Context: an optimization exercise on an open-source flow, tuned for small area, a short achievable clock period and few clock cycles per item. The choices shown serve that exercise and are no tape-out recipe. RTL that was checked went through simulation tests only; none was proved equivalent to the original. Some runs may be left out. An edit can pass the tests and still lose a function that they never use. The RTL of runs 5 to 8 was laid out without a check of its function.

==> design/flow/design.v <==
`timescale 1ns / 1ps
module verilog_multiplier(clk, rst, ready, op1, op2, res, done);
    input wire clk, rst;
    input wire ready;
    input wire[31:0] op1, op2;
    output reg[31:0] res;
    output reg done;
    parameter ST_START=0, ST_INIT=1, ST_SNAN1=2, ST_SNAN2=3, ST_QNAN=4, ST_ZERO=5, ST_INF=6, ST_ADJ3=7, ST_ADJ2=8, ST_ADJ1=9, ST_ELAB=10, ST_SHIFTR=11, ST_SHIFTL=12, ST_NORM=13, ST_CHECK=14, ST_SUBNORM=15, ST_ROUND=16, ST_WRITE=17, ST_FINISH=18;
    reg[4:0] STATE, NEXT_STATE;
    reg sign1, sign2;
    reg[7:0] exp1, exp2;
    reg[23:0] mant1, mant2;
    reg[9:0] exp_tmp;
    reg[47:0] mant_tmp;
always @(STATE, ready, exp1, mant1, exp2, mant2, exp_tmp, mant_tmp)
begin
    case (STATE)        
        ST_START: begin
            if (ready == 1'b1)
                NEXT_STATE <= ST_INIT;
            else
                NEXT_STATE <= STATE;
        end
        ST_INIT: begin        
            if (((exp1 == 8'd0 && mant1[22:0] == 23'd0) && (exp2 == 8'd255 && mant2[22:0] == 23'd0)) || 
               ((exp1 == 8'd255 && mant1[22:0] == 23'd0) && (exp2 == 8'd0 && mant2[22:0] == 23'd0)))
                NEXT_STATE <= ST_QNAN;
            else if (exp2 == 8'd255 && mant2[22:0] != 23'd0)
                NEXT_STATE <= ST_SNAN2;
            else if (exp1 == 8'd255 && mant1[22:0] != 23'd0)
                NEXT_STATE <= ST_SNAN1;
            else if ((exp1 == 8'd0 && mant1[22:0] == 23'd0) || (exp2 == 8'd0 && mant2[22:0] == 23'd0))
                NEXT_STATE <= ST_ZERO;
            else if ((exp1 == 8'd255 && mant1[22:0] == 23'd0) || (exp2 == 8'd255 && mant2[22:0] == 23'd0))
                NEXT_STATE <= ST_INF;
            else if ((exp1 == 8'd0 && mant1[22:0] != 23'd0) && (exp2 == 8'd0 && mant2[22:0] != 23'd0))
                NEXT_STATE <= ST_ADJ3;
            else if (exp2 == 8'd0 && mant2[22:0] != 23'd0)
                NEXT_STATE <= ST_ADJ2;
            else if (exp1 == 8'd0 && mant1[22:0] != 23'd0)
                NEXT_STATE <= ST_ADJ1;
            else
                NEXT_STATE <= ST_ELAB;            
        end
        ST_QNAN: begin
            NEXT_STATE <= ST_FINISH;
        end
        ST_SNAN2: begin
            NEXT_STATE <= ST_FINISH;
        end
        ST_SNAN1: begin
            NEXT_STATE <= ST_FINISH;
        end
        ST_ZERO: begin
            NEXT_STATE <= ST_FINISH;
        end
        ST_INF: begin
            NEXT_STATE <= ST_FINISH;
        end
        ST_ADJ3: begin
            NEXT_STATE <= ST_ELAB;
        end
        ST_ADJ2: begin
            NEXT_STATE <= ST_ELAB;
        end
        ST_ADJ1: begin
            NEXT_STATE <= ST_ELAB;
        end
        ST_ELAB: begin
            if (mant_tmp[47] == 1'b1)                                
                NEXT_STATE <= ST_SHIFTR;
            else if (mant_tmp[46] == 1'b1)                           
                NEXT_STATE <= ST_CHECK;
            else                                                     
                NEXT_STATE <= ST_SHIFTL;                             
        end
        ST_SHIFTR: begin
            NEXT_STATE <= ST_CHECK;
        end
        ST_SHIFTL: begin
            NEXT_STATE <= ST_NORM;
        end
        ST_NORM: begin                
            if ((exp_tmp[9] == 10'd1) || (exp_tmp == 10'd0))         
                NEXT_STATE <= ST_CHECK;                              
            else if (mant_tmp[46] == 10'd1)
                NEXT_STATE <= ST_CHECK;                              
            else
                NEXT_STATE <= ST_SHIFTL;                             
        end
        ST_CHECK: begin           
            if (exp_tmp[9:8] == 2'b01)                                               
                NEXT_STATE <= ST_INF;                                                
            else if (exp_tmp == 10'd0)                                               
                NEXT_STATE <= ST_SUBNORM;                                            
            else if ((exp_tmp[9:8] == 2'b00) && (mant_tmp[22] == 1'b0))              
                NEXT_STATE <= ST_WRITE;                                              
            else if ((exp_tmp[9:8] == 2'b00) && (mant_tmp[22] == 1'b1))              
                NEXT_STATE <= ST_ROUND;                                              
            else if (((exp_tmp + 10'd21) < 10'b1000000000))                          
                NEXT_STATE <= ST_SHIFTR;                                             
            else                                                                     
                NEXT_STATE <= ST_ZERO;                                               
        end
        ST_SUBNORM: begin
            NEXT_STATE <= ST_WRITE;
        end
        ST_ROUND: begin
            if (mant_tmp[47] == 1)
                NEXT_STATE <= ST_SHIFTR;      
            else
                NEXT_STATE <= ST_WRITE;
        end
        ST_WRITE: begin
            NEXT_STATE <= ST_FINISH;
        end
        ST_FINISH: begin
            NEXT_STATE <= ST_START;
        end
        default : begin
            NEXT_STATE <= STATE;
        end
    endcase
end
always @(posedge clk, posedge rst)
begin
    if (rst == 1'b1) begin                   
        STATE <= ST_START;
        done <= 1'b0;
        res <= 32'd0;
        exp_tmp <= 24'd0;            
        mant_tmp <= 48'd0;  
        sign1 <= 1'b0;             
        exp1 <= 10'd0;
        mant1 <= 24'd0; 
        sign2 <= 1'b0;             
        exp2 <= 10'd0;
        mant2 <= 24'd0;
end 
else begin
        STATE <= NEXT_STATE;                 
        case (NEXT_STATE)
            ST_START: begin 
                done <= 1'b0;                
                exp_tmp <= 24'd0;
                mant_tmp <= 48'd0;
                sign1 <= 1'b0;             
                exp1 <= 10'd0;
                mant1 <= 24'd0;
                sign2 <= 1'b0;             
                exp2 <= 10'd0;
                mant2 <= 24'd0;
            end       
            ST_INIT: begin
                sign1 <= op1[31];             
                exp1 <= op1[30:23];
                mant1[23] <= 1'b1;
                mant1[22:0] <= op1[22:0];
                sign2 <= op2[31];             
                exp2 <= op2[30:23];
                mant2[23] <= 1'b1;
                mant2[22:0] <= op2[22:0];
            end
            ST_QNAN: begin
                res[31] <= 1'b1;
                res[30:23] <= 8'd255;
                res[22] <= 1'b1;
                res[21:0] <= 8'd0;
            end
            ST_SNAN2: begin
                res[31] <= sign2;
                res[30:23] <= 8'd255;
                res[22] <= 1'b1;
                res[21:0] <= mant2[21:0];
            end
            ST_SNAN1: begin
                res[31] <= sign1;
                res[30:23] <= 8'd255;
                res[22] <= 1'b1;
                res[21:0] <= mant1[21:0];
            end
            ST_ZERO: begin
                res[31] = sign1 ^ sign2;
                res[30:23] = 8'd0;
                res[22:0] = 31'd0;
            end
            ST_INF: begin
                res[31] = sign1 ^ sign2;
                res[30:23] = 8'd255;
                res[22:0] = 31'd0;
            end
            ST_ADJ3: begin
                mant1[23] = 1'b0;
                exp1 = 10'd1;    
                mant2[23] = 1'b0;
                exp2 = 10'd1;    
            end
            ST_ADJ2: begin
                mant2[23] = 1'b0;
                exp2 = 10'd1;    
            end
            ST_ADJ1: begin
                mant1[23] = 1'b0;
                exp1 = 10'd1;    
            end
            ST_ELAB: begin
                exp_tmp <= exp1 + exp2 - 10'd127;
                mant_tmp <= mant1 * mant2;
            end
            ST_SHIFTR: begin
                mant_tmp <= mant_tmp >> 1'b1;
                exp_tmp <= exp_tmp + 10'd1;
            end
            ST_SHIFTL: begin
                mant_tmp <= mant_tmp << 1'b1;
                exp_tmp <= exp_tmp - 10'd1;
            end
            ST_NORM: begin
            end
            ST_CHECK: begin
            end
            ST_SUBNORM: begin
                mant_tmp <= mant_tmp >> 1'd1;  
            end
            ST_ROUND: begin
                mant_tmp[47:23] <= mant_tmp[47:23] + 24'd1;          
            end
            ST_WRITE: begin
                res[31] = sign1 ^ sign2;
                res[30:23] = exp_tmp[7:0];
                res[22:0] = mant_tmp[45:23];
            end
            ST_FINISH: begin
                done = 1'b1;
            end                
            default : begin
            end
        endcase
    end    
end
endmodule
==> design/flow/run.sh <==
#!/bin/bash
# synth_recipe.tcl (not shown) runs the flow's synth.tcl, then flattens the netlist and writes it again
# the make line also repeats each setting of config.mk as NAME=value (left out here)
make -C /OpenROAD-flow-scripts/flow DESIGN_CONFIG=/design/flow/config.mk WORK_HOME=/design/flow/orfs CLKGATE_MAP_FILE= SYNTH_SCRIPT=/design/flow/synth_recipe.tcl finish
==> design/flow/config.mk <==
export PLATFORM = sky130hd
export DESIGN_NAME = verilog_multiplier
export DESIGN_NICKNAME = verilog_multiplier
export VERILOG_FILES = /design/flow/design.v
export SDC_FILE = /design/flow/constraint.sdc
export NUM_CORES = 4
export LEC_CHECK = 0
export CAP_MARGIN = 20
export CORE_MARGIN = 2
export CORE_UTILIZATION = 40
export SLEW_MARGIN = 20
==> design/flow/constraint.sdc <==
create_clock -name core_clock -period 8.0 [get_ports {clk}]
set_input_delay 1.6000 -clock core_clock [delete_from_list [all_inputs] [get_ports {clk}]]
set_output_delay 1.6000 -clock core_clock [all_outputs]
set_load 0.01 [all_outputs]
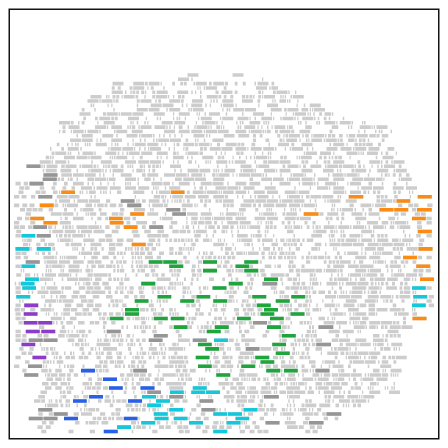
*Where the registers sit, run 1*
Other sequential cells in the stronger grey, the rest of the logic in the fainter grey.
legend:
  orange:
    signal: mant1
    sequential_cells: 24
  green:
    signal: mant_tmp
    sequential_cells: 48
  blue:
    signal: exp_tmp
    sequential_cells: 10
    where: lower left
  cyan:
    signal: res
    sequential_cells: 32
  purple:
    signal: exp1
    sequential_cells: 8
    where: lower left
Seq/total area: 0.133
Final Core Density: 0.444

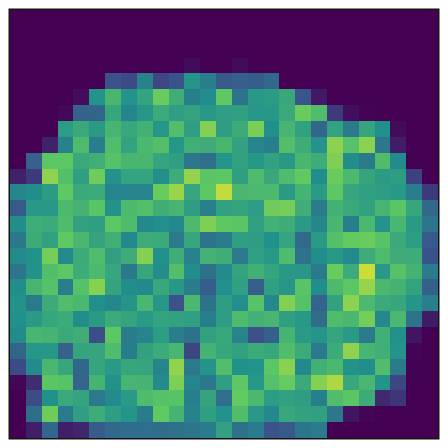
*Placement density heat map, run 1*
27 x 27 tiles, from dark purple (low) to yellow (high), 0 to 100% covered.
emptiest ninth of the die: upper right
mean over tiles: 41%
tiles over 75% full: 5.5%
Initial Utilization: 0.405
core area: 0.0687 mm²

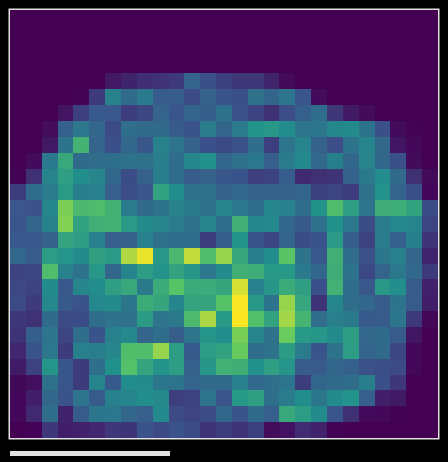
*Wire density map, run 1*
Scale bar: 100 µm. 27 x 27 tiles, from dark purple (low) to yellow (high), scaled to the fullest tile. Values are wire area over tile area, all layers added.
emptiest ninth of the die: upper right
nearly empty tiles: 24%
mean over tiles: 0.17
fullest tile: 0.62
tiles over half the peak: 16%
final WL: 77900 µm
drt wl/cell: 19.2 µm
via count: 21500
GR Util All Layers: 0.229

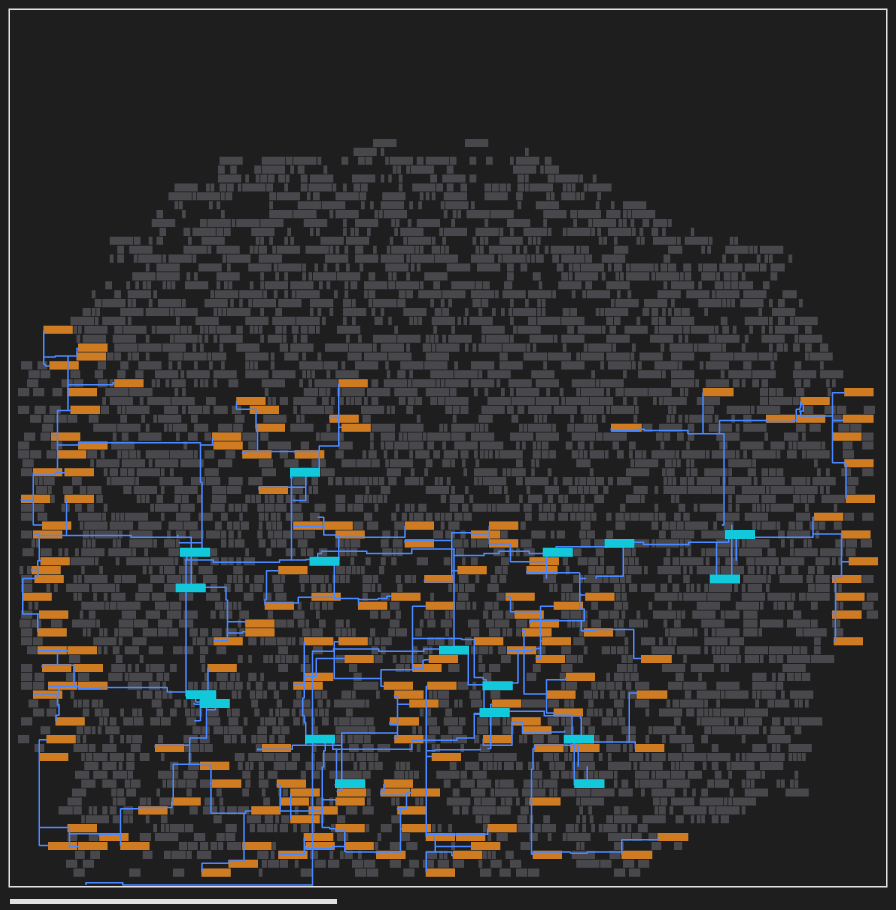
*Routed clock nets over the placement, run 1*
Scale bar: 100 µm.
legend:
  blue:
    item: clock wires
    length: 2950 µm
  cyan:
    item: clock-net drivers
    count: 17
  orange:
    item: flip-flops
    count: 162
routed clock nets: 18

==> qor.csv, run 1 <==
stage,metric,value,unit
synthesis,async_flop_share,1.00,
synthesis,yosysSeqAreaShare,0.146,
floorplan,die_area,0.0717,mm²
synthesis,yosys_warnings,1,
placement,gp_congestion,0.909,
timing,max_slew_margin,0.212,
finish,seq_area,0.00407,mm²
placement,dp_hpwl,61400,µm
clocking,tritoncts,built,
finish,num_antenna_cells,0,
placement,dpl_cell_area,0.0300,mm²
synthesis,synthDistinctLibCells,79,
floorplan,io_pins,100,
timing,min_period,7680,ps
flow_run,drv_cap,0,
detailed_routing,viasPerCell,5.32,
global_route,grt_pass1_vias,22700,
clocking,insertion_delay,470,ps
timing,rsz0062_at_grt,no,
critical_path,path_delay_family,adder cells,
synthesis,synth_seq_cells,162,
clocking,cts_buffers,17,
detailed_routing,drt_iter0_markers,1832,
global_route,grt_pass1_wl,128000,µm
timing,max_freq,130,MHz
synthesis,avgSynthCellArea,8.98,µm²
synthesis,synth-main-ff-cell,dfrtp_1,
critical_path,path_class,reg -> reg,
detailed_routing,route.detailed.drc,0,
finish,area_delta_synth_final,9.75,%
hold_path,hp-class,reg -> reg,
status,outcome,"complete, no violations",
placement,io_buffers,99,
critical_path,worst_setup_path_end_kind,flip-flop,
finish,multiInputGateArea,0.0207,mm²
placement,dp_cells,4019,
timing,fin_hold_ws,475,ps
timing,worst_pin_slew,1180,ps
Testbench counts for the RTL of run 1, summed over its fixed seeds: cycles 22,733, items 3,200.
[run 1: through the flow]
step / setup WS (ps) / utilization
after global routing: 18.1 / 0.444
after floorplan: 916 / -
final: 318 / 0.444
after detailed placement: 223 / 0.436
after global placement: 345 / 0.436
after CTS: 168 / 0.444
[run 1: final timing paths]
check / start / to / slack [ps] / depth (start not counted)
worst max-delay path: mant1[17] / mant_tmp[46] / 320 / 25
worst min-delay path: res[4] / res[4] / 470 / 2
worst max register to register: mant1[17] / mant_tmp[46] / 320 / 25
worst min register to register: res[4] / res[4] / 470 / 2
max in group asynchronous: rst / mant1[20] / 5190 / 3
min in group asynchronous: rst / exp_tmp[4] / 1660 / 2
[run 1: area by class of cell]
type	instances	share of cell area
Timing Repair Buffer	199	0.0583
Multi-Input combinational cell	2124	0.678
Sequential cell	162	0.133
Clock buffer	19	0.0142
Clock inverter	13	0.00434
Inverter	603	0.0743
Tap cell	931	0.0381
[run 1: cells in the final DEF, fill, tap and decap left out, drive strengths merged, types with 12 or more instances in the layout]
cell	Yosys	routed
buf	38	100
inv	603	612
fa	484	484
clkbuf	170	19
a22oi	16	16
nand4	13	13
nand2	450	450
nor2b	17	17
a21o	26	26
nor3	20	20
and3	12	12
xor2	23	23
clkdlybuf4s50	0	99
nor2	67	67
nor4	23	23
a222oi	45	45
a22o	68	68
xnor2	37	37
ha	199	199
a21oi	73	73
dfrtp	162	162
o21ai	65	65
and2	287	287
o211ai	13	13
a221o	22	22
nand3	30	30
[run 1: Yosys cell counts (all sizes together) (4+ instances only)]
library cell,instances,area share
o211ai,13,0.0037
o21a,4,0.0011
or3,8,0.0018
clkbuf,170,0.023
ha,199,0.089
nor2b,17,0.0038
a21boi,5,0.0015
xor2,23,0.0072
a2111oi,4,0.0026
nand2,450,0.061
o22ai,8,0.0020
a22oi,16,0.0043
a211oi,8,0.0023
a31oi,5,0.0016
o21bai,10,0.0027
nor4,23,0.0057
o31ai,7,0.0019
xnor2,37,0.012
a222oi,45,0.016
nand2b,8,0.0018
a211o,4,0.0013
o21ai,65,0.012
a21oi,73,0.013
or2,4,0.00090
dfrtp,162,0.15
a221oi,8,0.0025
nand4,13,0.0029
nand3,30,0.0056
nor3,20,0.0038
mux2i,4,0.0014
and2,287,0.065
a21o,26,0.0073
and4,5,0.0016
inv,603,0.081
a22o,68,0.021
a221o,22,0.0079
fa,484,0.35
nor3b,5,0.0013
nor2,67,0.0094
and3,12,0.0027
buf,38,0.0076
[run 1: kinds of logic (layout without fill, tap and decap cells)]
logic type | Yosys count | after routing | synth area share
AND/OR/NAND/NOR | 960 | 960 | 0.170
multiplexers | 4 | 4 | 0.00144
XOR/XNOR | 60 | 60 | 0.0189
flip-flops | 162 | 162 | 0.146
adder cells (fa/ha/maj) | 683 | 683 | 0.438
AO/OA/AOI/OAI | 417 | 417 | 0.114
buffers and inverters | 811 | 834 | 0.112
[run 1: per-layer routing]
layer	vias up	track usage	wire length, µm
li1	9745	-	-
met1	11000	0.328	34900
met2	729	0.368	36300
met3	104	0.0282	4960
met4	0	0.0572	1720
met5	-	0	0
[run 1: registers in the layout, summed over array words and instances (netlist names)]
signal	flops
exp1	8
res	32
STATE	5
done	1
exp2	8
exp_tmp	10
mant1	24
sign1	1
mant2	24
mant_tmp	48
sign2	1
[run 1: what timing repair did]
action | in CTS | in global routing
hold buffers | 0 | 0
setup endpoints to repair | 0 | 6
gates resized for setup | 0 | 11
[run 1: worst min-delay path, cell delays in order, from the launching register on]
cell	delay (ps)
dfrtp_1	340
nand2_1	50
nand2_1	50
--- run 2 (changed files replaced; the others as in run 1) ---
==> design/flow/design.v <==
`timescale 1ns / 1ps
module verilog_multiplier(clk, rst, ready, op1, op2, res, done);
    input wire clk, rst;
    input wire ready;
    input wire [31:0] op1, op2;
    output wire [31:0] res;
    output reg done;
    localparam IDLE = 3'd0, M1 = 3'd1, M2 = 3'd2, M3 = 3'd3,
               CHK = 3'd4, LSH = 3'd5, RSH = 3'd6;
    reg [2:0] st;
    reg [23:0] m1;       
    reg [23:0] acc;      
    reg [23:0] mq;       
    reg [9:0]  E;        
    reg        sgn;
    reg        rare;     
    reg        nornd;    
    reg        spec, fz, fnan, fs1, fs2;
    wire e1z = (op1[30:23] == 8'd0);
    wire e2z = (op2[30:23] == 8'd0);
    wire e1f = (op1[30:23] == 8'hff);
    wire e2f = (op2[30:23] == 8'hff);
    wire f1z = (op1[22:0] == 23'd0);
    wire f2z = (op2[22:0] == 23'd0);
    wire zero1 = e1z & f1z, zero2 = e2z & f2z;
    wire inf1 = e1f & f1z, inf2 = e2f & f2z;
    wire nan1 = e1f & ~f1z, nan2 = e2f & ~f2z;
    wire qnan = (zero1 & inf2) | (inf1 & zero2);
    wire special = zero1 | zero2 | e1f | e2f;
    wire [9:0] e_in = {2'b0, op1[30:24], op1[23] | e1z} + {2'b0, op2[30:24], op2[23] | e2z} - 10'd127;
wire t_0, t_1, t_2, t_3, t_4, t_5, t_6, t_7, t_8, t_9, t_10, t_11, t_12, t_13, t_14, t_15, t_16, t_17, t_18, t_19, t_20, t_21, t_22, t_23, t_24, t_25, t_26, t_27, t_28, t_29, t_30, t_31, t_32, t_33, t_34, t_35, t_36, t_37, t_38, t_39, t_40, t_41, t_42, t_43, t_44, t_45, t_46, t_47, t_48, t_49, t_50, t_51, t_52, t_53, t_54, t_55, t_56, t_57, t_58, t_59, t_60, t_61, t_62, t_63, t_64, t_65, t_66, t_67, t_68, t_69, t_70, t_71, t_72, t_73, t_74, t_75, t_76, t_77, t_78, t_79, t_80, t_81, t_82, t_83, t_84, t_85, t_86, t_87, t_88, t_89, t_90, t_91, t_92, t_93, t_94, t_95, t_96, t_97, t_98, t_99, t_100, t_101, t_102, t_103, t_104, t_105, t_106, t_107, t_108, t_109, t_110, t_111, t_112, t_113, t_114, t_115, t_116, t_117, t_118, t_119, t_120, t_121, t_122, t_123, t_124, t_125, t_126, t_127, t_128, t_129, t_130, t_131, t_132, t_133, t_134, t_135, t_136, t_137, t_138, t_139, t_140, t_141, t_142, t_143, t_144, t_145, t_146, t_147, t_148, t_149, t_150, t_151, t_152, t_153, t_154, t_155, t_156, t_157, t_158, t_159, t_160, t_161, t_162, t_163, t_164, t_165, t_166, t_167, t_168, t_169, t_170, t_171, t_172, t_173, t_174, t_175, t_176, t_177, t_178, t_179, t_180, t_181, t_182, t_183, t_184, t_185, t_186, t_187, t_188, t_189, t_190, t_191, t_192, t_193, t_194, t_195, t_196, t_197, t_198, t_199, t_200, t_201, t_202, t_203, t_204, t_205, t_206, t_207, t_208, t_209, t_210, t_211, t_212, t_213, t_214, t_215, t_216, t_217, t_218, t_219, t_220, t_221, t_222, t_223, t_224, t_225, t_226, t_227, t_228, t_229, t_230, t_231, t_232, t_233, t_234, t_235, t_236, t_237, t_238, t_239, t_240, t_241, t_242, t_243, t_244, t_245, t_246, t_247, t_248, t_249, t_250, t_251, t_252, t_253, t_254, t_255, t_256, t_257, t_258, t_259, t_260, t_261, t_262, t_263, t_264, t_265, t_266, t_267, t_268, t_269, t_270, t_271, t_272, t_273, t_274, t_275, t_276, t_277, t_278, t_279, t_280, t_281, t_282, t_283, t_284, t_285, t_286, t_287, t_288, t_289, t_290, t_291, t_292, t_293, t_294, t_295, t_296, t_297, t_298, t_299, t_300, t_301, t_302, t_303, t_304, t_305, t_306, t_307, t_308, t_309, t_310, t_311, t_312, t_313, t_314, t_315, t_316, t_317, t_318, t_319, t_320, t_321;
assign t_0 = (m1[5] & mq[0]) ^ (m1[4] & mq[1]);
assign t_1 = (m1[5] & mq[0]) & (m1[4] & mq[1]);
assign t_2 = (m1[6] & mq[0]) ^ (m1[5] & mq[1]) ^ (m1[4] & mq[2]);
assign t_3 = ((m1[6] & mq[0]) & (m1[5] & mq[1])) | ((m1[6] & mq[0]) & (m1[4] & mq[2])) | ((m1[5] & mq[1]) & (m1[4] & mq[2]));
assign t_4 = (m1[3] & mq[3]) ^ (m1[2] & mq[4]);
assign t_5 = (m1[3] & mq[3]) & (m1[2] & mq[4]);
assign t_6 = (m1[7] & mq[0]) ^ (m1[6] & mq[1]) ^ (m1[5] & mq[2]);
assign t_7 = ((m1[7] & mq[0]) & (m1[6] & mq[1])) | ((m1[7] & mq[0]) & (m1[5] & mq[2])) | ((m1[6] & mq[1]) & (m1[5] & mq[2]));
assign t_8 = (m1[4] & mq[3]) ^ (m1[3] & mq[4]) ^ (m1[2] & mq[5]);
assign t_9 = ((m1[4] & mq[3]) & (m1[3] & mq[4])) | ((m1[4] & mq[3]) & (m1[2] & mq[5])) | ((m1[3] & mq[4]) & (m1[2] & mq[5]));
assign t_10 = (m1[1] & mq[6]) ^ (m1[0] & mq[7]);
assign t_11 = (m1[1] & mq[6]) & (m1[0] & mq[7]);
assign t_12 = (m1[8] & mq[0]) ^ (m1[7] & mq[1]) ^ (m1[6] & mq[2]);
assign t_13 = ((m1[8] & mq[0]) & (m1[7] & mq[1])) | ((m1[8] & mq[0]) & (m1[6] & mq[2])) | ((m1[7] & mq[1]) & (m1[6] & mq[2]));
assign t_14 = (m1[5] & mq[3]) ^ (m1[4] & mq[4]) ^ (m1[3] & mq[5]);
assign t_15 = ((m1[5] & mq[3]) & (m1[4] & mq[4])) | ((m1[5] & mq[3]) & (m1[3] & mq[5])) | ((m1[4] & mq[4]) & (m1[3] & mq[5]));
assign t_16 = (m1[2] & mq[6]) ^ (m1[1] & mq[7]) ^ acc[8];
assign t_17 = ((m1[2] & mq[6]) & (m1[1] & mq[7])) | ((m1[2] & mq[6]) & acc[8]) | ((m1[1] & mq[7]) & acc[8]);
assign t_18 = (m1[9] & mq[0]) ^ (m1[8] & mq[1]) ^ (m1[7] & mq[2]);
assign t_19 = ((m1[9] & mq[0]) & (m1[8] & mq[1])) | ((m1[9] & mq[0]) & (m1[7] & mq[2])) | ((m1[8] & mq[1]) & (m1[7] & mq[2]));
assign t_20 = (m1[6] & mq[3]) ^ (m1[5] & mq[4]) ^ (m1[4] & mq[5]);
assign t_21 = ((m1[6] & mq[3]) & (m1[5] & mq[4])) | ((m1[6] & mq[3]) & (m1[4] & mq[5])) | ((m1[5] & mq[4]) & (m1[4] & mq[5]));
assign t_22 = (m1[3] & mq[6]) ^ (m1[2] & mq[7]) ^ acc[9];
assign t_23 = ((m1[3] & mq[6]) & (m1[2] & mq[7])) | ((m1[3] & mq[6]) & acc[9]) | ((m1[2] & mq[7]) & acc[9]);
assign t_24 = (m1[10] & mq[0]) ^ (m1[9] & mq[1]) ^ (m1[8] & mq[2]);
assign t_25 = ((m1[10] & mq[0]) & (m1[9] & mq[1])) | ((m1[10] & mq[0]) & (m1[8] & mq[2])) | ((m1[9] & mq[1]) & (m1[8] & mq[2]));
assign t_26 = (m1[7] & mq[3]) ^ (m1[6] & mq[4]) ^ (m1[5] & mq[5]);
assign t_27 = ((m1[7] & mq[3]) & (m1[6] & mq[4])) | ((m1[7] & mq[3]) & (m1[5] & mq[5])) | ((m1[6] & mq[4]) & (m1[5] & mq[5]));
assign t_28 = (m1[4] & mq[6]) ^ (m1[3] & mq[7]) ^ acc[10];
assign t_29 = ((m1[4] & mq[6]) & (m1[3] & mq[7])) | ((m1[4] & mq[6]) & acc[10]) | ((m1[3] & mq[7]) & acc[10]);
assign t_30 = (m1[11] & mq[0]) ^ (m1[10] & mq[1]) ^ (m1[9] & mq[2]);
assign t_31 = ((m1[11] & mq[0]) & (m1[10] & mq[1])) | ((m1[11] & mq[0]) & (m1[9] & mq[2])) | ((m1[10] & mq[1]) & (m1[9] & mq[2]));
assign t_32 = (m1[8] & mq[3]) ^ (m1[7] & mq[4]) ^ (m1[6] & mq[5]);
assign t_33 = ((m1[8] & mq[3]) & (m1[7] & mq[4])) | ((m1[8] & mq[3]) & (m1[6] & mq[5])) | ((m1[7] & mq[4]) & (m1[6] & mq[5]));
assign t_34 = (m1[5] & mq[6]) ^ (m1[4] & mq[7]) ^ acc[11];
assign t_35 = ((m1[5] & mq[6]) & (m1[4] & mq[7])) | ((m1[5] & mq[6]) & acc[11]) | ((m1[4] & mq[7]) & acc[11]);
assign t_36 = (m1[12] & mq[0]) ^ (m1[11] & mq[1]) ^ (m1[10] & mq[2]);
assign t_37 = ((m1[12] & mq[0]) & (m1[11] & mq[1])) | ((m1[12] & mq[0]) & (m1[10] & mq[2])) | ((m1[11] & mq[1]) & (m1[10] & mq[2]));
assign t_38 = (m1[9] & mq[3]) ^ (m1[8] & mq[4]) ^ (m1[7] & mq[5]);
assign t_39 = ((m1[9] & mq[3]) & (m1[8] & mq[4])) | ((m1[9] & mq[3]) & (m1[7] & mq[5])) | ((m1[8] & mq[4]) & (m1[7] & mq[5]));
assign t_40 = (m1[6] & mq[6]) ^ (m1[5] & mq[7]) ^ acc[12];
assign t_41 = ((m1[6] & mq[6]) & (m1[5] & mq[7])) | ((m1[6] & mq[6]) & acc[12]) | ((m1[5] & mq[7]) & acc[12]);
assign t_42 = (m1[13] & mq[0]) ^ (m1[12] & mq[1]) ^ (m1[11] & mq[2]);
assign t_43 = ((m1[13] & mq[0]) & (m1[12] & mq[1])) | ((m1[13] & mq[0]) & (m1[11] & mq[2])) | ((m1[12] & mq[1]) & (m1[11] & mq[2]));
assign t_44 = (m1[10] & mq[3]) ^ (m1[9] & mq[4]) ^ (m1[8] & mq[5]);
assign t_45 = ((m1[10] & mq[3]) & (m1[9] & mq[4])) | ((m1[10] & mq[3]) & (m1[8] & mq[5])) | ((m1[9] & mq[4]) & (m1[8] & mq[5]));
assign t_46 = (m1[7] & mq[6]) ^ (m1[6] & mq[7]) ^ acc[13];
assign t_47 = ((m1[7] & mq[6]) & (m1[6] & mq[7])) | ((m1[7] & mq[6]) & acc[13]) | ((m1[6] & mq[7]) & acc[13]);
assign t_48 = (m1[14] & mq[0]) ^ (m1[13] & mq[1]) ^ (m1[12] & mq[2]);
assign t_49 = ((m1[14] & mq[0]) & (m1[13] & mq[1])) | ((m1[14] & mq[0]) & (m1[12] & mq[2])) | ((m1[13] & mq[1]) & (m1[12] & mq[2]));
assign t_50 = (m1[11] & mq[3]) ^ (m1[10] & mq[4]) ^ (m1[9] & mq[5]);
assign t_51 = ((m1[11] & mq[3]) & (m1[10] & mq[4])) | ((m1[11] & mq[3]) & (m1[9] & mq[5])) | ((m1[10] & mq[4]) & (m1[9] & mq[5]));
assign t_52 = (m1[8] & mq[6]) ^ (m1[7] & mq[7]) ^ acc[14];
assign t_53 = ((m1[8] & mq[6]) & (m1[7] & mq[7])) | ((m1[8] & mq[6]) & acc[14]) | ((m1[7] & mq[7]) & acc[14]);
assign t_54 = (m1[15] & mq[0]) ^ (m1[14] & mq[1]) ^ (m1[13] & mq[2]);
assign t_55 = ((m1[15] & mq[0]) & (m1[14] & mq[1])) | ((m1[15] & mq[0]) & (m1[13] & mq[2])) | ((m1[14] & mq[1]) & (m1[13] & mq[2]));
assign t_56 = (m1[12] & mq[3]) ^ (m1[11] & mq[4]) ^ (m1[10] & mq[5]);
assign t_57 = ((m1[12] & mq[3]) & (m1[11] & mq[4])) | ((m1[12] & mq[3]) & (m1[10] & mq[5])) | ((m1[11] & mq[4]) & (m1[10] & mq[5]));
assign t_58 = (m1[9] & mq[6]) ^ (m1[8] & mq[7]) ^ acc[15];
assign t_59 = ((m1[9] & mq[6]) & (m1[8] & mq[7])) | ((m1[9] & mq[6]) & acc[15]) | ((m1[8] & mq[7]) & acc[15]);
assign t_60 = (m1[16] & mq[0]) ^ (m1[15] & mq[1]) ^ (m1[14] & mq[2]);
assign t_61 = ((m1[16] & mq[0]) & (m1[15] & mq[1])) | ((m1[16] & mq[0]) & (m1[14] & mq[2])) | ((m1[15] & mq[1]) & (m1[14] & mq[2]));
assign t_62 = (m1[13] & mq[3]) ^ (m1[12] & mq[4]) ^ (m1[11] & mq[5]);
assign t_63 = ((m1[13] & mq[3]) & (m1[12] & mq[4])) | ((m1[13] & mq[3]) & (m1[11] & mq[5])) | ((m1[12] & mq[4]) & (m1[11] & mq[5]));
assign t_64 = (m1[10] & mq[6]) ^ (m1[9] & mq[7]) ^ acc[16];
assign t_65 = ((m1[10] & mq[6]) & (m1[9] & mq[7])) | ((m1[10] & mq[6]) & acc[16]) | ((m1[9] & mq[7]) & acc[16]);
assign t_66 = (m1[17] & mq[0]) ^ (m1[16] & mq[1]) ^ (m1[15] & mq[2]);
assign t_67 = ((m1[17] & mq[0]) & (m1[16] & mq[1])) | ((m1[17] & mq[0]) & (m1[15] & mq[2])) | ((m1[16] & mq[1]) & (m1[15] & mq[2]));
assign t_68 = (m1[14] & mq[3]) ^ (m1[13] & mq[4]) ^ (m1[12] & mq[5]);
assign t_69 = ((m1[14] & mq[3]) & (m1[13] & mq[4])) | ((m1[14] & mq[3]) & (m1[12] & mq[5])) | ((m1[13] & mq[4]) & (m1[12] & mq[5]));
assign t_70 = (m1[11] & mq[6]) ^ (m1[10] & mq[7]) ^ acc[17];
assign t_71 = ((m1[11] & mq[6]) & (m1[10] & mq[7])) | ((m1[11] & mq[6]) & acc[17]) | ((m1[10] & mq[7]) & acc[17]);
assign t_72 = (m1[18] & mq[0]) ^ (m1[17] & mq[1]) ^ (m1[16] & mq[2]);
assign t_73 = ((m1[18] & mq[0]) & (m1[17] & mq[1])) | ((m1[18] & mq[0]) & (m1[16] & mq[2])) | ((m1[17] & mq[1]) & (m1[16] & mq[2]));
assign t_74 = (m1[15] & mq[3]) ^ (m1[14] & mq[4]) ^ (m1[13] & mq[5]);
assign t_75 = ((m1[15] & mq[3]) & (m1[14] & mq[4])) | ((m1[15] & mq[3]) & (m1[13] & mq[5])) | ((m1[14] & mq[4]) & (m1[13] & mq[5]));
assign t_76 = (m1[12] & mq[6]) ^ (m1[11] & mq[7]) ^ acc[18];
assign t_77 = ((m1[12] & mq[6]) & (m1[11] & mq[7])) | ((m1[12] & mq[6]) & acc[18]) | ((m1[11] & mq[7]) & acc[18]);
assign t_78 = (m1[19] & mq[0]) ^ (m1[18] & mq[1]) ^ (m1[17] & mq[2]);
assign t_79 = ((m1[19] & mq[0]) & (m1[18] & mq[1])) | ((m1[19] & mq[0]) & (m1[17] & mq[2])) | ((m1[18] & mq[1]) & (m1[17] & mq[2]));
assign t_80 = (m1[16] & mq[3]) ^ (m1[15] & mq[4]) ^ (m1[14] & mq[5]);
assign t_81 = ((m1[16] & mq[3]) & (m1[15] & mq[4])) | ((m1[16] & mq[3]) & (m1[14] & mq[5])) | ((m1[15] & mq[4]) & (m1[14] & mq[5]));
assign t_82 = (m1[13] & mq[6]) ^ (m1[12] & mq[7]) ^ acc[19];
assign t_83 = ((m1[13] & mq[6]) & (m1[12] & mq[7])) | ((m1[13] & mq[6]) & acc[19]) | ((m1[12] & mq[7]) & acc[19]);
assign t_84 = (m1[20] & mq[0]) ^ (m1[19] & mq[1]) ^ (m1[18] & mq[2]);
assign t_85 = ((m1[20] & mq[0]) & (m1[19] & mq[1])) | ((m1[20] & mq[0]) & (m1[18] & mq[2])) | ((m1[19] & mq[1]) & (m1[18] & mq[2]));
assign t_86 = (m1[17] & mq[3]) ^ (m1[16] & mq[4]) ^ (m1[15] & mq[5]);
assign t_87 = ((m1[17] & mq[3]) & (m1[16] & mq[4])) | ((m1[17] & mq[3]) & (m1[15] & mq[5])) | ((m1[16] & mq[4]) & (m1[15] & mq[5]));
assign t_88 = (m1[14] & mq[6]) ^ (m1[13] & mq[7]) ^ acc[20];
assign t_89 = ((m1[14] & mq[6]) & (m1[13] & mq[7])) | ((m1[14] & mq[6]) & acc[20]) | ((m1[13] & mq[7]) & acc[20]);
assign t_90 = (m1[21] & mq[0]) ^ (m1[20] & mq[1]) ^ (m1[19] & mq[2]);
assign t_91 = ((m1[21] & mq[0]) & (m1[20] & mq[1])) | ((m1[21] & mq[0]) & (m1[19] & mq[2])) | ((m1[20] & mq[1]) & (m1[19] & mq[2]));
assign t_92 = (m1[18] & mq[3]) ^ (m1[17] & mq[4]) ^ (m1[16] & mq[5]);
assign t_93 = ((m1[18] & mq[3]) & (m1[17] & mq[4])) | ((m1[18] & mq[3]) & (m1[16] & mq[5])) | ((m1[17] & mq[4]) & (m1[16] & mq[5]));
assign t_94 = (m1[15] & mq[6]) ^ (m1[14] & mq[7]) ^ acc[21];
assign t_95 = ((m1[15] & mq[6]) & (m1[14] & mq[7])) | ((m1[15] & mq[6]) & acc[21]) | ((m1[14] & mq[7]) & acc[21]);
assign t_96 = (m1[22] & mq[0]) ^ (m1[21] & mq[1]) ^ (m1[20] & mq[2]);
assign t_97 = ((m1[22] & mq[0]) & (m1[21] & mq[1])) | ((m1[22] & mq[0]) & (m1[20] & mq[2])) | ((m1[21] & mq[1]) & (m1[20] & mq[2]));
assign t_98 = (m1[19] & mq[3]) ^ (m1[18] & mq[4]) ^ (m1[17] & mq[5]);
assign t_99 = ((m1[19] & mq[3]) & (m1[18] & mq[4])) | ((m1[19] & mq[3]) & (m1[17] & mq[5])) | ((m1[18] & mq[4]) & (m1[17] & mq[5]));
assign t_100 = (m1[16] & mq[6]) ^ (m1[15] & mq[7]) ^ acc[22];
assign t_101 = ((m1[16] & mq[6]) & (m1[15] & mq[7])) | ((m1[16] & mq[6]) & acc[22]) | ((m1[15] & mq[7]) & acc[22]);
assign t_102 = (m1[23] & mq[0]) ^ (m1[22] & mq[1]) ^ (m1[21] & mq[2]);
assign t_103 = ((m1[23] & mq[0]) & (m1[22] & mq[1])) | ((m1[23] & mq[0]) & (m1[21] & mq[2])) | ((m1[22] & mq[1]) & (m1[21] & mq[2]));
assign t_104 = (m1[20] & mq[3]) ^ (m1[19] & mq[4]) ^ (m1[18] & mq[5]);
assign t_105 = ((m1[20] & mq[3]) & (m1[19] & mq[4])) | ((m1[20] & mq[3]) & (m1[18] & mq[5])) | ((m1[19] & mq[4]) & (m1[18] & mq[5]));
assign t_106 = (m1[17] & mq[6]) ^ (m1[16] & mq[7]) ^ acc[23];
assign t_107 = ((m1[17] & mq[6]) & (m1[16] & mq[7])) | ((m1[17] & mq[6]) & acc[23]) | ((m1[16] & mq[7]) & acc[23]);
assign t_108 = (m1[23] & mq[1]) ^ (m1[22] & mq[2]) ^ (m1[21] & mq[3]);
assign t_109 = ((m1[23] & mq[1]) & (m1[22] & mq[2])) | ((m1[23] & mq[1]) & (m1[21] & mq[3])) | ((m1[22] & mq[2]) & (m1[21] & mq[3]));
assign t_110 = (m1[20] & mq[4]) ^ (m1[19] & mq[5]) ^ (m1[18] & mq[6]);
assign t_111 = ((m1[20] & mq[4]) & (m1[19] & mq[5])) | ((m1[20] & mq[4]) & (m1[18] & mq[6])) | ((m1[19] & mq[5]) & (m1[18] & mq[6]));
assign t_112 = (m1[23] & mq[2]) ^ (m1[22] & mq[3]) ^ (m1[21] & mq[4]);
assign t_113 = ((m1[23] & mq[2]) & (m1[22] & mq[3])) | ((m1[23] & mq[2]) & (m1[21] & mq[4])) | ((m1[22] & mq[3]) & (m1[21] & mq[4]));
assign t_114 = (m1[3] & mq[0]) ^ (m1[2] & mq[1]);
assign t_115 = (m1[3] & mq[0]) & (m1[2] & mq[1]);
assign t_116 = (m1[4] & mq[0]) ^ (m1[3] & mq[1]) ^ (m1[2] & mq[2]);
assign t_117 = ((m1[4] & mq[0]) & (m1[3] & mq[1])) | ((m1[4] & mq[0]) & (m1[2] & mq[2])) | ((m1[3] & mq[1]) & (m1[2] & mq[2]));
assign t_118 = (m1[1] & mq[3]) ^ (m1[0] & mq[4]);
assign t_119 = (m1[1] & mq[3]) & (m1[0] & mq[4]);
assign t_120 = t_0 ^ (m1[3] & mq[2]) ^ (m1[2] & mq[3]);
assign t_121 = (t_0 & (m1[3] & mq[2])) | (t_0 & (m1[2] & mq[3])) | ((m1[3] & mq[2]) & (m1[2] & mq[3]));
assign t_122 = (m1[1] & mq[4]) ^ (m1[0] & mq[5]) ^ acc[5];
assign t_123 = ((m1[1] & mq[4]) & (m1[0] & mq[5])) | ((m1[1] & mq[4]) & acc[5]) | ((m1[0] & mq[5]) & acc[5]);
assign t_124 = t_1 ^ t_2 ^ t_4;
assign t_125 = (t_1 & t_2) | (t_1 & t_4) | (t_2 & t_4);
assign t_126 = (m1[1] & mq[5]) ^ (m1[0] & mq[6]) ^ acc[6];
assign t_127 = ((m1[1] & mq[5]) & (m1[0] & mq[6])) | ((m1[1] & mq[5]) & acc[6]) | ((m1[0] & mq[6]) & acc[6]);
assign t_128 = t_3 ^ t_5 ^ t_6;
assign t_129 = (t_3 & t_5) | (t_3 & t_6) | (t_5 & t_6);
assign t_130 = t_8 ^ t_10 ^ acc[7];
assign t_131 = (t_8 & t_10) | (t_8 & acc[7]) | (t_10 & acc[7]);
assign t_132 = t_7 ^ t_9 ^ t_11;
assign t_133 = (t_7 & t_9) | (t_7 & t_11) | (t_9 & t_11);
assign t_134 = t_12 ^ t_14 ^ t_16;
assign t_135 = (t_12 & t_14) | (t_12 & t_16) | (t_14 & t_16);
assign t_136 = t_13 ^ t_15 ^ t_17;
assign t_137 = (t_13 & t_15) | (t_13 & t_17) | (t_15 & t_17);
assign t_138 = t_18 ^ t_20 ^ t_22;
assign t_139 = (t_18 & t_20) | (t_18 & t_22) | (t_20 & t_22);
assign t_140 = t_19 ^ t_21 ^ t_23;
assign t_141 = (t_19 & t_21) | (t_19 & t_23) | (t_21 & t_23);
assign t_142 = t_24 ^ t_26 ^ t_28;
assign t_143 = (t_24 & t_26) | (t_24 & t_28) | (t_26 & t_28);
assign t_144 = t_25 ^ t_27 ^ t_29;
assign t_145 = (t_25 & t_27) | (t_25 & t_29) | (t_27 & t_29);
assign t_146 = t_30 ^ t_32 ^ t_34;
assign t_147 = (t_30 & t_32) | (t_30 & t_34) | (t_32 & t_34);
assign t_148 = t_31 ^ t_33 ^ t_35;
assign t_149 = (t_31 & t_33) | (t_31 & t_35) | (t_33 & t_35);
assign t_150 = t_36 ^ t_38 ^ t_40;
assign t_151 = (t_36 & t_38) | (t_36 & t_40) | (t_38 & t_40);
assign t_152 = t_37 ^ t_39 ^ t_41;
assign t_153 = (t_37 & t_39) | (t_37 & t_41) | (t_39 & t_41);
assign t_154 = t_42 ^ t_44 ^ t_46;
assign t_155 = (t_42 & t_44) | (t_42 & t_46) | (t_44 & t_46);
assign t_156 = t_43 ^ t_45 ^ t_47;
assign t_157 = (t_43 & t_45) | (t_43 & t_47) | (t_45 & t_47);
assign t_158 = t_48 ^ t_50 ^ t_52;
assign t_159 = (t_48 & t_50) | (t_48 & t_52) | (t_50 & t_52);
assign t_160 = t_49 ^ t_51 ^ t_53;
assign t_161 = (t_49 & t_51) | (t_49 & t_53) | (t_51 & t_53);
assign t_162 = t_54 ^ t_56 ^ t_58;
assign t_163 = (t_54 & t_56) | (t_54 & t_58) | (t_56 & t_58);
assign t_164 = t_55 ^ t_57 ^ t_59;
assign t_165 = (t_55 & t_57) | (t_55 & t_59) | (t_57 & t_59);
assign t_166 = t_60 ^ t_62 ^ t_64;
assign t_167 = (t_60 & t_62) | (t_60 & t_64) | (t_62 & t_64);
assign t_168 = t_61 ^ t_63 ^ t_65;
assign t_169 = (t_61 & t_63) | (t_61 & t_65) | (t_63 & t_65);
assign t_170 = t_66 ^ t_68 ^ t_70;
assign t_171 = (t_66 & t_68) | (t_66 & t_70) | (t_68 & t_70);
assign t_172 = t_67 ^ t_69 ^ t_71;
assign t_173 = (t_67 & t_69) | (t_67 & t_71) | (t_69 & t_71);
assign t_174 = t_72 ^ t_74 ^ t_76;
assign t_175 = (t_72 & t_74) | (t_72 & t_76) | (t_74 & t_76);
assign t_176 = t_73 ^ t_75 ^ t_77;
assign t_177 = (t_73 & t_75) | (t_73 & t_77) | (t_75 & t_77);
assign t_178 = t_78 ^ t_80 ^ t_82;
assign t_179 = (t_78 & t_80) | (t_78 & t_82) | (t_80 & t_82);
assign t_180 = t_79 ^ t_81 ^ t_83;
assign t_181 = (t_79 & t_81) | (t_79 & t_83) | (t_81 & t_83);
assign t_182 = t_84 ^ t_86 ^ t_88;
assign t_183 = (t_84 & t_86) | (t_84 & t_88) | (t_86 & t_88);
assign t_184 = t_85 ^ t_87 ^ t_89;
assign t_185 = (t_85 & t_87) | (t_85 & t_89) | (t_87 & t_89);
assign t_186 = t_90 ^ t_92 ^ t_94;
assign t_187 = (t_90 & t_92) | (t_90 & t_94) | (t_92 & t_94);
assign t_188 = t_91 ^ t_93 ^ t_95;
assign t_189 = (t_91 & t_93) | (t_91 & t_95) | (t_93 & t_95);
assign t_190 = t_96 ^ t_98 ^ t_100;
assign t_191 = (t_96 & t_98) | (t_96 & t_100) | (t_98 & t_100);
assign t_192 = t_97 ^ t_99 ^ t_101;
assign t_193 = (t_97 & t_99) | (t_97 & t_101) | (t_99 & t_101);
assign t_194 = t_102 ^ t_104 ^ t_106;
assign t_195 = (t_102 & t_104) | (t_102 & t_106) | (t_104 & t_106);
assign t_196 = t_103 ^ t_105 ^ t_107;
assign t_197 = (t_103 & t_105) | (t_103 & t_107) | (t_105 & t_107);
assign t_198 = t_108 ^ t_110 ^ (m1[17] & mq[7]);
assign t_199 = (t_108 & t_110) | (t_108 & (m1[17] & mq[7])) | (t_110 & (m1[17] & mq[7]));
assign t_200 = t_109 ^ t_111 ^ t_112;
assign t_201 = (t_109 & t_111) | (t_109 & t_112) | (t_111 & t_112);
assign t_202 = (m1[20] & mq[5]) ^ (m1[19] & mq[6]) ^ (m1[18] & mq[7]);
assign t_203 = ((m1[20] & mq[5]) & (m1[19] & mq[6])) | ((m1[20] & mq[5]) & (m1[18] & mq[7])) | ((m1[19] & mq[6]) & (m1[18] & mq[7]));
assign t_204 = t_113 ^ (m1[23] & mq[3]) ^ (m1[22] & mq[4]);
assign t_205 = (t_113 & (m1[23] & mq[3])) | (t_113 & (m1[22] & mq[4])) | ((m1[23] & mq[3]) & (m1[22] & mq[4]));
assign t_206 = (m1[21] & mq[5]) ^ (m1[20] & mq[6]) ^ (m1[19] & mq[7]);
assign t_207 = ((m1[21] & mq[5]) & (m1[20] & mq[6])) | ((m1[21] & mq[5]) & (m1[19] & mq[7])) | ((m1[20] & mq[6]) & (m1[19] & mq[7]));
assign t_208 = (m1[23] & mq[4]) ^ (m1[22] & mq[5]) ^ (m1[21] & mq[6]);
assign t_209 = ((m1[23] & mq[4]) & (m1[22] & mq[5])) | ((m1[23] & mq[4]) & (m1[21] & mq[6])) | ((m1[22] & mq[5]) & (m1[21] & mq[6]));
assign t_210 = (m1[2] & mq[0]) ^ (m1[1] & mq[1]);
assign t_211 = (m1[2] & mq[0]) & (m1[1] & mq[1]);
assign t_212 = t_114 ^ (m1[1] & mq[2]) ^ (m1[0] & mq[3]);
assign t_213 = (t_114 & (m1[1] & mq[2])) | (t_114 & (m1[0] & mq[3])) | ((m1[1] & mq[2]) & (m1[0] & mq[3]));
assign t_214 = t_115 ^ t_116 ^ t_118;
assign t_215 = (t_115 & t_116) | (t_115 & t_118) | (t_116 & t_118);
assign t_216 = t_117 ^ t_119 ^ t_120;
assign t_217 = (t_117 & t_119) | (t_117 & t_120) | (t_119 & t_120);
assign t_218 = t_121 ^ t_123 ^ t_124;
assign t_219 = (t_121 & t_123) | (t_121 & t_124) | (t_123 & t_124);
assign t_220 = t_125 ^ t_127 ^ t_128;
assign t_221 = (t_125 & t_127) | (t_125 & t_128) | (t_127 & t_128);
assign t_222 = t_129 ^ t_131 ^ t_132;
assign t_223 = (t_129 & t_131) | (t_129 & t_132) | (t_131 & t_132);
assign t_224 = t_133 ^ t_135 ^ t_136;
assign t_225 = (t_133 & t_135) | (t_133 & t_136) | (t_135 & t_136);
assign t_226 = t_137 ^ t_139 ^ t_140;
assign t_227 = (t_137 & t_139) | (t_137 & t_140) | (t_139 & t_140);
assign t_228 = t_141 ^ t_143 ^ t_144;
assign t_229 = (t_141 & t_143) | (t_141 & t_144) | (t_143 & t_144);
assign t_230 = t_145 ^ t_147 ^ t_148;
assign t_231 = (t_145 & t_147) | (t_145 & t_148) | (t_147 & t_148);
assign t_232 = t_149 ^ t_151 ^ t_152;
assign t_233 = (t_149 & t_151) | (t_149 & t_152) | (t_151 & t_152);
assign t_234 = t_153 ^ t_155 ^ t_156;
assign t_235 = (t_153 & t_155) | (t_153 & t_156) | (t_155 & t_156);
assign t_236 = t_157 ^ t_159 ^ t_160;
assign t_237 = (t_157 & t_159) | (t_157 & t_160) | (t_159 & t_160);
assign t_238 = t_161 ^ t_163 ^ t_164;
assign t_239 = (t_161 & t_163) | (t_161 & t_164) | (t_163 & t_164);
assign t_240 = t_165 ^ t_167 ^ t_168;
assign t_241 = (t_165 & t_167) | (t_165 & t_168) | (t_167 & t_168);
assign t_242 = t_169 ^ t_171 ^ t_172;
assign t_243 = (t_169 & t_171) | (t_169 & t_172) | (t_171 & t_172);
assign t_244 = t_173 ^ t_175 ^ t_176;
assign t_245 = (t_173 & t_175) | (t_173 & t_176) | (t_175 & t_176);
assign t_246 = t_177 ^ t_179 ^ t_180;
assign t_247 = (t_177 & t_179) | (t_177 & t_180) | (t_179 & t_180);
assign t_248 = t_181 ^ t_183 ^ t_184;
assign t_249 = (t_181 & t_183) | (t_181 & t_184) | (t_183 & t_184);
assign t_250 = t_185 ^ t_187 ^ t_188;
assign t_251 = (t_185 & t_187) | (t_185 & t_188) | (t_187 & t_188);
assign t_252 = t_189 ^ t_191 ^ t_192;
assign t_253 = (t_189 & t_191) | (t_189 & t_192) | (t_191 & t_192);
assign t_254 = t_193 ^ t_195 ^ t_196;
assign t_255 = (t_193 & t_195) | (t_193 & t_196) | (t_195 & t_196);
assign t_256 = t_197 ^ t_199 ^ t_200;
assign t_257 = (t_197 & t_199) | (t_197 & t_200) | (t_199 & t_200);
assign t_258 = t_201 ^ t_203 ^ t_204;
assign t_259 = (t_201 & t_203) | (t_201 & t_204) | (t_203 & t_204);
assign t_260 = t_205 ^ t_207 ^ t_208;
assign t_261 = (t_205 & t_207) | (t_205 & t_208) | (t_207 & t_208);
assign t_262 = t_209 ^ (m1[23] & mq[5]) ^ (m1[22] & mq[6]);
assign t_263 = (t_209 & (m1[23] & mq[5])) | (t_209 & (m1[22] & mq[6])) | ((m1[23] & mq[5]) & (m1[22] & mq[6]));
assign t_264 = (m1[1] & mq[0]) ^ (m1[0] & mq[1]);
assign t_265 = (m1[1] & mq[0]) & (m1[0] & mq[1]);
assign t_266 = t_210 ^ (m1[0] & mq[2]) ^ acc[2];
assign t_267 = (t_210 & (m1[0] & mq[2])) | (t_210 & acc[2]) | ((m1[0] & mq[2]) & acc[2]);
assign t_268 = t_211 ^ t_212 ^ acc[3];
assign t_269 = (t_211 & t_212) | (t_211 & acc[3]) | (t_212 & acc[3]);
assign t_270 = t_213 ^ t_214 ^ acc[4];
assign t_271 = (t_213 & t_214) | (t_213 & acc[4]) | (t_214 & acc[4]);
assign t_272 = t_215 ^ t_216 ^ t_122;
assign t_273 = (t_215 & t_216) | (t_215 & t_122) | (t_216 & t_122);
assign t_274 = t_217 ^ t_218 ^ t_126;
assign t_275 = (t_217 & t_218) | (t_217 & t_126) | (t_218 & t_126);
assign t_276 = t_219 ^ t_220 ^ t_130;
assign t_277 = (t_219 & t_220) | (t_219 & t_130) | (t_220 & t_130);
assign t_278 = t_221 ^ t_222 ^ t_134;
assign t_279 = (t_221 & t_222) | (t_221 & t_134) | (t_222 & t_134);
assign t_280 = t_223 ^ t_224 ^ t_138;
assign t_281 = (t_223 & t_224) | (t_223 & t_138) | (t_224 & t_138);
assign t_282 = t_225 ^ t_226 ^ t_142;
assign t_283 = (t_225 & t_226) | (t_225 & t_142) | (t_226 & t_142);
assign t_284 = t_227 ^ t_228 ^ t_146;
assign t_285 = (t_227 & t_228) | (t_227 & t_146) | (t_228 & t_146);
assign t_286 = t_229 ^ t_230 ^ t_150;
assign t_287 = (t_229 & t_230) | (t_229 & t_150) | (t_230 & t_150);
assign t_288 = t_231 ^ t_232 ^ t_154;
assign t_289 = (t_231 & t_232) | (t_231 & t_154) | (t_232 & t_154);
assign t_290 = t_233 ^ t_234 ^ t_158;
assign t_291 = (t_233 & t_234) | (t_233 & t_158) | (t_234 & t_158);
assign t_292 = t_235 ^ t_236 ^ t_162;
assign t_293 = (t_235 & t_236) | (t_235 & t_162) | (t_236 & t_162);
assign t_294 = t_237 ^ t_238 ^ t_166;
assign t_295 = (t_237 & t_238) | (t_237 & t_166) | (t_238 & t_166);
assign t_296 = t_239 ^ t_240 ^ t_170;
assign t_297 = (t_239 & t_240) | (t_239 & t_170) | (t_240 & t_170);
assign t_298 = t_241 ^ t_242 ^ t_174;
assign t_299 = (t_241 & t_242) | (t_241 & t_174) | (t_242 & t_174);
assign t_300 = t_243 ^ t_244 ^ t_178;
assign t_301 = (t_243 & t_244) | (t_243 & t_178) | (t_244 & t_178);
assign t_302 = t_245 ^ t_246 ^ t_182;
assign t_303 = (t_245 & t_246) | (t_245 & t_182) | (t_246 & t_182);
assign t_304 = t_247 ^ t_248 ^ t_186;
assign t_305 = (t_247 & t_248) | (t_247 & t_186) | (t_248 & t_186);
assign t_306 = t_249 ^ t_250 ^ t_190;
assign t_307 = (t_249 & t_250) | (t_249 & t_190) | (t_250 & t_190);
assign t_308 = t_251 ^ t_252 ^ t_194;
assign t_309 = (t_251 & t_252) | (t_251 & t_194) | (t_252 & t_194);
assign t_310 = t_253 ^ t_254 ^ t_198;
assign t_311 = (t_253 & t_254) | (t_253 & t_198) | (t_254 & t_198);
assign t_312 = t_255 ^ t_256 ^ t_202;
assign t_313 = (t_255 & t_256) | (t_255 & t_202) | (t_256 & t_202);
assign t_314 = t_257 ^ t_258 ^ t_206;
assign t_315 = (t_257 & t_258) | (t_257 & t_206) | (t_258 & t_206);
assign t_316 = t_259 ^ t_260 ^ (m1[20] & mq[7]);
assign t_317 = (t_259 & t_260) | (t_259 & (m1[20] & mq[7])) | (t_260 & (m1[20] & mq[7]));
assign t_318 = t_261 ^ t_262 ^ (m1[21] & mq[7]);
assign t_319 = (t_261 & t_262) | (t_261 & (m1[21] & mq[7])) | (t_262 & (m1[21] & mq[7]));
assign t_320 = t_263 ^ (m1[23] & mq[6]) ^ (m1[22] & mq[7]);
assign t_321 = (t_263 & (m1[23] & mq[6])) | (t_263 & (m1[22] & mq[7])) | ((m1[23] & mq[6]) & (m1[22] & mq[7]));
wire [31:0] ra = {1'b0, t_321, t_319, t_317, t_315, t_313, t_311, t_309, t_307, t_305, t_303, t_301, t_299, t_297, t_295, t_293, t_291, t_289, t_287, t_285, t_283, t_281, t_279, t_277, t_275, t_273, t_271, t_269, t_267, t_265, t_264, (m1[0] & mq[0])};
wire [31:0] rb = {1'b0, (m1[23] & mq[7]), t_320, t_318, t_316, t_314, t_312, t_310, t_308, t_306, t_304, t_302, t_300, t_298, t_296, t_294, t_292, t_290, t_288, t_286, t_284, t_282, t_280, t_278, t_276, t_274, t_272, t_270, t_268, t_266, acc[1], acc[0]};
wire [31:0] sum = ra + rb;
    wire top = acc[23];
    wire p46 = acc[22];
    wire e_pos = ~E[9] & (E != 10'd0);       
    wire e_zero = (E == 10'd0);
    wire e_under = E[9] & (E < 10'h3eb);      
    wire [23:0] mant = top ? acc : {acc[22:0], mq[23]};
    wire rbit = ~nornd & (top ? mq[23] : mq[22]);
    wire [24:0] rnd = {1'b0, mant} + {24'd0, rbit};
    wire [9:0] ef = E + {9'd0, top} + {9'd0, rnd[24]};
    wire ovf = ef[8];
    assign res = spec ? {sgn, {8{~fz}}, fnan, ({22{fs2}} & mq[21:0]) | ({22{fs1}} & m1[21:0])}
               : ovf  ? {sgn, 8'hff, 23'd0}
               :        {sgn, ef[7:0], rnd[22:0]};
    always @(posedge clk or posedge rst) begin
        if (rst) begin
            st <= IDLE;
            done <= 1'b0;
        end else begin
            done <= 1'b0;
            case (st)
                IDLE: if (ready) begin
                    if (special) done <= 1'b1;
                    else st <= M1;
                end
                M1: st <= M2;
                M2: st <= M3;
                M3: begin
                    if (~rare & e_pos) begin
                        done <= 1'b1;
                        st <= IDLE;
                    end else
                        st <= CHK;
                end
                CHK: begin
                    if (top) begin
                        if (~E[9]) begin done <= 1'b1; st <= IDLE; end
                        else st <= RSH;
                    end else if (p46) begin
                        if (e_pos) begin done <= 1'b1; st <= IDLE; end
                        else st <= RSH;
                    end else
                        st <= LSH;
                end
                LSH: begin
                    if (~e_pos) st <= RSH;
                    else if (p46) begin done <= 1'b1; st <= IDLE; end
                end
                RSH: begin
                    if (e_under | e_zero) begin done <= 1'b1; st <= IDLE; end
                end
                default: st <= IDLE;
            endcase
        end
    end
    always @(posedge clk) begin
        case (st)
            IDLE: begin
                m1 <= {~e1z, op1[22:0]};
                mq <= {~e2z, op2[22:0]};
                acc <= 24'd0;
                E <= e_in;
                sgn <= qnan | (nan2 ? op2[31] : nan1 ? op1[31] : op1[31] ^ op2[31]);
                rare <= e1z | e2z;
                nornd <= 1'b0;
                spec <= special;
                fz <= ~(e1f | e2f);
                fnan <= qnan | nan1 | nan2;
                fs2 <= ~qnan & nan2;
                fs1 <= ~qnan & ~nan2 & nan1;
            end
            M1, M2, M3: begin
                acc <= sum[31:8];
                mq <= {sum[7:0], mq[23:8]};
            end
            CHK: begin
                if (top) begin
                    if (E[9]) begin
                        {acc, mq} <= {1'b0, acc, mq[23:1]};
                        E <= E + 10'd1;
                    end
                end else if (~p46) begin
                    {acc, mq} <= {acc[22:0], mq, 1'b0};
                    E <= E - 10'd1;
                end
            end
            LSH: begin
                if (e_pos & ~p46) begin
                    {acc, mq} <= {acc[22:0], mq, 1'b0};
                    E <= E - 10'd1;
                end
            end
            RSH: begin
                if (e_under) begin
                    spec <= 1'b1;
                    fz <= 1'b1;
                end else begin
                    {acc, mq} <= {1'b0, acc, mq[23:1]};
                    if (e_zero) nornd <= 1'b1;
                    else E <= E + 10'd1;
                end
            end
            default: ;
        endcase
    end
endmodule
==> design/flow/config.mk <==
export PLATFORM = sky130hd
export DESIGN_NAME = verilog_multiplier
export DESIGN_NICKNAME = verilog_multiplier
export VERILOG_FILES = /design/flow/design.v
export SDC_FILE = /design/flow/constraint.sdc
export NUM_CORES = 4
export LEC_CHECK = 0
export ABC_CLOCK_PERIOD_IN_PS = 3500
export CAP_MARGIN = 20
export CORE_MARGIN = 2
export CORE_UTILIZATION = 40
export SETUP_SLACK_MARGIN = 4.5
export SLEW_MARGIN = 20
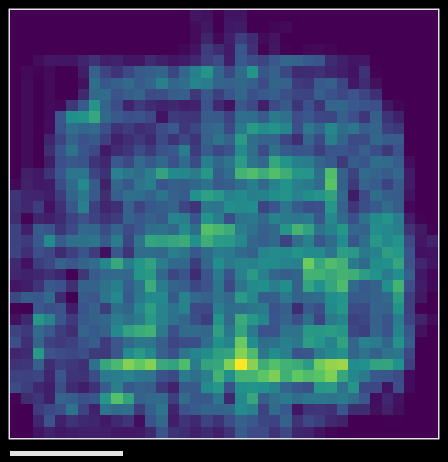
*Wire density map, run 2*
Scale bar: 50 µm. 38 x 38 tiles, from dark purple (low) to yellow (high), scaled to the fullest tile. Values are wire area over tile area, all layers added.
nearly empty tiles: 18%
mean over tiles: 0.22
tiles over half the peak: 11%
fullest tile: 0.87
GR Util All Layers: 0.270
final WL: 47900 µm
via count: 12700
drt wl/cell: 21.5 µm

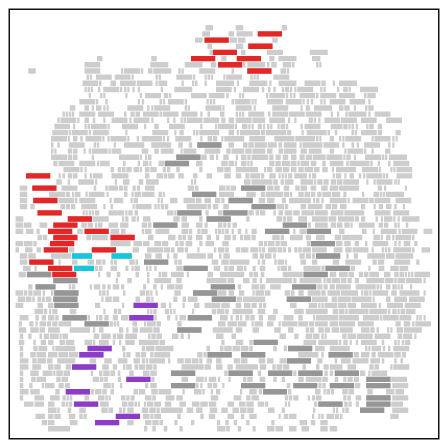
*Where the registers sit, run 2*
Other sequential cells in the stronger grey, the rest of the logic in the fainter grey.
legend:
  purple:
    signal: E
    sequential_cells: 10
    where: lower left
  red:
    signal: m1
    sequential_cells: 24
  cyan:
    signal: st
    sequential_cells: 3
not coloured: 57
Final Core Density: 0.537
Seq/total area: 0.156
sequential cell area: 0.00280 mm²

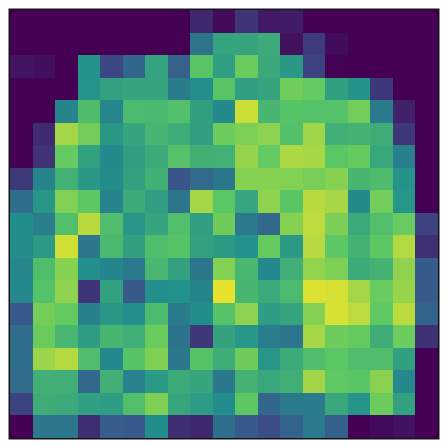
*Placement density heat map, run 2*
19 x 19 tiles, from dark purple (low) to yellow (high), 0 to 100% covered.
fullest tile: 96%
tiles over 75% full: 20%
nearly empty tiles: 14%
core area: 0.0335 mm²
Initial Utilization: 0.407

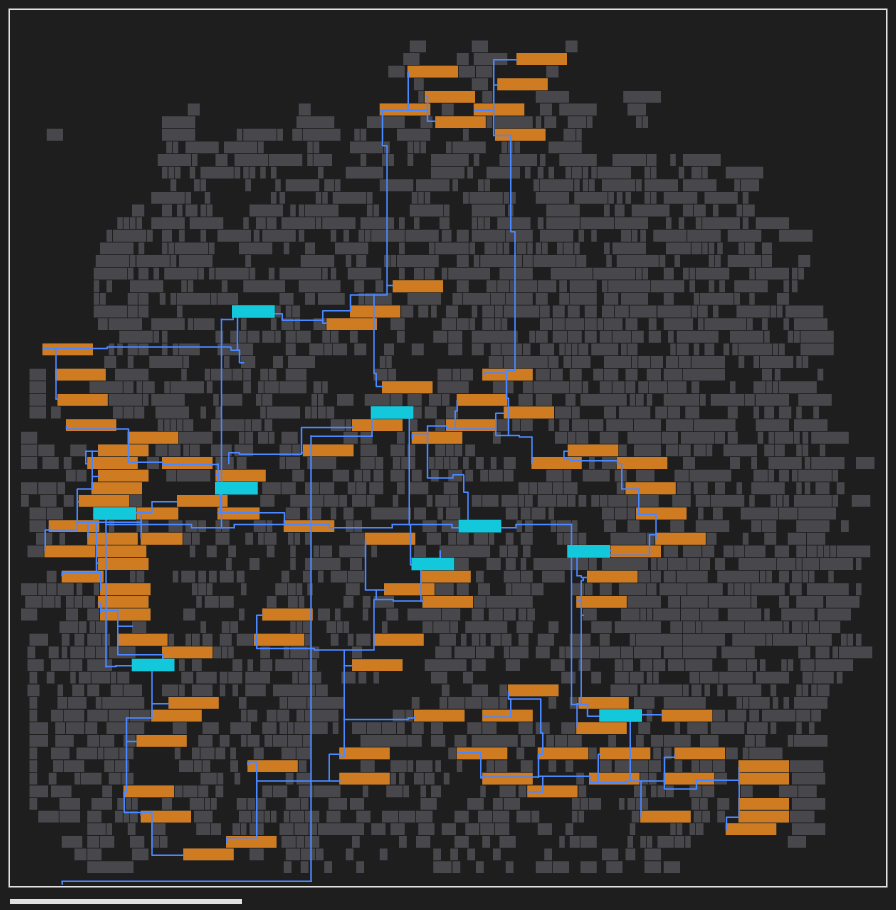
*Routed clock nets over the placement, run 2*
Scale bar: 50 µm.
legend:
  orange:
    item: flip-flops
    count: 94
  blue:
    item: clock wires
    length: 1600 µm
  cyan:
    item: clock-net drivers
    count: 9
routed clock nets: 10
clock latency at the later pin of the worst-skew pair: 370 ps
Layout Skew: 16.3 ps

==> run 2 against run 1 <==
Critical path depth decreased by 5. Largest cell class unchanged. Synthesized cell count down 48%. Routed wire length is 38% lower. Maximum frequency grew 36%.
==> qor.csv, run 2 <==
stage,metric,value,unit,change
status,outcome,"complete, no violations",,
synthesis,synth_top_area_cell,fa_1,,
placement,dpl_cell_area,0.0154,mm²,-49%
synthesis,avgSynthCellArea,8.50,µm²,-5.4%
critical_path,worst_setup_path_end_kind,output pin,,
detailed_routing,route.detailed.drc,0,,unchanged
finish,layout_commonest_cell,inv_1,,
critical_path,r2r_start,mq[0],,
detailed_routing,drt_iter0_markers,1240,,-32%
synthesis,synthTopCellsByCount,"inv_1 (247), nand2_1 (188), fa_1 (156), a21oi_1 (95), and2_1 (92)",,
timing,max_freq,177,MHz,+36%
hold_path,holdPathStages,3,,+1
synthesis,async_flop_share,0.0426,,-0.957
synthesis,synth_seq_cells,94,,-42%
critical_path,rrSetupSlack,3170,ps,+2850 ps
floorplan,die_area,0.0356,mm²,-50%
flow_run,drv_cap,0,,unchanged
timing,worst_pin_slew,1020,ps,-166 ps
finish,most-common-layout-cells,"inv_1 (230), nand2_1 (170), fa_1 (131), buf_4 (107), edfxtp_1 (90)",,
clocking,tritoncts,built,,
placement,gp_congestion,0.914,,+0.53%
synthesis,yosys-top-cells-area,"fa_1 (23%), edfxtp_1 (20%), inv_1 (6.8%)",,
timing,rsz0062_at_grt,yes,,
timing,max_slew_margin,0.320,,+0.108
clocking,cts_buffers,9,,-8
detailed_routing,viasPerCell,5.71,,+7.3%
synthesis,synth_top_area_share,0.229,,-0.119
hold_path,hp-class,reg -> reg,,
critical_path,setup.worst_path.start,acc[23],,
hold_path,hold_path.startpoint,rare,,
placement,io_buffers,99,,unchanged
finish,largest_registers,"acc: 24 flops, m1: 24 flops, mq: 24 flops",,
synthesis,synth-main-ff-cell,edfxtp_1,,
timing,min_period,5640,ps,-2040 ps
finish,area_delta_synth_final,31.9,%,
placement,dp_hpwl,33500,µm,-45%
Testbench counts for the RTL of run 2, summed over its fixed seeds: cycles 16,000, items 3,200.
==> run 2: cell types whose count changed in the layout (fill, tap and decap cells not counted), moves of 25 or more <==
cell | before | now
a222oi_1 | 45 | 4
a22o_1 | 68 | 42
and2_1 | 287 | 86
buf_2 | 0 | 34
buf_6 | 0 | 37
clkdlybuf4s50_1 | 99 | 52
dfrtp_1 | 153 | 4
edfxtp_1 | 0 | 90
fa_1 | 484 | 131
fa_2 | 0 | 25
ha_1 | 199 | 33
ha_4 | 0 | 27
inv_1 | 599 | 230
nand2_1 | 448 | 170
==> run 2: cell type report <==
type,count,area share
multi-input cells,1162,0.603
flip-flops and latches,94,0.156
repair buffers,262,0.141
inverters,249,0.0519
well taps,448,0.0311
clock buffers,9,0.0125
clock inverters,7,0.00445
==> run 2: what timing repair did <==
action	4_1_cts	5_1_grt
resized for setup	370	63
buffers inserted	118	21
pin swaps	103	57
gates cloned	6	0
setup endpoints to repair	68	104
==> run 2: routing by layer <==
metal / vias up / share of wire / track usage
met5: - / 0 / 0
met4: 0 / 0.037 / 0.105
met3: 89 / 0.075 / 0.0466
met2: 565 / 0.47 / 0.440
met1: 6338 / 0.42 / 0.358
li1: 5738 / - / -
==> run 2: how the worst max path moves through the flow <==
| stage | cells after the start | slack (ps) | to |
|---|---|---|---|
| final | 20 | 2360 | res[9] |
| after global routing | 20 | 2170 | res[9] |
| after CTS | 20 | 2350 | res[9] |
| after detailed placement | 19 | 1610 | res[12] |
| after global placement | 19 | 1750 | res[12] |
| after floorplan | 23 | 2210 | res[14] |
==> run 2: stage by stage <==
| step | hold slack [ps] | setup WS (ps) | std cells |
|---|---|---|---|
| floorplan | 565 | 2210 | 1606 |
| global placement | 604 | 1750 | 2070 |
| detailed placement | 632 | 1610 | 2070 |
| CTS | 654 | 2350 | 2210 |
| global route | 715 | 2170 | 2231 |
| finish | 646 | 2360 | 2231 |
==> run 2: cells by family (layout without fill, tap and decap cells) <==
group / after synthesis / in the layout / synth area share
adders and majority gates: 217 / 217 / 0.285
buffers and inverters: 350 / 527 / 0.0984
AOI/OAI and AO/OA: 373 / 373 / 0.183
and+or+nand+nor: 493 / 493 / 0.176
xor gates and xnor gates: 64 / 64 / 0.0411
muxes: 15 / 15 / 0.0114
DFF: 94 / 94 / 0.205
==> run 2: critical path, delay by kind of cell (launching register included) <==
kind	cells	cell delay, ps
AO/OA/AOI/OAI	4	820
AND/OR/NAND/NOR	6	920
multiplexers	1	110
flip-flops	1	440
buffers and inverters	5	670
adder cells (fa/ha/maj)	4	690
==> inputs of run 3 (changes only) <==
--- a/design/flow/config.mk
+++ b/design/flow/config.mk
@@ -7,3 +7,2 @@
 export LEC_CHECK = 0
-export ABC_CLOCK_PERIOD_IN_PS = 3500
 export CAP_MARGIN = 20
@@ -11,3 +10,2 @@
 export CORE_UTILIZATION = 40
-export SETUP_SLACK_MARGIN = 4.5
 export SLEW_MARGIN = 20
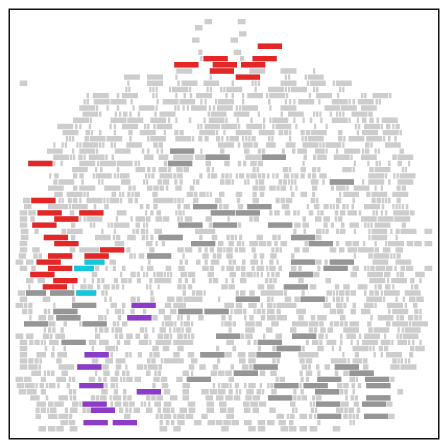
*Where the registers sit, run 3*
Other sequential cells in the stronger grey, the rest of the logic in the fainter grey.
legend:
  purple:
    signal: E
    sequential_cells: 10
    where: lower left
  cyan:
    signal: st
    sequential_cells: 3
  red:
    signal: m1
    sequential_cells: 24
not coloured: 57
Final Core Density: 0.455

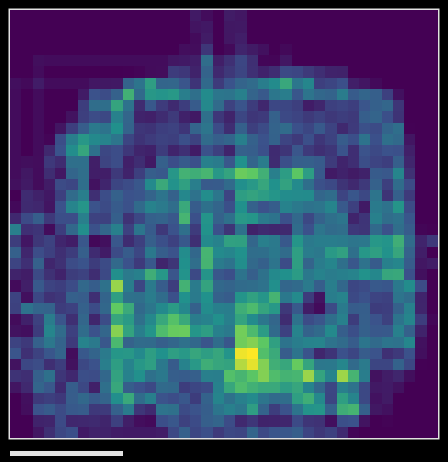
*Wire density map, run 3*
Scale bar: 50 µm. 38 x 38 tiles, from dark purple (low) to yellow (high), scaled to the fullest tile. Values are wire area over tile area, all layers added.
densest ninth of the die: bottom centre
fullest tile: 0.80
mean over tiles: 0.20
nearly empty tiles: 18%
drt wl/cell: 20.6 µm
final WL: 42900 µm
GR Util All Layers: 0.246
via count: 12000

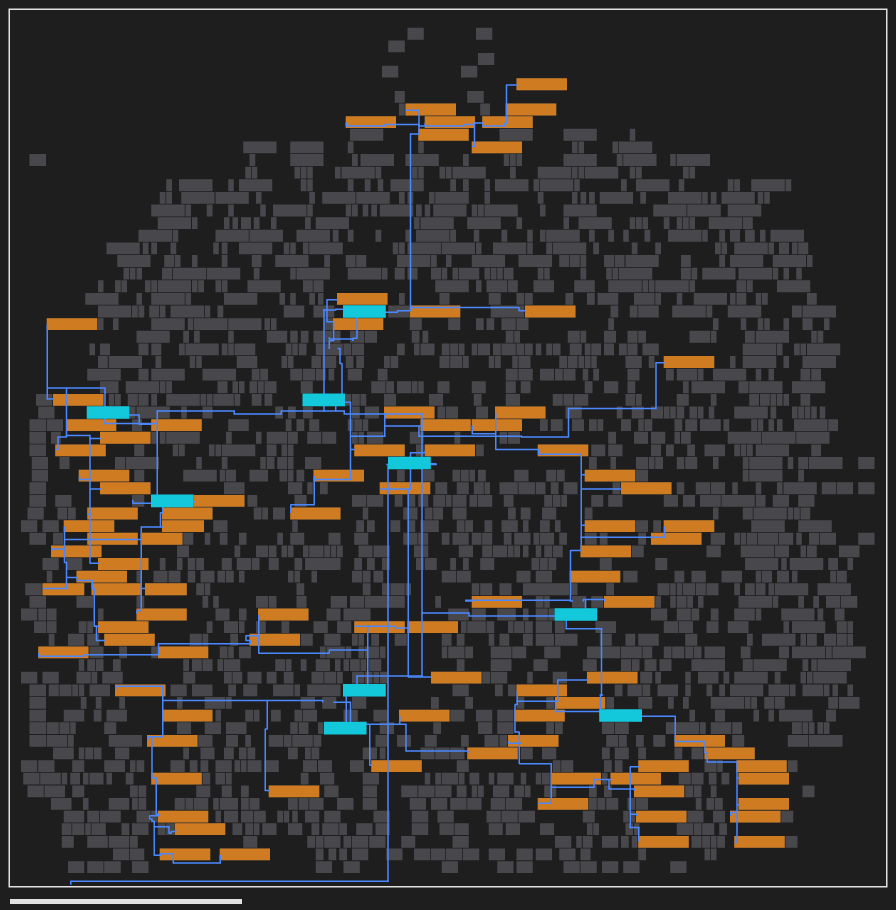
*Routed clock nets over the placement, run 3*
Scale bar: 50 µm.
legend:
  cyan:
    item: clock-net drivers
    count: 9
  orange:
    item: flip-flops
    count: 94
  blue:
    item: clock wires
    length: 1630 µm
routed clock nets: 10
Layout Skew: 16.0 ps

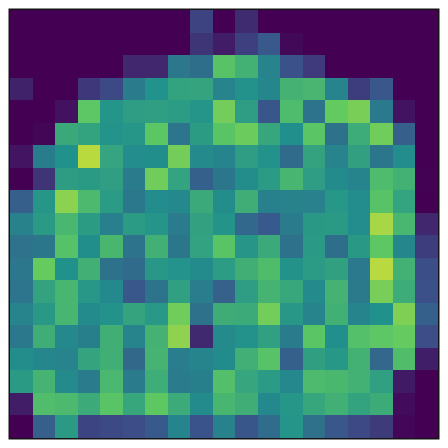
*Placement density heat map, run 3*
19 x 19 tiles, from dark purple (low) to yellow (high), 0 to 100% covered.
tiles over 75% full: 5.0%
emptiest ninth of the die: upper left
nearly empty tiles: 17%
mean over tiles: 41%

==> run 3 against run 2 <==
Still clean on timing, DRC and antenna. Synthesized cell count unchanged. First-iteration DRC count fell by 7.5%. Sequential share of layout area increased by 2.8 points. Final cell count shrank 6.5%. Cell area down 15%. Synthesized area stayed put. Register-to-register slack worse by 1100 ps. Utilization fell by 8.2 points. Worst setup slack worse by 1200 ps. Critical path type unchanged.
==> qor.csv, run 3 <==
stage,metric,value,unit,change
status,outcome,"complete, no violations",,
floorplan,core-area,0.0335,mm²,unchanged
hold_path,hold_path.startpoint,rare,,
detailed_routing,viasPerCell,5.73,,+0.49%
detailed_routing,drt_iter0_markers,1147,,-7.5%
clocking,cts_buffers,9,,unchanged
finish,largest_registers,"acc: 24 flops, m1: 24 flops, mq: 24 flops",,
timing,worst_pin_slew,1160,ps,+140 ps
finish,area_delta_synth_final,11.8,%,
critical_path,rrSetupSlack,2060,ps,-1110 ps
placement,io_buffers,99,,unchanged
timing,min_period,6790,ps,+1160 ps
synthesis,avgSynthCellArea,8.50,µm²,unchanged
global_route,met3_usage,0.0374,,-0.00913
finish,layout_commonest_cell,inv_1,,
synthesis,synth_top_family_by_area,adder cells,,
detailed_routing,route.detailed.drc,0,,unchanged
synthesis,async_flop_share,0.0426,,unchanged
synthesis,yosys-top-cells-area,"fa_1 (23%), edfxtp_1 (20%), inv_1 (6.8%)",,
global_route,grt_use_met2,0.395,,-0.0445
global_route,grt_use_met1,0.343,,-0.0151
critical_path,setup.worst_path.start,acc[23],,
synthesis,synth_top_area_share,0.229,,unchanged
global_route,top_usage_layer,met2,,
hold_path,hp-class,reg -> reg,,
synthesis,synth-main-ff-cell,edfxtp_1,,
-- run 3: cells by family (layout without fill, tap and decap cells) --
| logic type | count (synthesis) | count (layout) |
|---|---|---|
| multiplexers | 15 | 15 |
| buffers and inverters | 350 | 383 |
| XOR/XNOR | 64 | 64 |
| adder cells (fa/ha/maj) | 217 | 217 |
| flip-flops | 94 | 94 |
| AO/OA/AOI/OAI | 373 | 373 |
| AND/OR/NAND/NOR | 493 | 493 |
-- run 3: through the flow --
step / worst slack (ps) / instances
5_1_grt: 939 / 2087
6_report: 1210 / 2087
2_1_floorplan: 1620 / 1606
3_3_place_gp: 1820 / 2071
3_5_place_dp: 1730 / 2071
4_1_cts: 1310 / 2087
-- run 3: worst paths after layout --
path                           end  depth (start not counted)
setup reg to reg           acc[22]                         16
max in group asynchronous    st[1]                          2
hold reg to reg              st[2]                          3
setup / recovery           res[12]                         19
min in group asynchronous     done                          2
hold / removal               st[2]                          3
-- run 3: metal layers --
metal  routed length (µm)  vias up
li1                     -     5461
met1                18700     5963
met2                19900      480
met3                 3210       63
met4                 1120        0
met5                    0        -
-- run 3: critical path: cells and delay by family, from the launching register on --
family	cells	cell delay [ps]
fa+ha+maj	4	880
mux	1	140
buf+inv	3	1200
simple gates	8	1450
flops	1	390
compound gates	3	740
-- run 3: layout make-up --
cell class	count	area, µm²
fillers	3339	18300
clock buffers	9	225
well taps	448	561
flip-flops and latches	94	2800
clock inverters	7	75.1
multi-input cells	1162	9530
repair buffers	118	1130
inverters	249	935
==> inputs of run 4 (changes only) <==
--- a/design/flow/config.mk
+++ b/design/flow/config.mk
@@ -7,2 +7,3 @@
 export LEC_CHECK = 0
+export ABC_CLOCK_PERIOD_IN_PS = 3000
 export CAP_MARGIN = 20
==> run 4 against run 3 <==
Register-to-register slack hardly changed. Routed wire length stayed put. Via count stayed put. Utilization stayed put. Critical path type unchanged. Critical endpoint unchanged.
==> qor.csv, run 4 <==
stage,metric,value,unit,change
global_route,grt_pass1_vias,11900,,
placement,io_buffers,99,,unchanged
finish,fin_cells,2087,,unchanged
detailed_routing,drt-total-wl,42900,µm,unchanged
floorplan,core-area,0.0335,mm²,unchanged
flow_run,drv_cap,0,,
detailed_routing,routedWlPerCell,20.6,µm,unchanged
detailed_routing,vias,12000,,unchanged
critical_path,reg2reg_depth,16,,unchanged
synthesis,synth_top_area_cell,fa_1,,
synthesis,synth-main-ff-cell,edfxtp_1,,
finish,layout_commonest_cell,inv_1,,
hold_path,holdPathStages,3,,unchanged
finish,largest_registers,"acc: 24 flops, m1: 24 flops, mq: 24 flops",,
clocking,cts_buffers,9,,unchanged
detailed_routing,drt_iter0_markers,1147,,unchanged
synthesis,async_flop_share,0.0426,,unchanged
placement,dp_cells,2071,,unchanged
detailed_routing,route.detailed.drc,0,,unchanged
hold_path,hp-class,reg -> reg,,
placement,post-place-ws,1730,ps,unchanged
timing,min_period,6790,ps,unchanged
synthesis,yosys-top-cells-area,"fa_1 (23%), edfxtp_1 (20%), inv_1 (6.8%)",,
synthesis,avgSynthCellArea,8.50,µm²,unchanged
timing,worst_pin_slew,1160,ps,unchanged
timing,fin_skew,16.0,ps,unchanged
status,outcome,"complete, no violations",,
finish,area_delta_synth_final,11.8,%,unchanged
global_route,grt_usage,0.246,,unchanged
## run 4: metal layers
| layer | vias to the layer above | GRT usage | routed length [µm] |
|---|---|---|---|
| li1 | 5461 | - | - |
| met1 | 5963 | 0.343 | 18700 |
| met2 | 480 | 0.395 | 19900 |
| met3 | 63 | 0.0374 | 3210 |
| met4 | 0 | 0.0757 | 1120 |
| met5 | - | 0 | 0 |
## run 4: layout make-up
type                       count  area (µm²)
fill                        3339       18300
multi-input combinational   1162        9530
sequential                    94        2800
timing repair buffer         118        1130
inverter                     249         935
tap                          448         561
clock buffer                   9         225
clock inverter                 7        75.1
## run 4: critical path: stages (launching register included)
cell,delay (ps)
edfxtp_1,390
buf_4,230
mux2i_1,140
nor2_1,140
ha_1,180
ha_1,220
nand2_1,120
a2111oi_4,340
and2_1,410
nand4b_4,170
nor3_4,210
o211a_1,200
fa_1,220
ha_1,260
nand4_1,150
a21oi_2,200
buf_4,380
nand3_1,140
nand3_1,110
clkdlybuf4s50_1,590
## run 4: logic make-up (layout without fill, tap and decap cells)
group	Yosys count	after routing	synth area share
adders and majority gates	217	217	0.285
DFF	94	94	0.205
muxes	15	15	0.0114
and+or+nand+nor	493	493	0.176
AOI/OAI and AO/OA	373	373	0.183
xor gates and xnor gates	64	64	0.0411
buffers and inverters	350	383	0.0984
## run 4: worst paths after layout
path,slack (ps),to,from
setup / recovery,1210,res[12],acc[23]
hold / removal,640,st[2],rare
setup reg to reg,2060,acc[22],mq[0]
hold reg to reg,640,st[2],rare
max in group asynchronous,6410,st[1],rst
min in group asynchronous,1430,done,rst
## run 4: stage by stage
| stage | hold slack (ps) | cell area [µm²] | utilization |
|---|---|---|---|
| final | 639 | 15300 | 0.455 |
| after global routing | 684 | 15300 | 0.455 |
| after CTS | 642 | 15300 | 0.455 |
| after detailed placement | 623 | 15000 | 0.446 |
| after global placement | 619 | 15000 | 0.446 |
| after floorplan | 565 | 13600 | - |
## Run 5: large edit since run 4, in outline
design/flow/design.v: 461 -> 1122 lines; modules unchanged: 0
  verilog_multiplier: edited, 460 -> 1121 lines
--- a/design/flow/config.mk
+++ b/design/flow/config.mk
@@ -6,7 +6,7 @@
 export NUM_CORES = 4
 export LEC_CHECK = 0
-export ABC_CLOCK_PERIOD_IN_PS = 3000
 export CAP_MARGIN = 20
 export CORE_MARGIN = 2
 export CORE_UTILIZATION = 40
+export SETUP_SLACK_MARGIN = 3.0
 export SLEW_MARGIN = 20
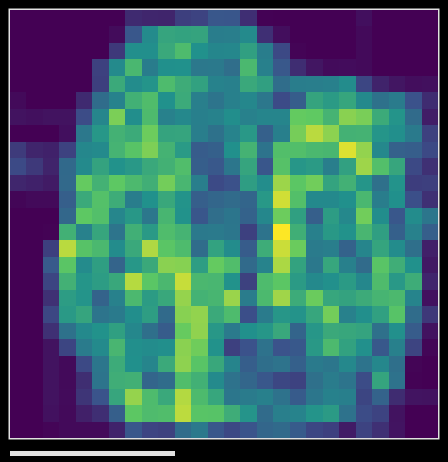
*Wire density map, run 5*
Scale bar: 100 µm. 26 x 26 tiles, from dark purple (low) to yellow (high), scaled to the fullest tile. Values are wire area over tile area, all layers added.
emptiest ninth of the die: upper left
fullest tile: 0.52
tiles over half the peak: 35%
nearly empty tiles: 16%
densest ninth of the die: centre
mean over tiles: 0.20
via count: 21700
GR Util All Layers: 0.253
final WL: 83600 µm
drt wl/cell: 20.6 µm

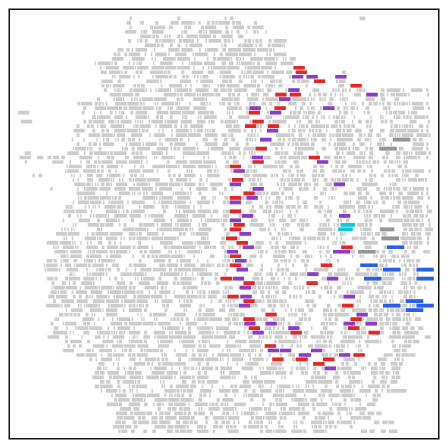
*Where the registers sit, run 5*
Other sequential cells in the stronger grey, the rest of the logic in the fainter grey.
legend:
  red:
    signal: C
    sequential_cells: 46
  purple:
    signal: S
    sequential_cells: 48
  cyan:
    signal: st
    sequential_cells: 2
  blue:
    signal: E
    sequential_cells: 10
not coloured: 5
Seq/total area: 0.0771
Final Core Density: 0.481
sequential cell area: 0.00239 mm²

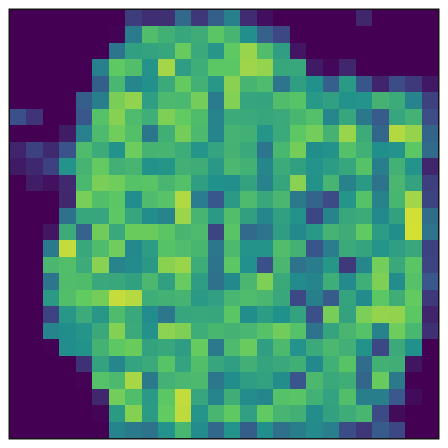
*Placement density heat map, run 5*
26 x 26 tiles, from dark purple (low) to yellow (high), 0 to 100% covered.
tiles over 75% full: 10%
emptiest ninth of the die: upper left
fullest tile: 94%
core area: 0.0645 mm²
Initial Utilization: 0.405

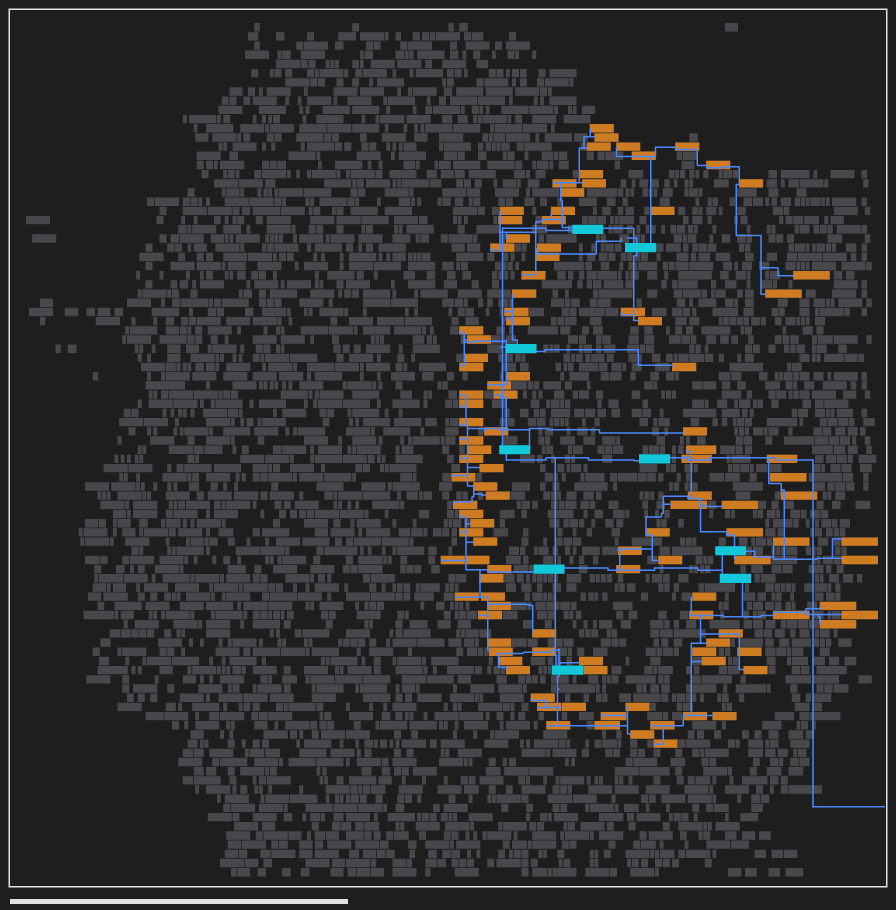
*Routed clock nets over the placement, run 5*
Scale bar: 100 µm.
legend:
  cyan:
    item: clock-net drivers
    count: 9
  blue:
    item: clock wires
    length: 1670 µm
  orange:
    item: flip-flops
    count: 111
routed clock nets: 10
clock latency at the later pin of the worst-skew pair: 380 ps
Layout Skew: 16.7 ps

==> run 5 against run 4 <==
Clock skew up 0.76 ps. Utilization up 2.6 points. Register-to-register slack better by 1000 ps. Cell area up 100%. Worst setup slack worse by 34 ps. Critical path depth up 3. Flip-flop and latch count up 17. Highest routed layer unchanged.
==> qor.csv, run 5 <==
stage,metric,value,unit,change
synthesis,synthMuxAreaShare,0.0116,,+0.000186
synthesis,synth_top_family_by_area,adder cells,,
placement,io_buffers,99,,unchanged
timing,worst_pin_slew,972,ps,-184 ps
finish,layout_commonest_cell,inv_1,,
synthesis,synth-main-ff-cell,dfxtp_1,,
critical_path,cpPeakStageDelay,500,ps,-90 ps
synthesis,yosys.area_share.adder,0.414,,+0.129
timing,fin_hold_ws,675,ps,+36.3 ps
detailed_routing,route.detailed.drc,0,,unchanged
synthesis,synth_compound_area_frac,0.110,,-0.0726
hold_path,hp-class,reg -> reg,,
critical_path,worstPathCellList,"ha_4, and4_4, a311oi_1, a2111o_1, a2111oi_4, buf_4, nor2_4, xor2_2, nor4b_2, nand4_2, nor4_4, xnor2_4, inv_2, ha_4, ha_4, nand3_4, nor2_4, xnor2_4, nand2b_4, buf_12, a311oi_1, buf_2",,
critical_path,path_delay_family,simple AND/OR/NAND/NOR gates,,
critical_path,path_common_cell,ha_4,,
clocking,cts_buffers,9,,unchanged
flow_run,drv_cap,0,,unchanged
timing,min_period,6830,ps,+33.6 ps
status,outcome,"complete, no violations",,
finish,n_fill_cell,6219,,+86%
synthesis,synth-simple-area-share,0.228,,+0.0519
critical_path,cpMaxStageDelayCell,a2111o_1,,
placement,dpl_cell_area,0.0288,mm²,+93%
synthesis,yosys-top-cells-area,"fa_1 (37%), and2_1 (9.8%), inv_1 (7.5%)",,
synthesis,synth_top_area_cell,fa_1,,
finish,design_area,0.0310,mm²,+100%
run 5: changes by cell type after synthesis, moves of 57 or more:
| cell | delta |
|---|---|
| clkbuf_1 | +68 |
| and3_1 | +57 |
| edfxtp_1 | -75 |
| dfxtp_1 | +93 |
| and2_1 | +317 |
| nand2_1 | +172 |
| fa_1 | +329 |
| inv_1 | +277 |
run 5: logic make-up after synthesis:
kind of cell,count (synthesis)
and+or+nand+nor,1131
buffers and inverters,712
adders and majority gates,573
AOI/OAI and AO/OA,436
xor gates and xnor gates,111
DFF,111
muxes,30
run 5: tightest hold or removal path, delay by kind of cell, from the launching register on:
| kind | cells | cell delay [ps] |
|---|---|---|
| buffers and inverters | 1 | 110 |
| DFF | 1 | 380 |
| AOI/OAI and AO/OA | 1 | 140 |
run 5: layer usage:
layer,vias up,wire length (µm),global-route usage
met5,-,0,0
met1,11000,36700,0.339
met4,0,2260,0.0715
met2,652,40200,0.430
li1,9901,-,-
met3,124,4460,0.0298
run 5: path summary, 6_finish.rpt:
kind	start	to	slack, ps	depth (start not counted)
min in group asynchronous	rst	st[1]	1420	2
hold reg to reg	st[1]	st[1]	670	2
max in group asynchronous	rst	done	6430	2
setup / recovery	C[9]	res[21]	1170	22
hold / removal	st[1]	st[1]	670	2
setup reg to reg	C[9]	E[6]	3090	14
run 5: metrics by stage:
stage / setup slack (ps) / instances
floorplan: 1660 / 3104
global placement: 570 / 3967
detailed placement: 542 / 3967
CTS: 1140 / 4037
global route: 978 / 4067
finish: 1170 / 4067
run 5: cell type report:
type / count / area, µm² / area share
clock buffer: 10 / 229 / 0.00739
clock inverter: 6 / 60.1 / 0.00194
inverter: 525 / 1970 / 0.0636
multi-input combinational: 2281 / 22600 / 0.730
sequential: 111 / 2390 / 0.0771
tap: 855 / 1070 / 0.0345
timing repair buffer: 279 / 2660 / 0.0858
run 5: what timing repair did:
action | in CTS | in global routing
gates resized for setup | 713 | 144
cloned | 2 | 0
pin swaps | 135 | 97
buffers inserted | 52 | 30
setup endpoints to repair | 123 | 109
==> inputs of run 6 (changes only) <==
--- a/design/flow/config.mk
+++ b/design/flow/config.mk
@@ -10,3 +10,2 @@
 export CORE_UTILIZATION = 40
-export SETUP_SLACK_MARGIN = 3.0
 export SLEW_MARGIN = 20
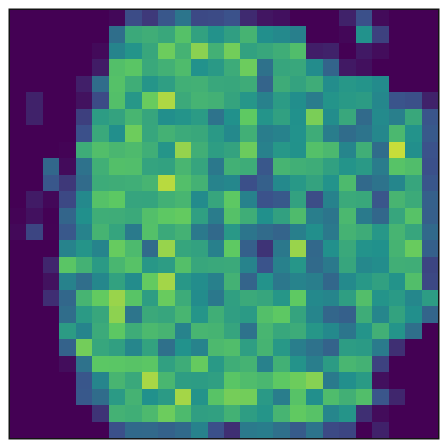
*Placement density heat map, run 6*
26 x 26 tiles, from dark purple (low) to yellow (high), 0 to 100% covered.
fullest tile: 92%
tiles over 75% full: 4.9%
emptiest ninth of the die: upper left
Final Core Density: 0.443

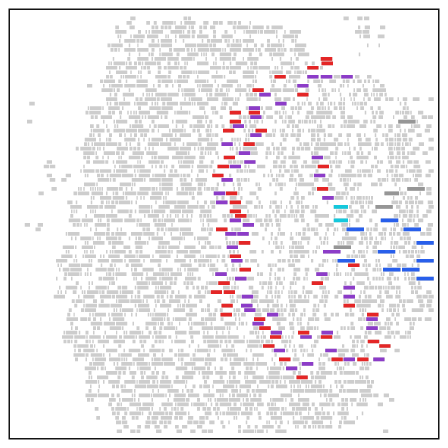
*Where the registers sit, run 6*
Other sequential cells in the stronger grey, the rest of the logic in the fainter grey.
legend:
  blue:
    signal: E
    sequential_cells: 10
    where: middle right
  cyan:
    signal: st
    sequential_cells: 2
  purple:
    signal: S
    sequential_cells: 48
  red:
    signal: C
    sequential_cells: 46
not coloured: 5
sequential cell area: 0.00239 mm²
Seq/total area: 0.0836

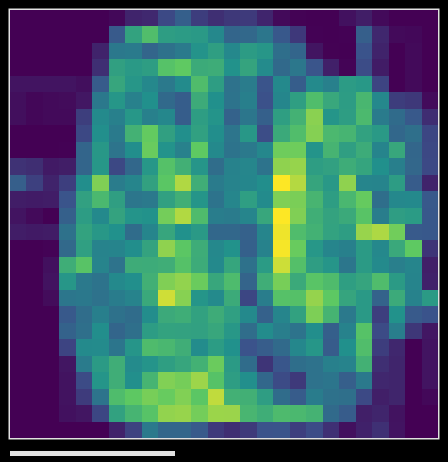
*Wire density map, run 6*
Scale bar: 100 µm. 26 x 26 tiles, from dark purple (low) to yellow (high), scaled to the fullest tile. Values are wire area over tile area, all layers added.
tiles over half the peak: 37%
fullest tile: 0.50
densest ninth of the die: centre
mean over tiles: 0.19
via count: 21300
GR Util All Layers: 0.248
final WL: 81800 µm
drt wl/cell: 20.5 µm

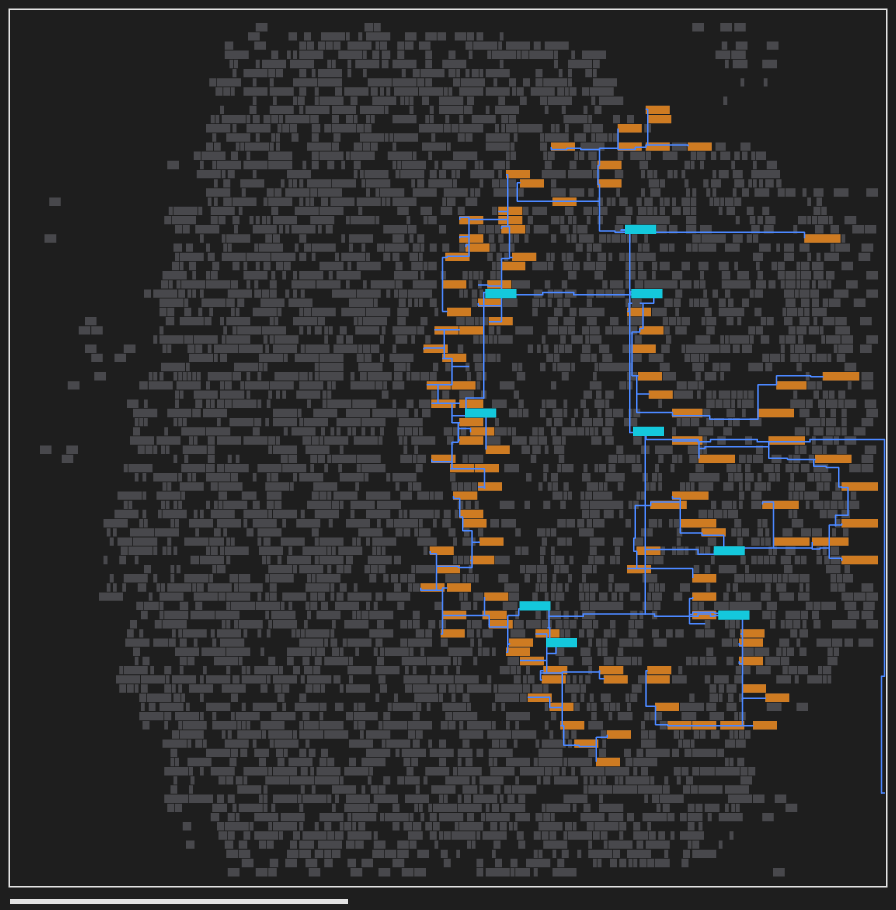
*Routed clock nets over the placement, run 6*
Scale bar: 100 µm.
legend:
  orange:
    item: flip-flops
    count: 111
  blue:
    item: clock wires
    length: 1670 µm
  cyan:
    item: clock-net drivers
    count: 9
routed clock nets: 10
Layout Skew: 18.8 ps

==> run 6 against run 5 <==
First-iteration DRC count shrank 10%. Synthesized cell count is the same. Non-clock buffer count shrank 81. Clock-buffer cell count grew 1. Die area is the same.
==> qor.csv, run 6 <==
stage,metric,value,unit,change
placement,io_buffers,99,,unchanged
synthesis,synth-simple-area-share,0.228,,unchanged
finish,multiInputGateArea,0.0211,mm²,-6.5%
timing,fin_hold_ws,692,ps,+16.6 ps
critical_path,path_common_cell,ha_1,,
global_route,top_usage_layer,met2,,
flow_run,drv_cap,0,,unchanged
timing,max_freq,131,MHz,
detailed_routing,route.detailed.drc,0,,unchanged
critical_path,cpMaxStageDelayCell,a2111oi_0,,
timing,hold_violations,0,,
clocking,cts_max_level,3,,
timing,worst_pin_slew,1130,ps,+158 ps
synthesis,synth_top_family_by_area,adder cells,,
global_route,grt_use_met2,0.424,,-0.00622
hold_path,hp-class,reg -> reg,,
synthesis,synth-main-ff-cell,dfxtp_1,,
synthesis,synth_compound_area_frac,0.110,,unchanged
critical_path,path_delay_family,compound AO/OA/AOI/OAI gates,,
global_route,met3_usage,0.0279,,-0.00186
clocking,tritoncts,built,,
synthesis,synth_top_area_cell,fa_1,,
critical_path,cpPeakStageDelay,660,ps,+160 ps
global_route,grt_use_met1,0.336,,-0.00319
clocking,insertion_delay,380,ps,about the same
synthesis,netlist_area,0.0261,mm²,
floorplan,start_util,0.405,,unchanged
finish,layout_commonest_cell,inv_1,,
floorplan,core-area,0.0645,mm²,unchanged
finish,n_fill_cell,6508,,+4.6%
synthesis,async_flop_share,0.0270,,
status,outcome,"complete, no violations",,
synthesis,yosys-top-cells-area,"fa_1 (37%), and2_1 (9.8%), inv_1 (7.5%)",,
timing,min_period,7660,ps,+828 ps
synthesis,yosys.area_share.adder,0.414,,unchanged
synthesis,synthMuxAreaShare,0.0116,,unchanged
critical_path,worstPathCellList,"ha_1, a21oi_1, o21ai_0, a2111oi_0, o21bai_1, o21ba_2, or4_1, nand3b_4, nand4b_4, nor4_4, xnor2_2, inv_2, ha_1, ha_1, nand3_1, nor2_1, xnor2_1, buf_4, nand2b_1, buf_4, o31ai_1, clkdlybuf4s50_1",,
-- run 6: cell counts after synthesis --
Identical to the previous run, type by type.
-- run 6: layout make-up --
| class | count | area share |
|---|---|---|
| Tap cell | 855 | 0.0374 |
| Clock buffer | 11 | 0.00815 |
| Multi-Input combinational cell | 2281 | 0.740 |
| Inverter | 525 | 0.0690 |
| Sequential cell | 111 | 0.0836 |
| Timing Repair Buffer | 198 | 0.0606 |
| Clock inverter | 5 | 0.00114 |
-- run 6: repair_timing --
action	CTS	global route
buffers inserted	0	4
setup endpoints to repair	0	23
resized for setup	0	23
-- run 6: cells by family after synthesis --
family / Yosys count
fa+ha+maj: 573
xor+xnor: 111
flops: 111
compound gates: 436
buf+inv: 712
simple gates: 1131
mux: 30
-- run 6: metal layers --
layer,routed length (µm),vias to the layer above
li1,-,9749
met1,36400,10700
met2,39200,686
met3,4380,134
met4,1840,0
met5,0,-
-- run 6: metrics by stage --
step / cell area (µm²) / setup WS, ps / instances
floorplan: 26100 / 1020 / 3104
global placement: 28100 / 539 / 3965
detailed placement: 28100 / 495 / 3966
CTS: 28400 / 176 / 3982
global route: 28600 / -20.1 / 3986
finish: 28600 / 343 / 3986
-- run 6: worst paths after layout --
| check | slack, ps | end | cells after the start | from |
|---|---|---|---|---|
| max | 340 | res[22] | 22 | C[24] |
| min | 690 | st[1] | 2 | st[1] |
| max reg2reg | 3100 | E[6] | 15 | S[8] |
| min reg2reg | 690 | st[1] | 2 | st[1] |
| max in group asynchronous | 6430 | st[0] | 2 | rst |
| min in group asynchronous | 1400 | st[1] | 2 | rst |
-- run 6: worst register-to-register path: stages (launching register included) --
cell and delay (ps):
dfxtp_1 310, ha_2 410, a21o_1 230, a31oi_1 130
a2111o_1 540, a2111oi_4 380, buf_4 200, o21bai_2 130
a2111oi_4 470, o21ai_2 190, a21oi_2 240, o21a_2 180
buf_4 680, mux2i_1 300, xor2_1 160, o21ai_0 100
## Run 7: large edit since run 6, in outline
design/flow/design.v: 1122 -> 1124 lines; modules unchanged: 0
  verilog_multiplier: edited, 1121 -> 1123 lines
--- a/design/flow/config.mk
+++ b/design/flow/config.mk
@@ -9,3 +9,4 @@
 export CORE_MARGIN = 2
 export CORE_UTILIZATION = 40
+export SETUP_SLACK_MARGIN = 3.0
 export SLEW_MARGIN = 20
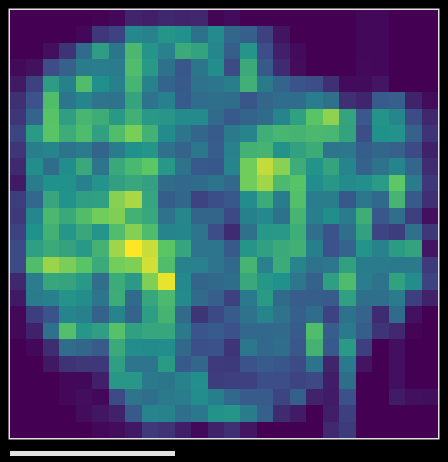
*Wire density map, run 7*
Scale bar: 100 µm. 26 x 26 tiles, from dark purple (low) to yellow (high), scaled to the fullest tile. Values are wire area over tile area, all layers added.
densest ninth of the die: middle left
mean over tiles: 0.22
tiles over half the peak: 25%
final WL: 90900 µm
GR Util All Layers: 0.273
drt wl/cell: 22.3 µm

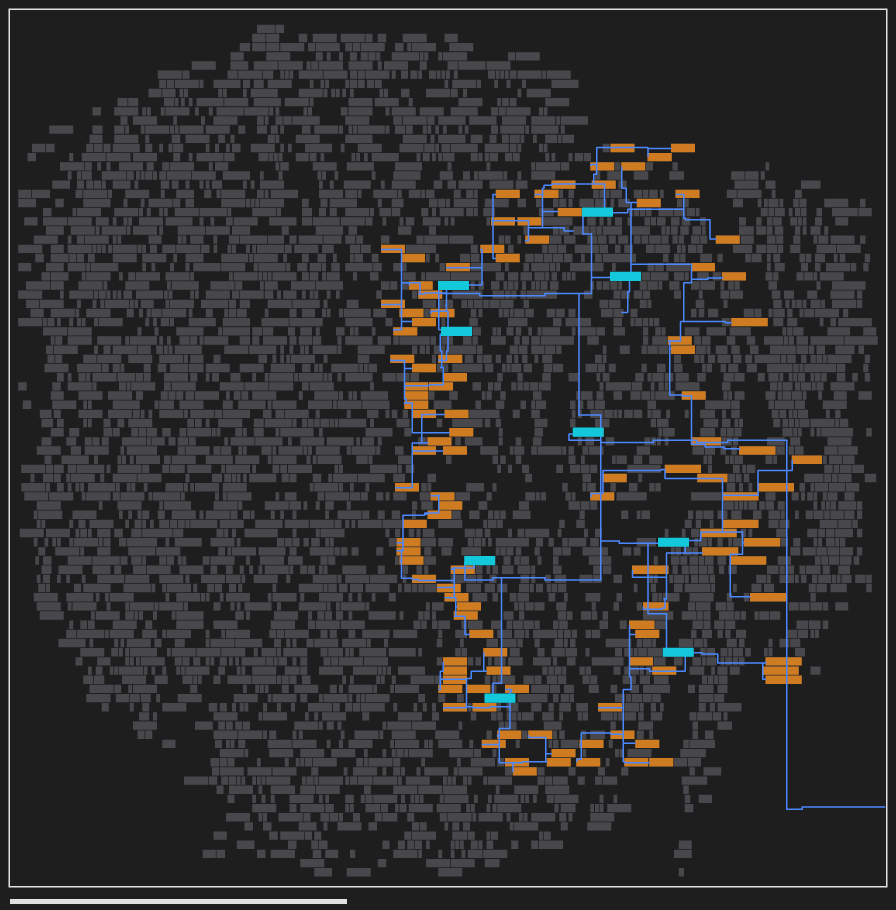
*Routed clock nets over the placement, run 7*
Scale bar: 100 µm.
legend:
  blue:
    item: clock wires
    length: 1720 µm
  cyan:
    item: clock-net drivers
    count: 9
  orange:
    item: flip-flops
    count: 111
routed clock nets: 10
Layout Skew: 12.9 ps

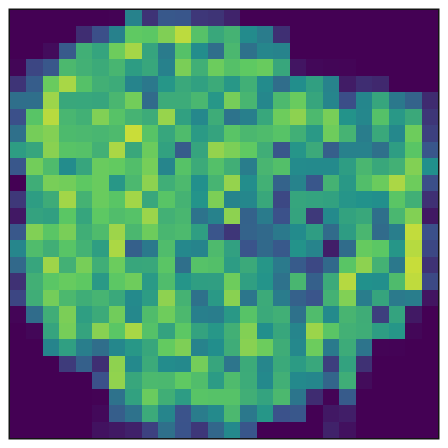
*Placement density heat map, run 7*
26 x 26 tiles, from dark purple (low) to yellow (high), 0 to 100% covered.
nearly empty tiles: 18%
tiles over 75% full: 14%
fullest tile: 92%
mean over tiles: 45%
densest ninth of the die: middle left
core area: 0.0646 mm²
Initial Utilization: 0.406

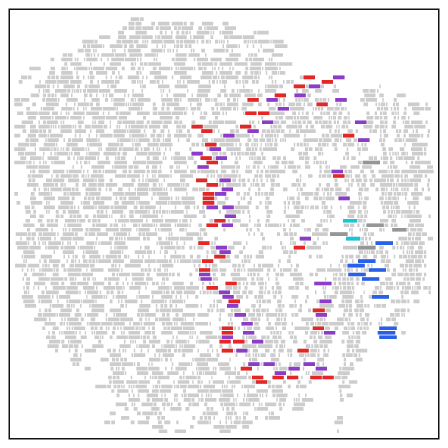
*Where the registers sit, run 7*
Other sequential cells in the stronger grey, the rest of the logic in the fainter grey.
legend:
  red:
    signal: C
    sequential_cells: 46
  cyan:
    signal: st
    sequential_cells: 2
  purple:
    signal: S
    sequential_cells: 48
  blue:
    signal: E
    sequential_cells: 10
not coloured: 5
sequential cell area: 0.00239 mm²
Final Core Density: 0.487
Seq/total area: 0.0760

==> run 7 against run 6 <==
Routed wire length is 11% higher. Still clean on timing, DRC and antenna. Global-route usage increased by 2.5 points. Largest cell class unchanged.
==> qor.csv, run 7 <==
stage,metric,value,unit,change
status,outcome,"complete, no violations",,
timing,rsz0062_at_grt,yes,,
timing,drv_slew,0,,
synthesis,async_flop_share,0.0270,,unchanged
critical_path,worst_ep_arrival_time,4650,ps,
clocking,cts_max_level,3,,unchanged
global_route,grt_start_max_net_pins,67,,
synthesis,synthDistinctLibCells,103,,
timing,min_period,6250,ps,-1410 ps
synthesis,avgSynthCellArea,8.49,µm²,
timing,max_freq,160,MHz,+23%
synthesis,synth_top_area_share,0.371,,
detailed_routing,route.detailed.drc,0,,unchanged
clocking,clkSlewWorstSetupHoldPaths,80,ps,
global_route,grt_use_met2,0.457,,+0.0328
synthesis,yosys-top-cells-area,"fa_1 (37%), and2_1 (8.8%), dfxtp_1 (7.1%)",,
detailed_routing,vias,22900,,+7.3%
global_route,grt_use_met1,0.370,,+0.0334
synthesis,synth-main-ff-cell,dfxtp_1,,
finish,most-common-layout-cells,"inv_1 (435), fa_1 (379), nand2_1 (370), and2_1 (308), buf_4 (157)",,
timing,final.setup.worst_slack,1750,ps,+1410 ps
placement,gp_congestion,0.970,,
timing,hold_violations,0,,unchanged
global_route,top_usage_layer,met2,,
floorplan,die_area,0.0676,mm²,
clocking,tritoncts,built,,
clocking,insertion_delay,380,ps,about the same
finish,n_fill_cell,6104,,-6.2%
synthesis,synth_most_common_cell,fa_1,,
synthesis,synth_top_area_cell,fa_1,,
hold_path,hp-class,reg -> reg,,
finish,area_delta_synth_final,20.0,%,
placement,post-place-ws,998,ps,+504 ps
finish,layout_commonest_cell,inv_1,,
synthesis,netlist_area,0.0262,mm²,+0.38%
placement,io_buffers,99,,unchanged
floorplan,row_count,93,,
critical_path,rrSetupSlack,3540,ps,+440 ps
timing,worst_pin_slew,779,ps,-351 ps
detailed_routing,drt_iter0_markers,1996,,
clocking,holdBufCountCts,0,,
global_route,met3_usage,0.0361,,+0.00814
clocking,cts_buffers,9,,
timing,setup_tns,0,ps,
flow_run,drv_cap,0,,unchanged
critical_path,startpoint_type,flip-flop,,
floorplan,fp.dieW,260,µm,
global_route,gr-total-overflow,0,,
==> run 7: cell count changes in the layout (fill, tap and decap cells not counted), sizes merged, moves of 10 or more <==
cell / before / now
a22o: 11 / 1
clkdlybuf4s50: 99 / 6
nand2: 360 / 385
buf: 99 / 313
xnor2: 76 / 62
o21ai: 107 / 139
a21oi: 137 / 98
nor2: 117 / 106
and2: 409 / 370
a221oi: 3 / 15
a211oi: 30 / 40
inv: 526 / 479
mux2i: 29 / 67
==> run 7: metal layers <==
metal / up-vias / wire length [µm]
met5: - / 0
met4: 0 / 2870
met3: 177 / 6790
met2: 1009 / 42700
met1: 11700 / 38600
li1: 9990 / -
==> run 7: final timing paths <==
check | start | endpoint | depth (start not counted)
hold / removal | S[0] | S[1] | 2
max in group asynchronous | rst | st[1] | 2
min in group asynchronous | rst | st[0] | 2
hold reg to reg | S[0] | S[1] | 2
setup / recovery | C[19] | res[7] | 16
setup reg to reg | C[12] | E[4] | 13
==> run 7: cell families (layout without fill, tap and decap cells) <==
family | count (synthesis) | in the layout | share of synthesized area
compound gates | 446 | 446 | 0.117
simple gates | 1110 | 1110 | 0.220
other cells | 0 | 1 | 0
xor+xnor | 95 | 95 | 0.0331
flops | 111 | 111 | 0.0911
buf+inv | 685 | 818 | 0.101
fa+ha+maj | 570 | 570 | 0.411
mux | 70 | 70 | 0.0269
==> run 7: stage by stage <==
| stage | utilization | hold WS, ps | area, µm² | std cells |
|---|---|---|---|---|
| global route | 0.487 | 616 | 31400 | 4075 |
| floorplan | - | 506 | 27100 | 3087 |
| global placement | 0.444 | 546 | 28700 | 3927 |
| CTS | 0.480 | 576 | 31000 | 4054 |
| finish | 0.487 | 570 | 31400 | 4076 |
| detailed placement | 0.444 | 555 | 28700 | 3927 |
==> run 7: final cells by class <==
cell class                 count  area (µm²)  area share
inverter                     479        1800      0.0572
antenna                        1        2.50   0.0000796
tap                          855        1070      0.0340
clock inverter                 5        31.3    0.000995
multi-input combinational   2291       22600       0.719
timing repair buffer         323        3280       0.104
sequential                   111        2390      0.0760
clock buffer                  11         253     0.00804
==> run 7: timing repair <==
action	CTS	global route
setup buffers	105	21
pin swaps	141	72
resized for setup	827	95
gates cloned	6	0
setup endpoints to repair	148	78
==> run 7: worst max-delay path: stages, from the launching register on <==
cell and delay (ps):
dfxtp_1 310, ha_1 440, nand2_1 110, o21ai_0 350, a21oi_1 230, o21bai_1 400
a21oi_2 130, xnor2_1 510, nand4_1 160, buf_4 190, nor2_2 120, a31oi_4 120
o21ai_1 160, or3b_4 510, buf_16 190, a2111oi_4 180, buf_2 180
==> inputs of run 8 (changes only) <==
--- a/design/flow/config.mk
+++ b/design/flow/config.mk
@@ -10,3 +10,3 @@
 export CORE_UTILIZATION = 40
-export SETUP_SLACK_MARGIN = 3.0
+export SETUP_SLACK_MARGIN = 1.5
 export SLEW_MARGIN = 20
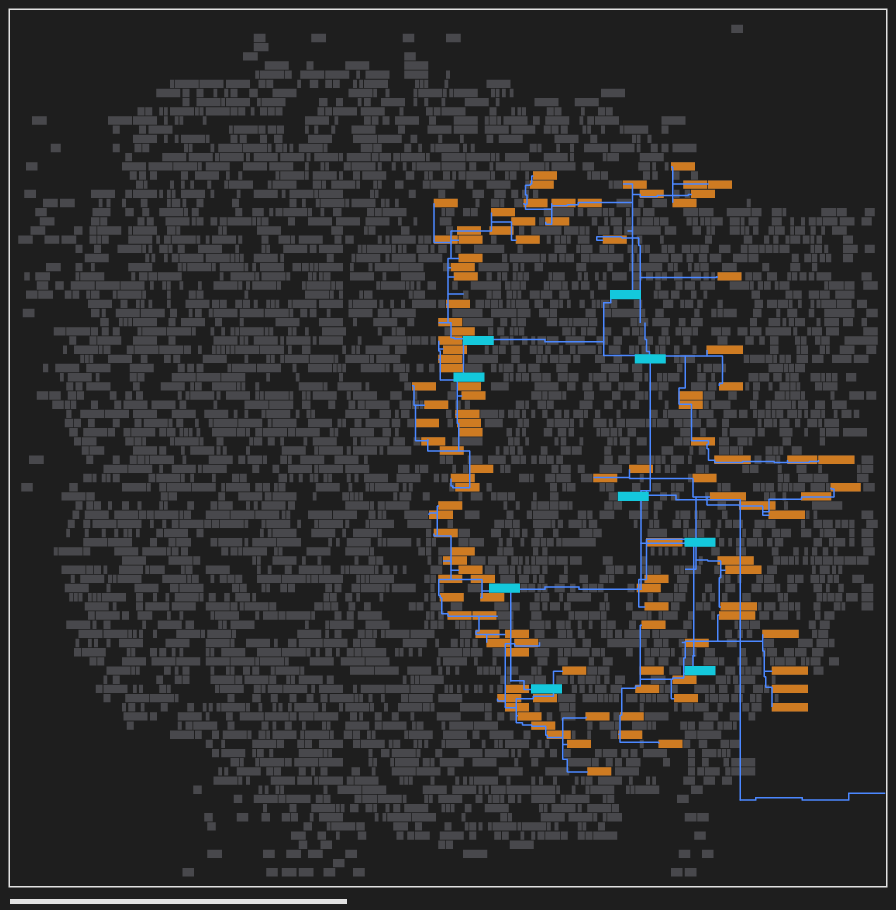
*Routed clock nets over the placement, run 8*
Scale bar: 100 µm.
legend:
  orange:
    item: flip-flops
    count: 111
  cyan:
    item: clock-net drivers
    count: 9
  blue:
    item: clock wires
    length: 1580 µm
routed clock nets: 10
clock latency at the later pin of the worst-skew pair: 370 ps
Layout Skew: 15.0 ps

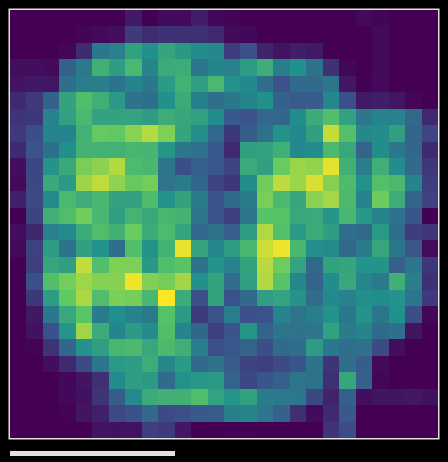
*Wire density map, run 8*
Scale bar: 100 µm. 26 x 26 tiles, from dark purple (low) to yellow (high), scaled to the fullest tile. Values are wire area over tile area, all layers added.
tiles over half the peak: 35%
mean over tiles: 0.20
nearly empty tiles: 16%
drt wl/cell: 21.2 µm
final WL: 84200 µm
GR Util All Layers: 0.254
via count: 21800

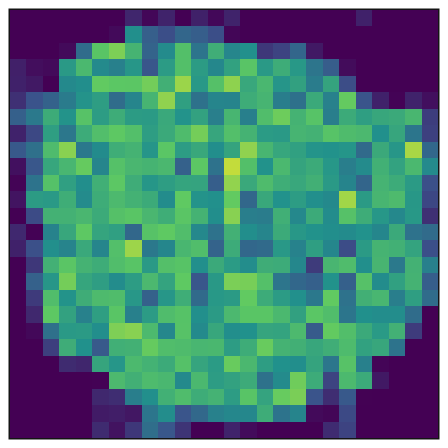
*Placement density heat map, run 8*
26 x 26 tiles, from dark purple (low) to yellow (high), 0 to 100% covered.
tiles over 75% full: 5.0%
nearly empty tiles: 19%
densest ninth of the die: centre
mean over tiles: 42%
fullest tile: 91%
Final Core Density: 0.452

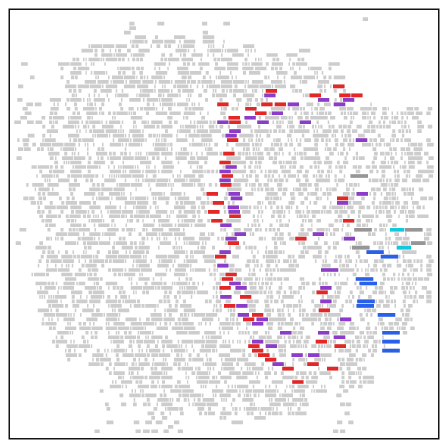
*Where the registers sit, run 8*
Other sequential cells in the stronger grey, the rest of the logic in the fainter grey.
legend:
  purple:
    signal: S
    sequential_cells: 48
  red:
    signal: C
    sequential_cells: 46
  cyan:
    signal: st
    sequential_cells: 2
  blue:
    signal: E
    sequential_cells: 10
not coloured: 5
Seq/total area: 0.0818
sequential cell area: 0.00239 mm²

==> run 8 against run 7 <==
Flip-flop and latch count did not move. Non-clock buffer count fell by 101. Global-route usage fell by 1.9 points. Synthesized cell count did not move. Sequential share of layout area rose by 0.58 points. Critical path type unchanged. Critical endpoint is now res[5].
==> qor.csv, run 8 <==
stage,metric,value,unit,change
critical_path,worst_setup_path_end_kind,output pin,,
synthesis,synthDistinctLibCells,103,,unchanged
placement,gp_congestion,0.965,,-0.45%
detailed_routing,drt_iter0_markers,1800,,-9.8%
synthesis,netlist_area,0.0262,mm²,unchanged
synthesis,yosys-top-cells-area,"fa_1 (37%), and2_1 (8.8%), dfxtp_1 (7.1%)",,
finish,largest_registers,"S: 48 flops, C: 46 flops, E: 10 flops",,
finish,area_delta_synth_final,11.4,%,
critical_path,worst_ep_arrival_time,4710,ps,+60 ps
clocking,holdBufCountCts,0,,unchanged
synthesis,async_flop_share,0.0270,,unchanged
synthesis,avgSynthCellArea,8.49,µm²,unchanged
critical_path,startpoint_type,flip-flop,,
floorplan,row_count,93,,unchanged
floorplan,fp.dieW,260,µm,unchanged
detailed_routing,antenna_left,0,,
timing,fin_crit_sh,0.789,,
clocking,cts_buffers,9,,unchanged
timing,setup_tns,0,ps,unchanged
status,outcome,"complete, no violations",,
timing,drv_slew,0,,unchanged
flow_run,drv_cap,0,,unchanged
floorplan,die_area,0.0676,mm²,unchanged
placement,io_buffers,99,,unchanged
placement,dp_cells,3924,,-0.076%
synthesis,synth_top_area_share,0.371,,unchanged
finish,most-common-layout-cells,"fa_1 (484), inv_1 (477), nand2_1 (381), and2_1 (369), o21ai_0 (129)",,
timing,min_period,6310,ps,+60.1 ps
global_route,grt_start_max_net_pins,93,,+39%
timing,rsz0062_at_grt,no,,
hold_path,hp-class,reg -> reg,,
timing,worst_pin_slew,1040,ps,+262 ps
global_route,gr-total-overflow,0,,unchanged
detailed_routing,route.detailed.drc,0,,unchanged
finish,layout_commonest_cell,fa_1,,
clocking,cts_max_level,3,,unchanged
finish,multiInputGateArea,0.0216,mm²,-4.5%
synthesis,synth-main-ff-cell,dfxtp_1,,
floorplan,start_util,0.406,,unchanged
synthesis,synth_most_common_cell,fa_1,,
synthesis,synth_top_area_cell,fa_1,,
finish,n_fill_cell,6395,,+4.8%
timing,hold_violations,0,,unchanged
finish,fin_cells,3976,,-2.5%
synthesis,yosysSeqAreaShare,0.0911,,
clocking,clkSlewWorstSetupHoldPaths,80,ps,about the same
## run 8: cells by family after synthesis
logic type | Yosys count | share of synthesized area
adders and majority gates | 570 | 0.411
buffers and inverters | 685 | 0.101
muxes | 70 | 0.0269
xor gates and xnor gates | 95 | 0.0331
and+or+nand+nor | 1110 | 0.220
AOI/OAI and AO/OA | 446 | 0.117
DFF | 111 | 0.0911
## run 8: final timing paths
check / start / end / slack [ps] / cells after the start
max: S[32] / res[5] / 1690 / 17
min: S[0] / S[1] / 580 / 2
max reg2reg: C[12] / S[19] / 3230 / 16
min reg2reg: S[0] / S[1] / 580 / 2
max in group asynchronous: rst / done / 6470 / 2
min in group asynchronous: rst / st[1] / 1390 / 2
## run 8: final cells by class
| type | count | share of cell area |
|---|---|---|
| multi-input cells | 2291 | 0.740 |
| inverters | 479 | 0.0616 |
| clock inverters | 5 | 0.00270 |
| diodes | 2 | 0.000172 |
| well taps | 855 | 0.0367 |
| flip-flops and latches | 111 | 0.0818 |
| repair buffers | 222 | 0.0687 |
| clock buffers | 11 | 0.00866 |
## run 8: critical path, cell delays in order, from the launching register on
cell and delay [ps]:
dfxtp_1 330, ha_4 310, nand2_4 60, or4_4 560, or2_0 230, a311o_1 400
a211oi_2 380, buf_4 180, or4_1 120, nand3_2 100, nor3_4 230, a31oi_2 130
buf_6 160, o21ai_1 100, or3b_4 440, clkbuf_16 200, a211oi_2 140, dlygate4sd2_1 290
## run 8: per-layer routing
| metal | vias to the layer above | wire length, µm | track usage |
|---|---|---|---|
| met5 | - | 0 | 0 |
| met1 | 11000 | 37100 | 0.361 |
| met3 | 106 | 6960 | 0.0388 |
| met2 | 901 | 38200 | 0.407 |
| met4 | 0 | 1990 | 0.0568 |
| li1 | 9804 | - | - |
## run 8: what timing repair did
action,4_1_cts,5_1_grt
gates cloned,0,1
pin swaps,7,21
buffers inserted,12,20
gates resized for setup,42,91
endpoints found under the setup margin,33,47
## run 8: per-stage QoR
| step | utilization | hold slack, ps | area [µm²] | worst slack [ps] |
|---|---|---|---|---|
| 2_1_floorplan | - | 507 | 26200 | 2140 |
| 4_1_cts | 0.443 | 577 | 28600 | 1300 |
| 6_report | 0.452 | 581 | 29200 | 1690 |
| 3_3_place_gp | 0.436 | 563 | 28100 | 1100 |
| 3_5_place_dp | 0.436 | 553 | 28100 | 1060 |
| 5_1_grt | 0.452 | 589 | 29200 | 1490 |

==> port drivers added, routing unchanged <==
The flow's constraints put no driver on any port. The routed layouts listed below were extracted and timed again, unchanged, in two steps. Step 1: set_driving_cell puts a clkbuf_16 on clk and a buf_2 on each other input, an assumption about the parent block. Step 2, shift: input delay + t, output delay - t, t = (earliest + latest rising clock arrival at the registers) / 2. This alone moves slack from input paths to output paths. a / b / c = ideal / step 1 / step 2; a / b = the first two.
run	t, ns	setup slack, ns	worst data-port slew with drivers (ns)	cell pins on the clock port's net
run 1	0.508	0.318 / 0.318 / 0.318	0.06	1
run 2	0.413	2.362 / 2.312 / 2.726	0.05	1
run 3	0.414	1.205 / 1.157 / 1.572	0.05	1
run 4	0.414	1.205 / 1.157 / 1.572	0.05	1
run 5	0.425	1.172 / 1.116 / 1.541	0.10	1
run 6	0.420	0.343 / 0.295 / 0.489	0.09	1
run 7	0.425	1.750 / 1.695 / 2.065	0.08	1
run 8	0.416	1.690 / 1.639 / 1.326	0.06	1
After both steps every run listed still meets setup and hold. The setup slack of run 8, which loses most, moves by -0.051 ns with the drivers and by -0.364 ns with both steps.
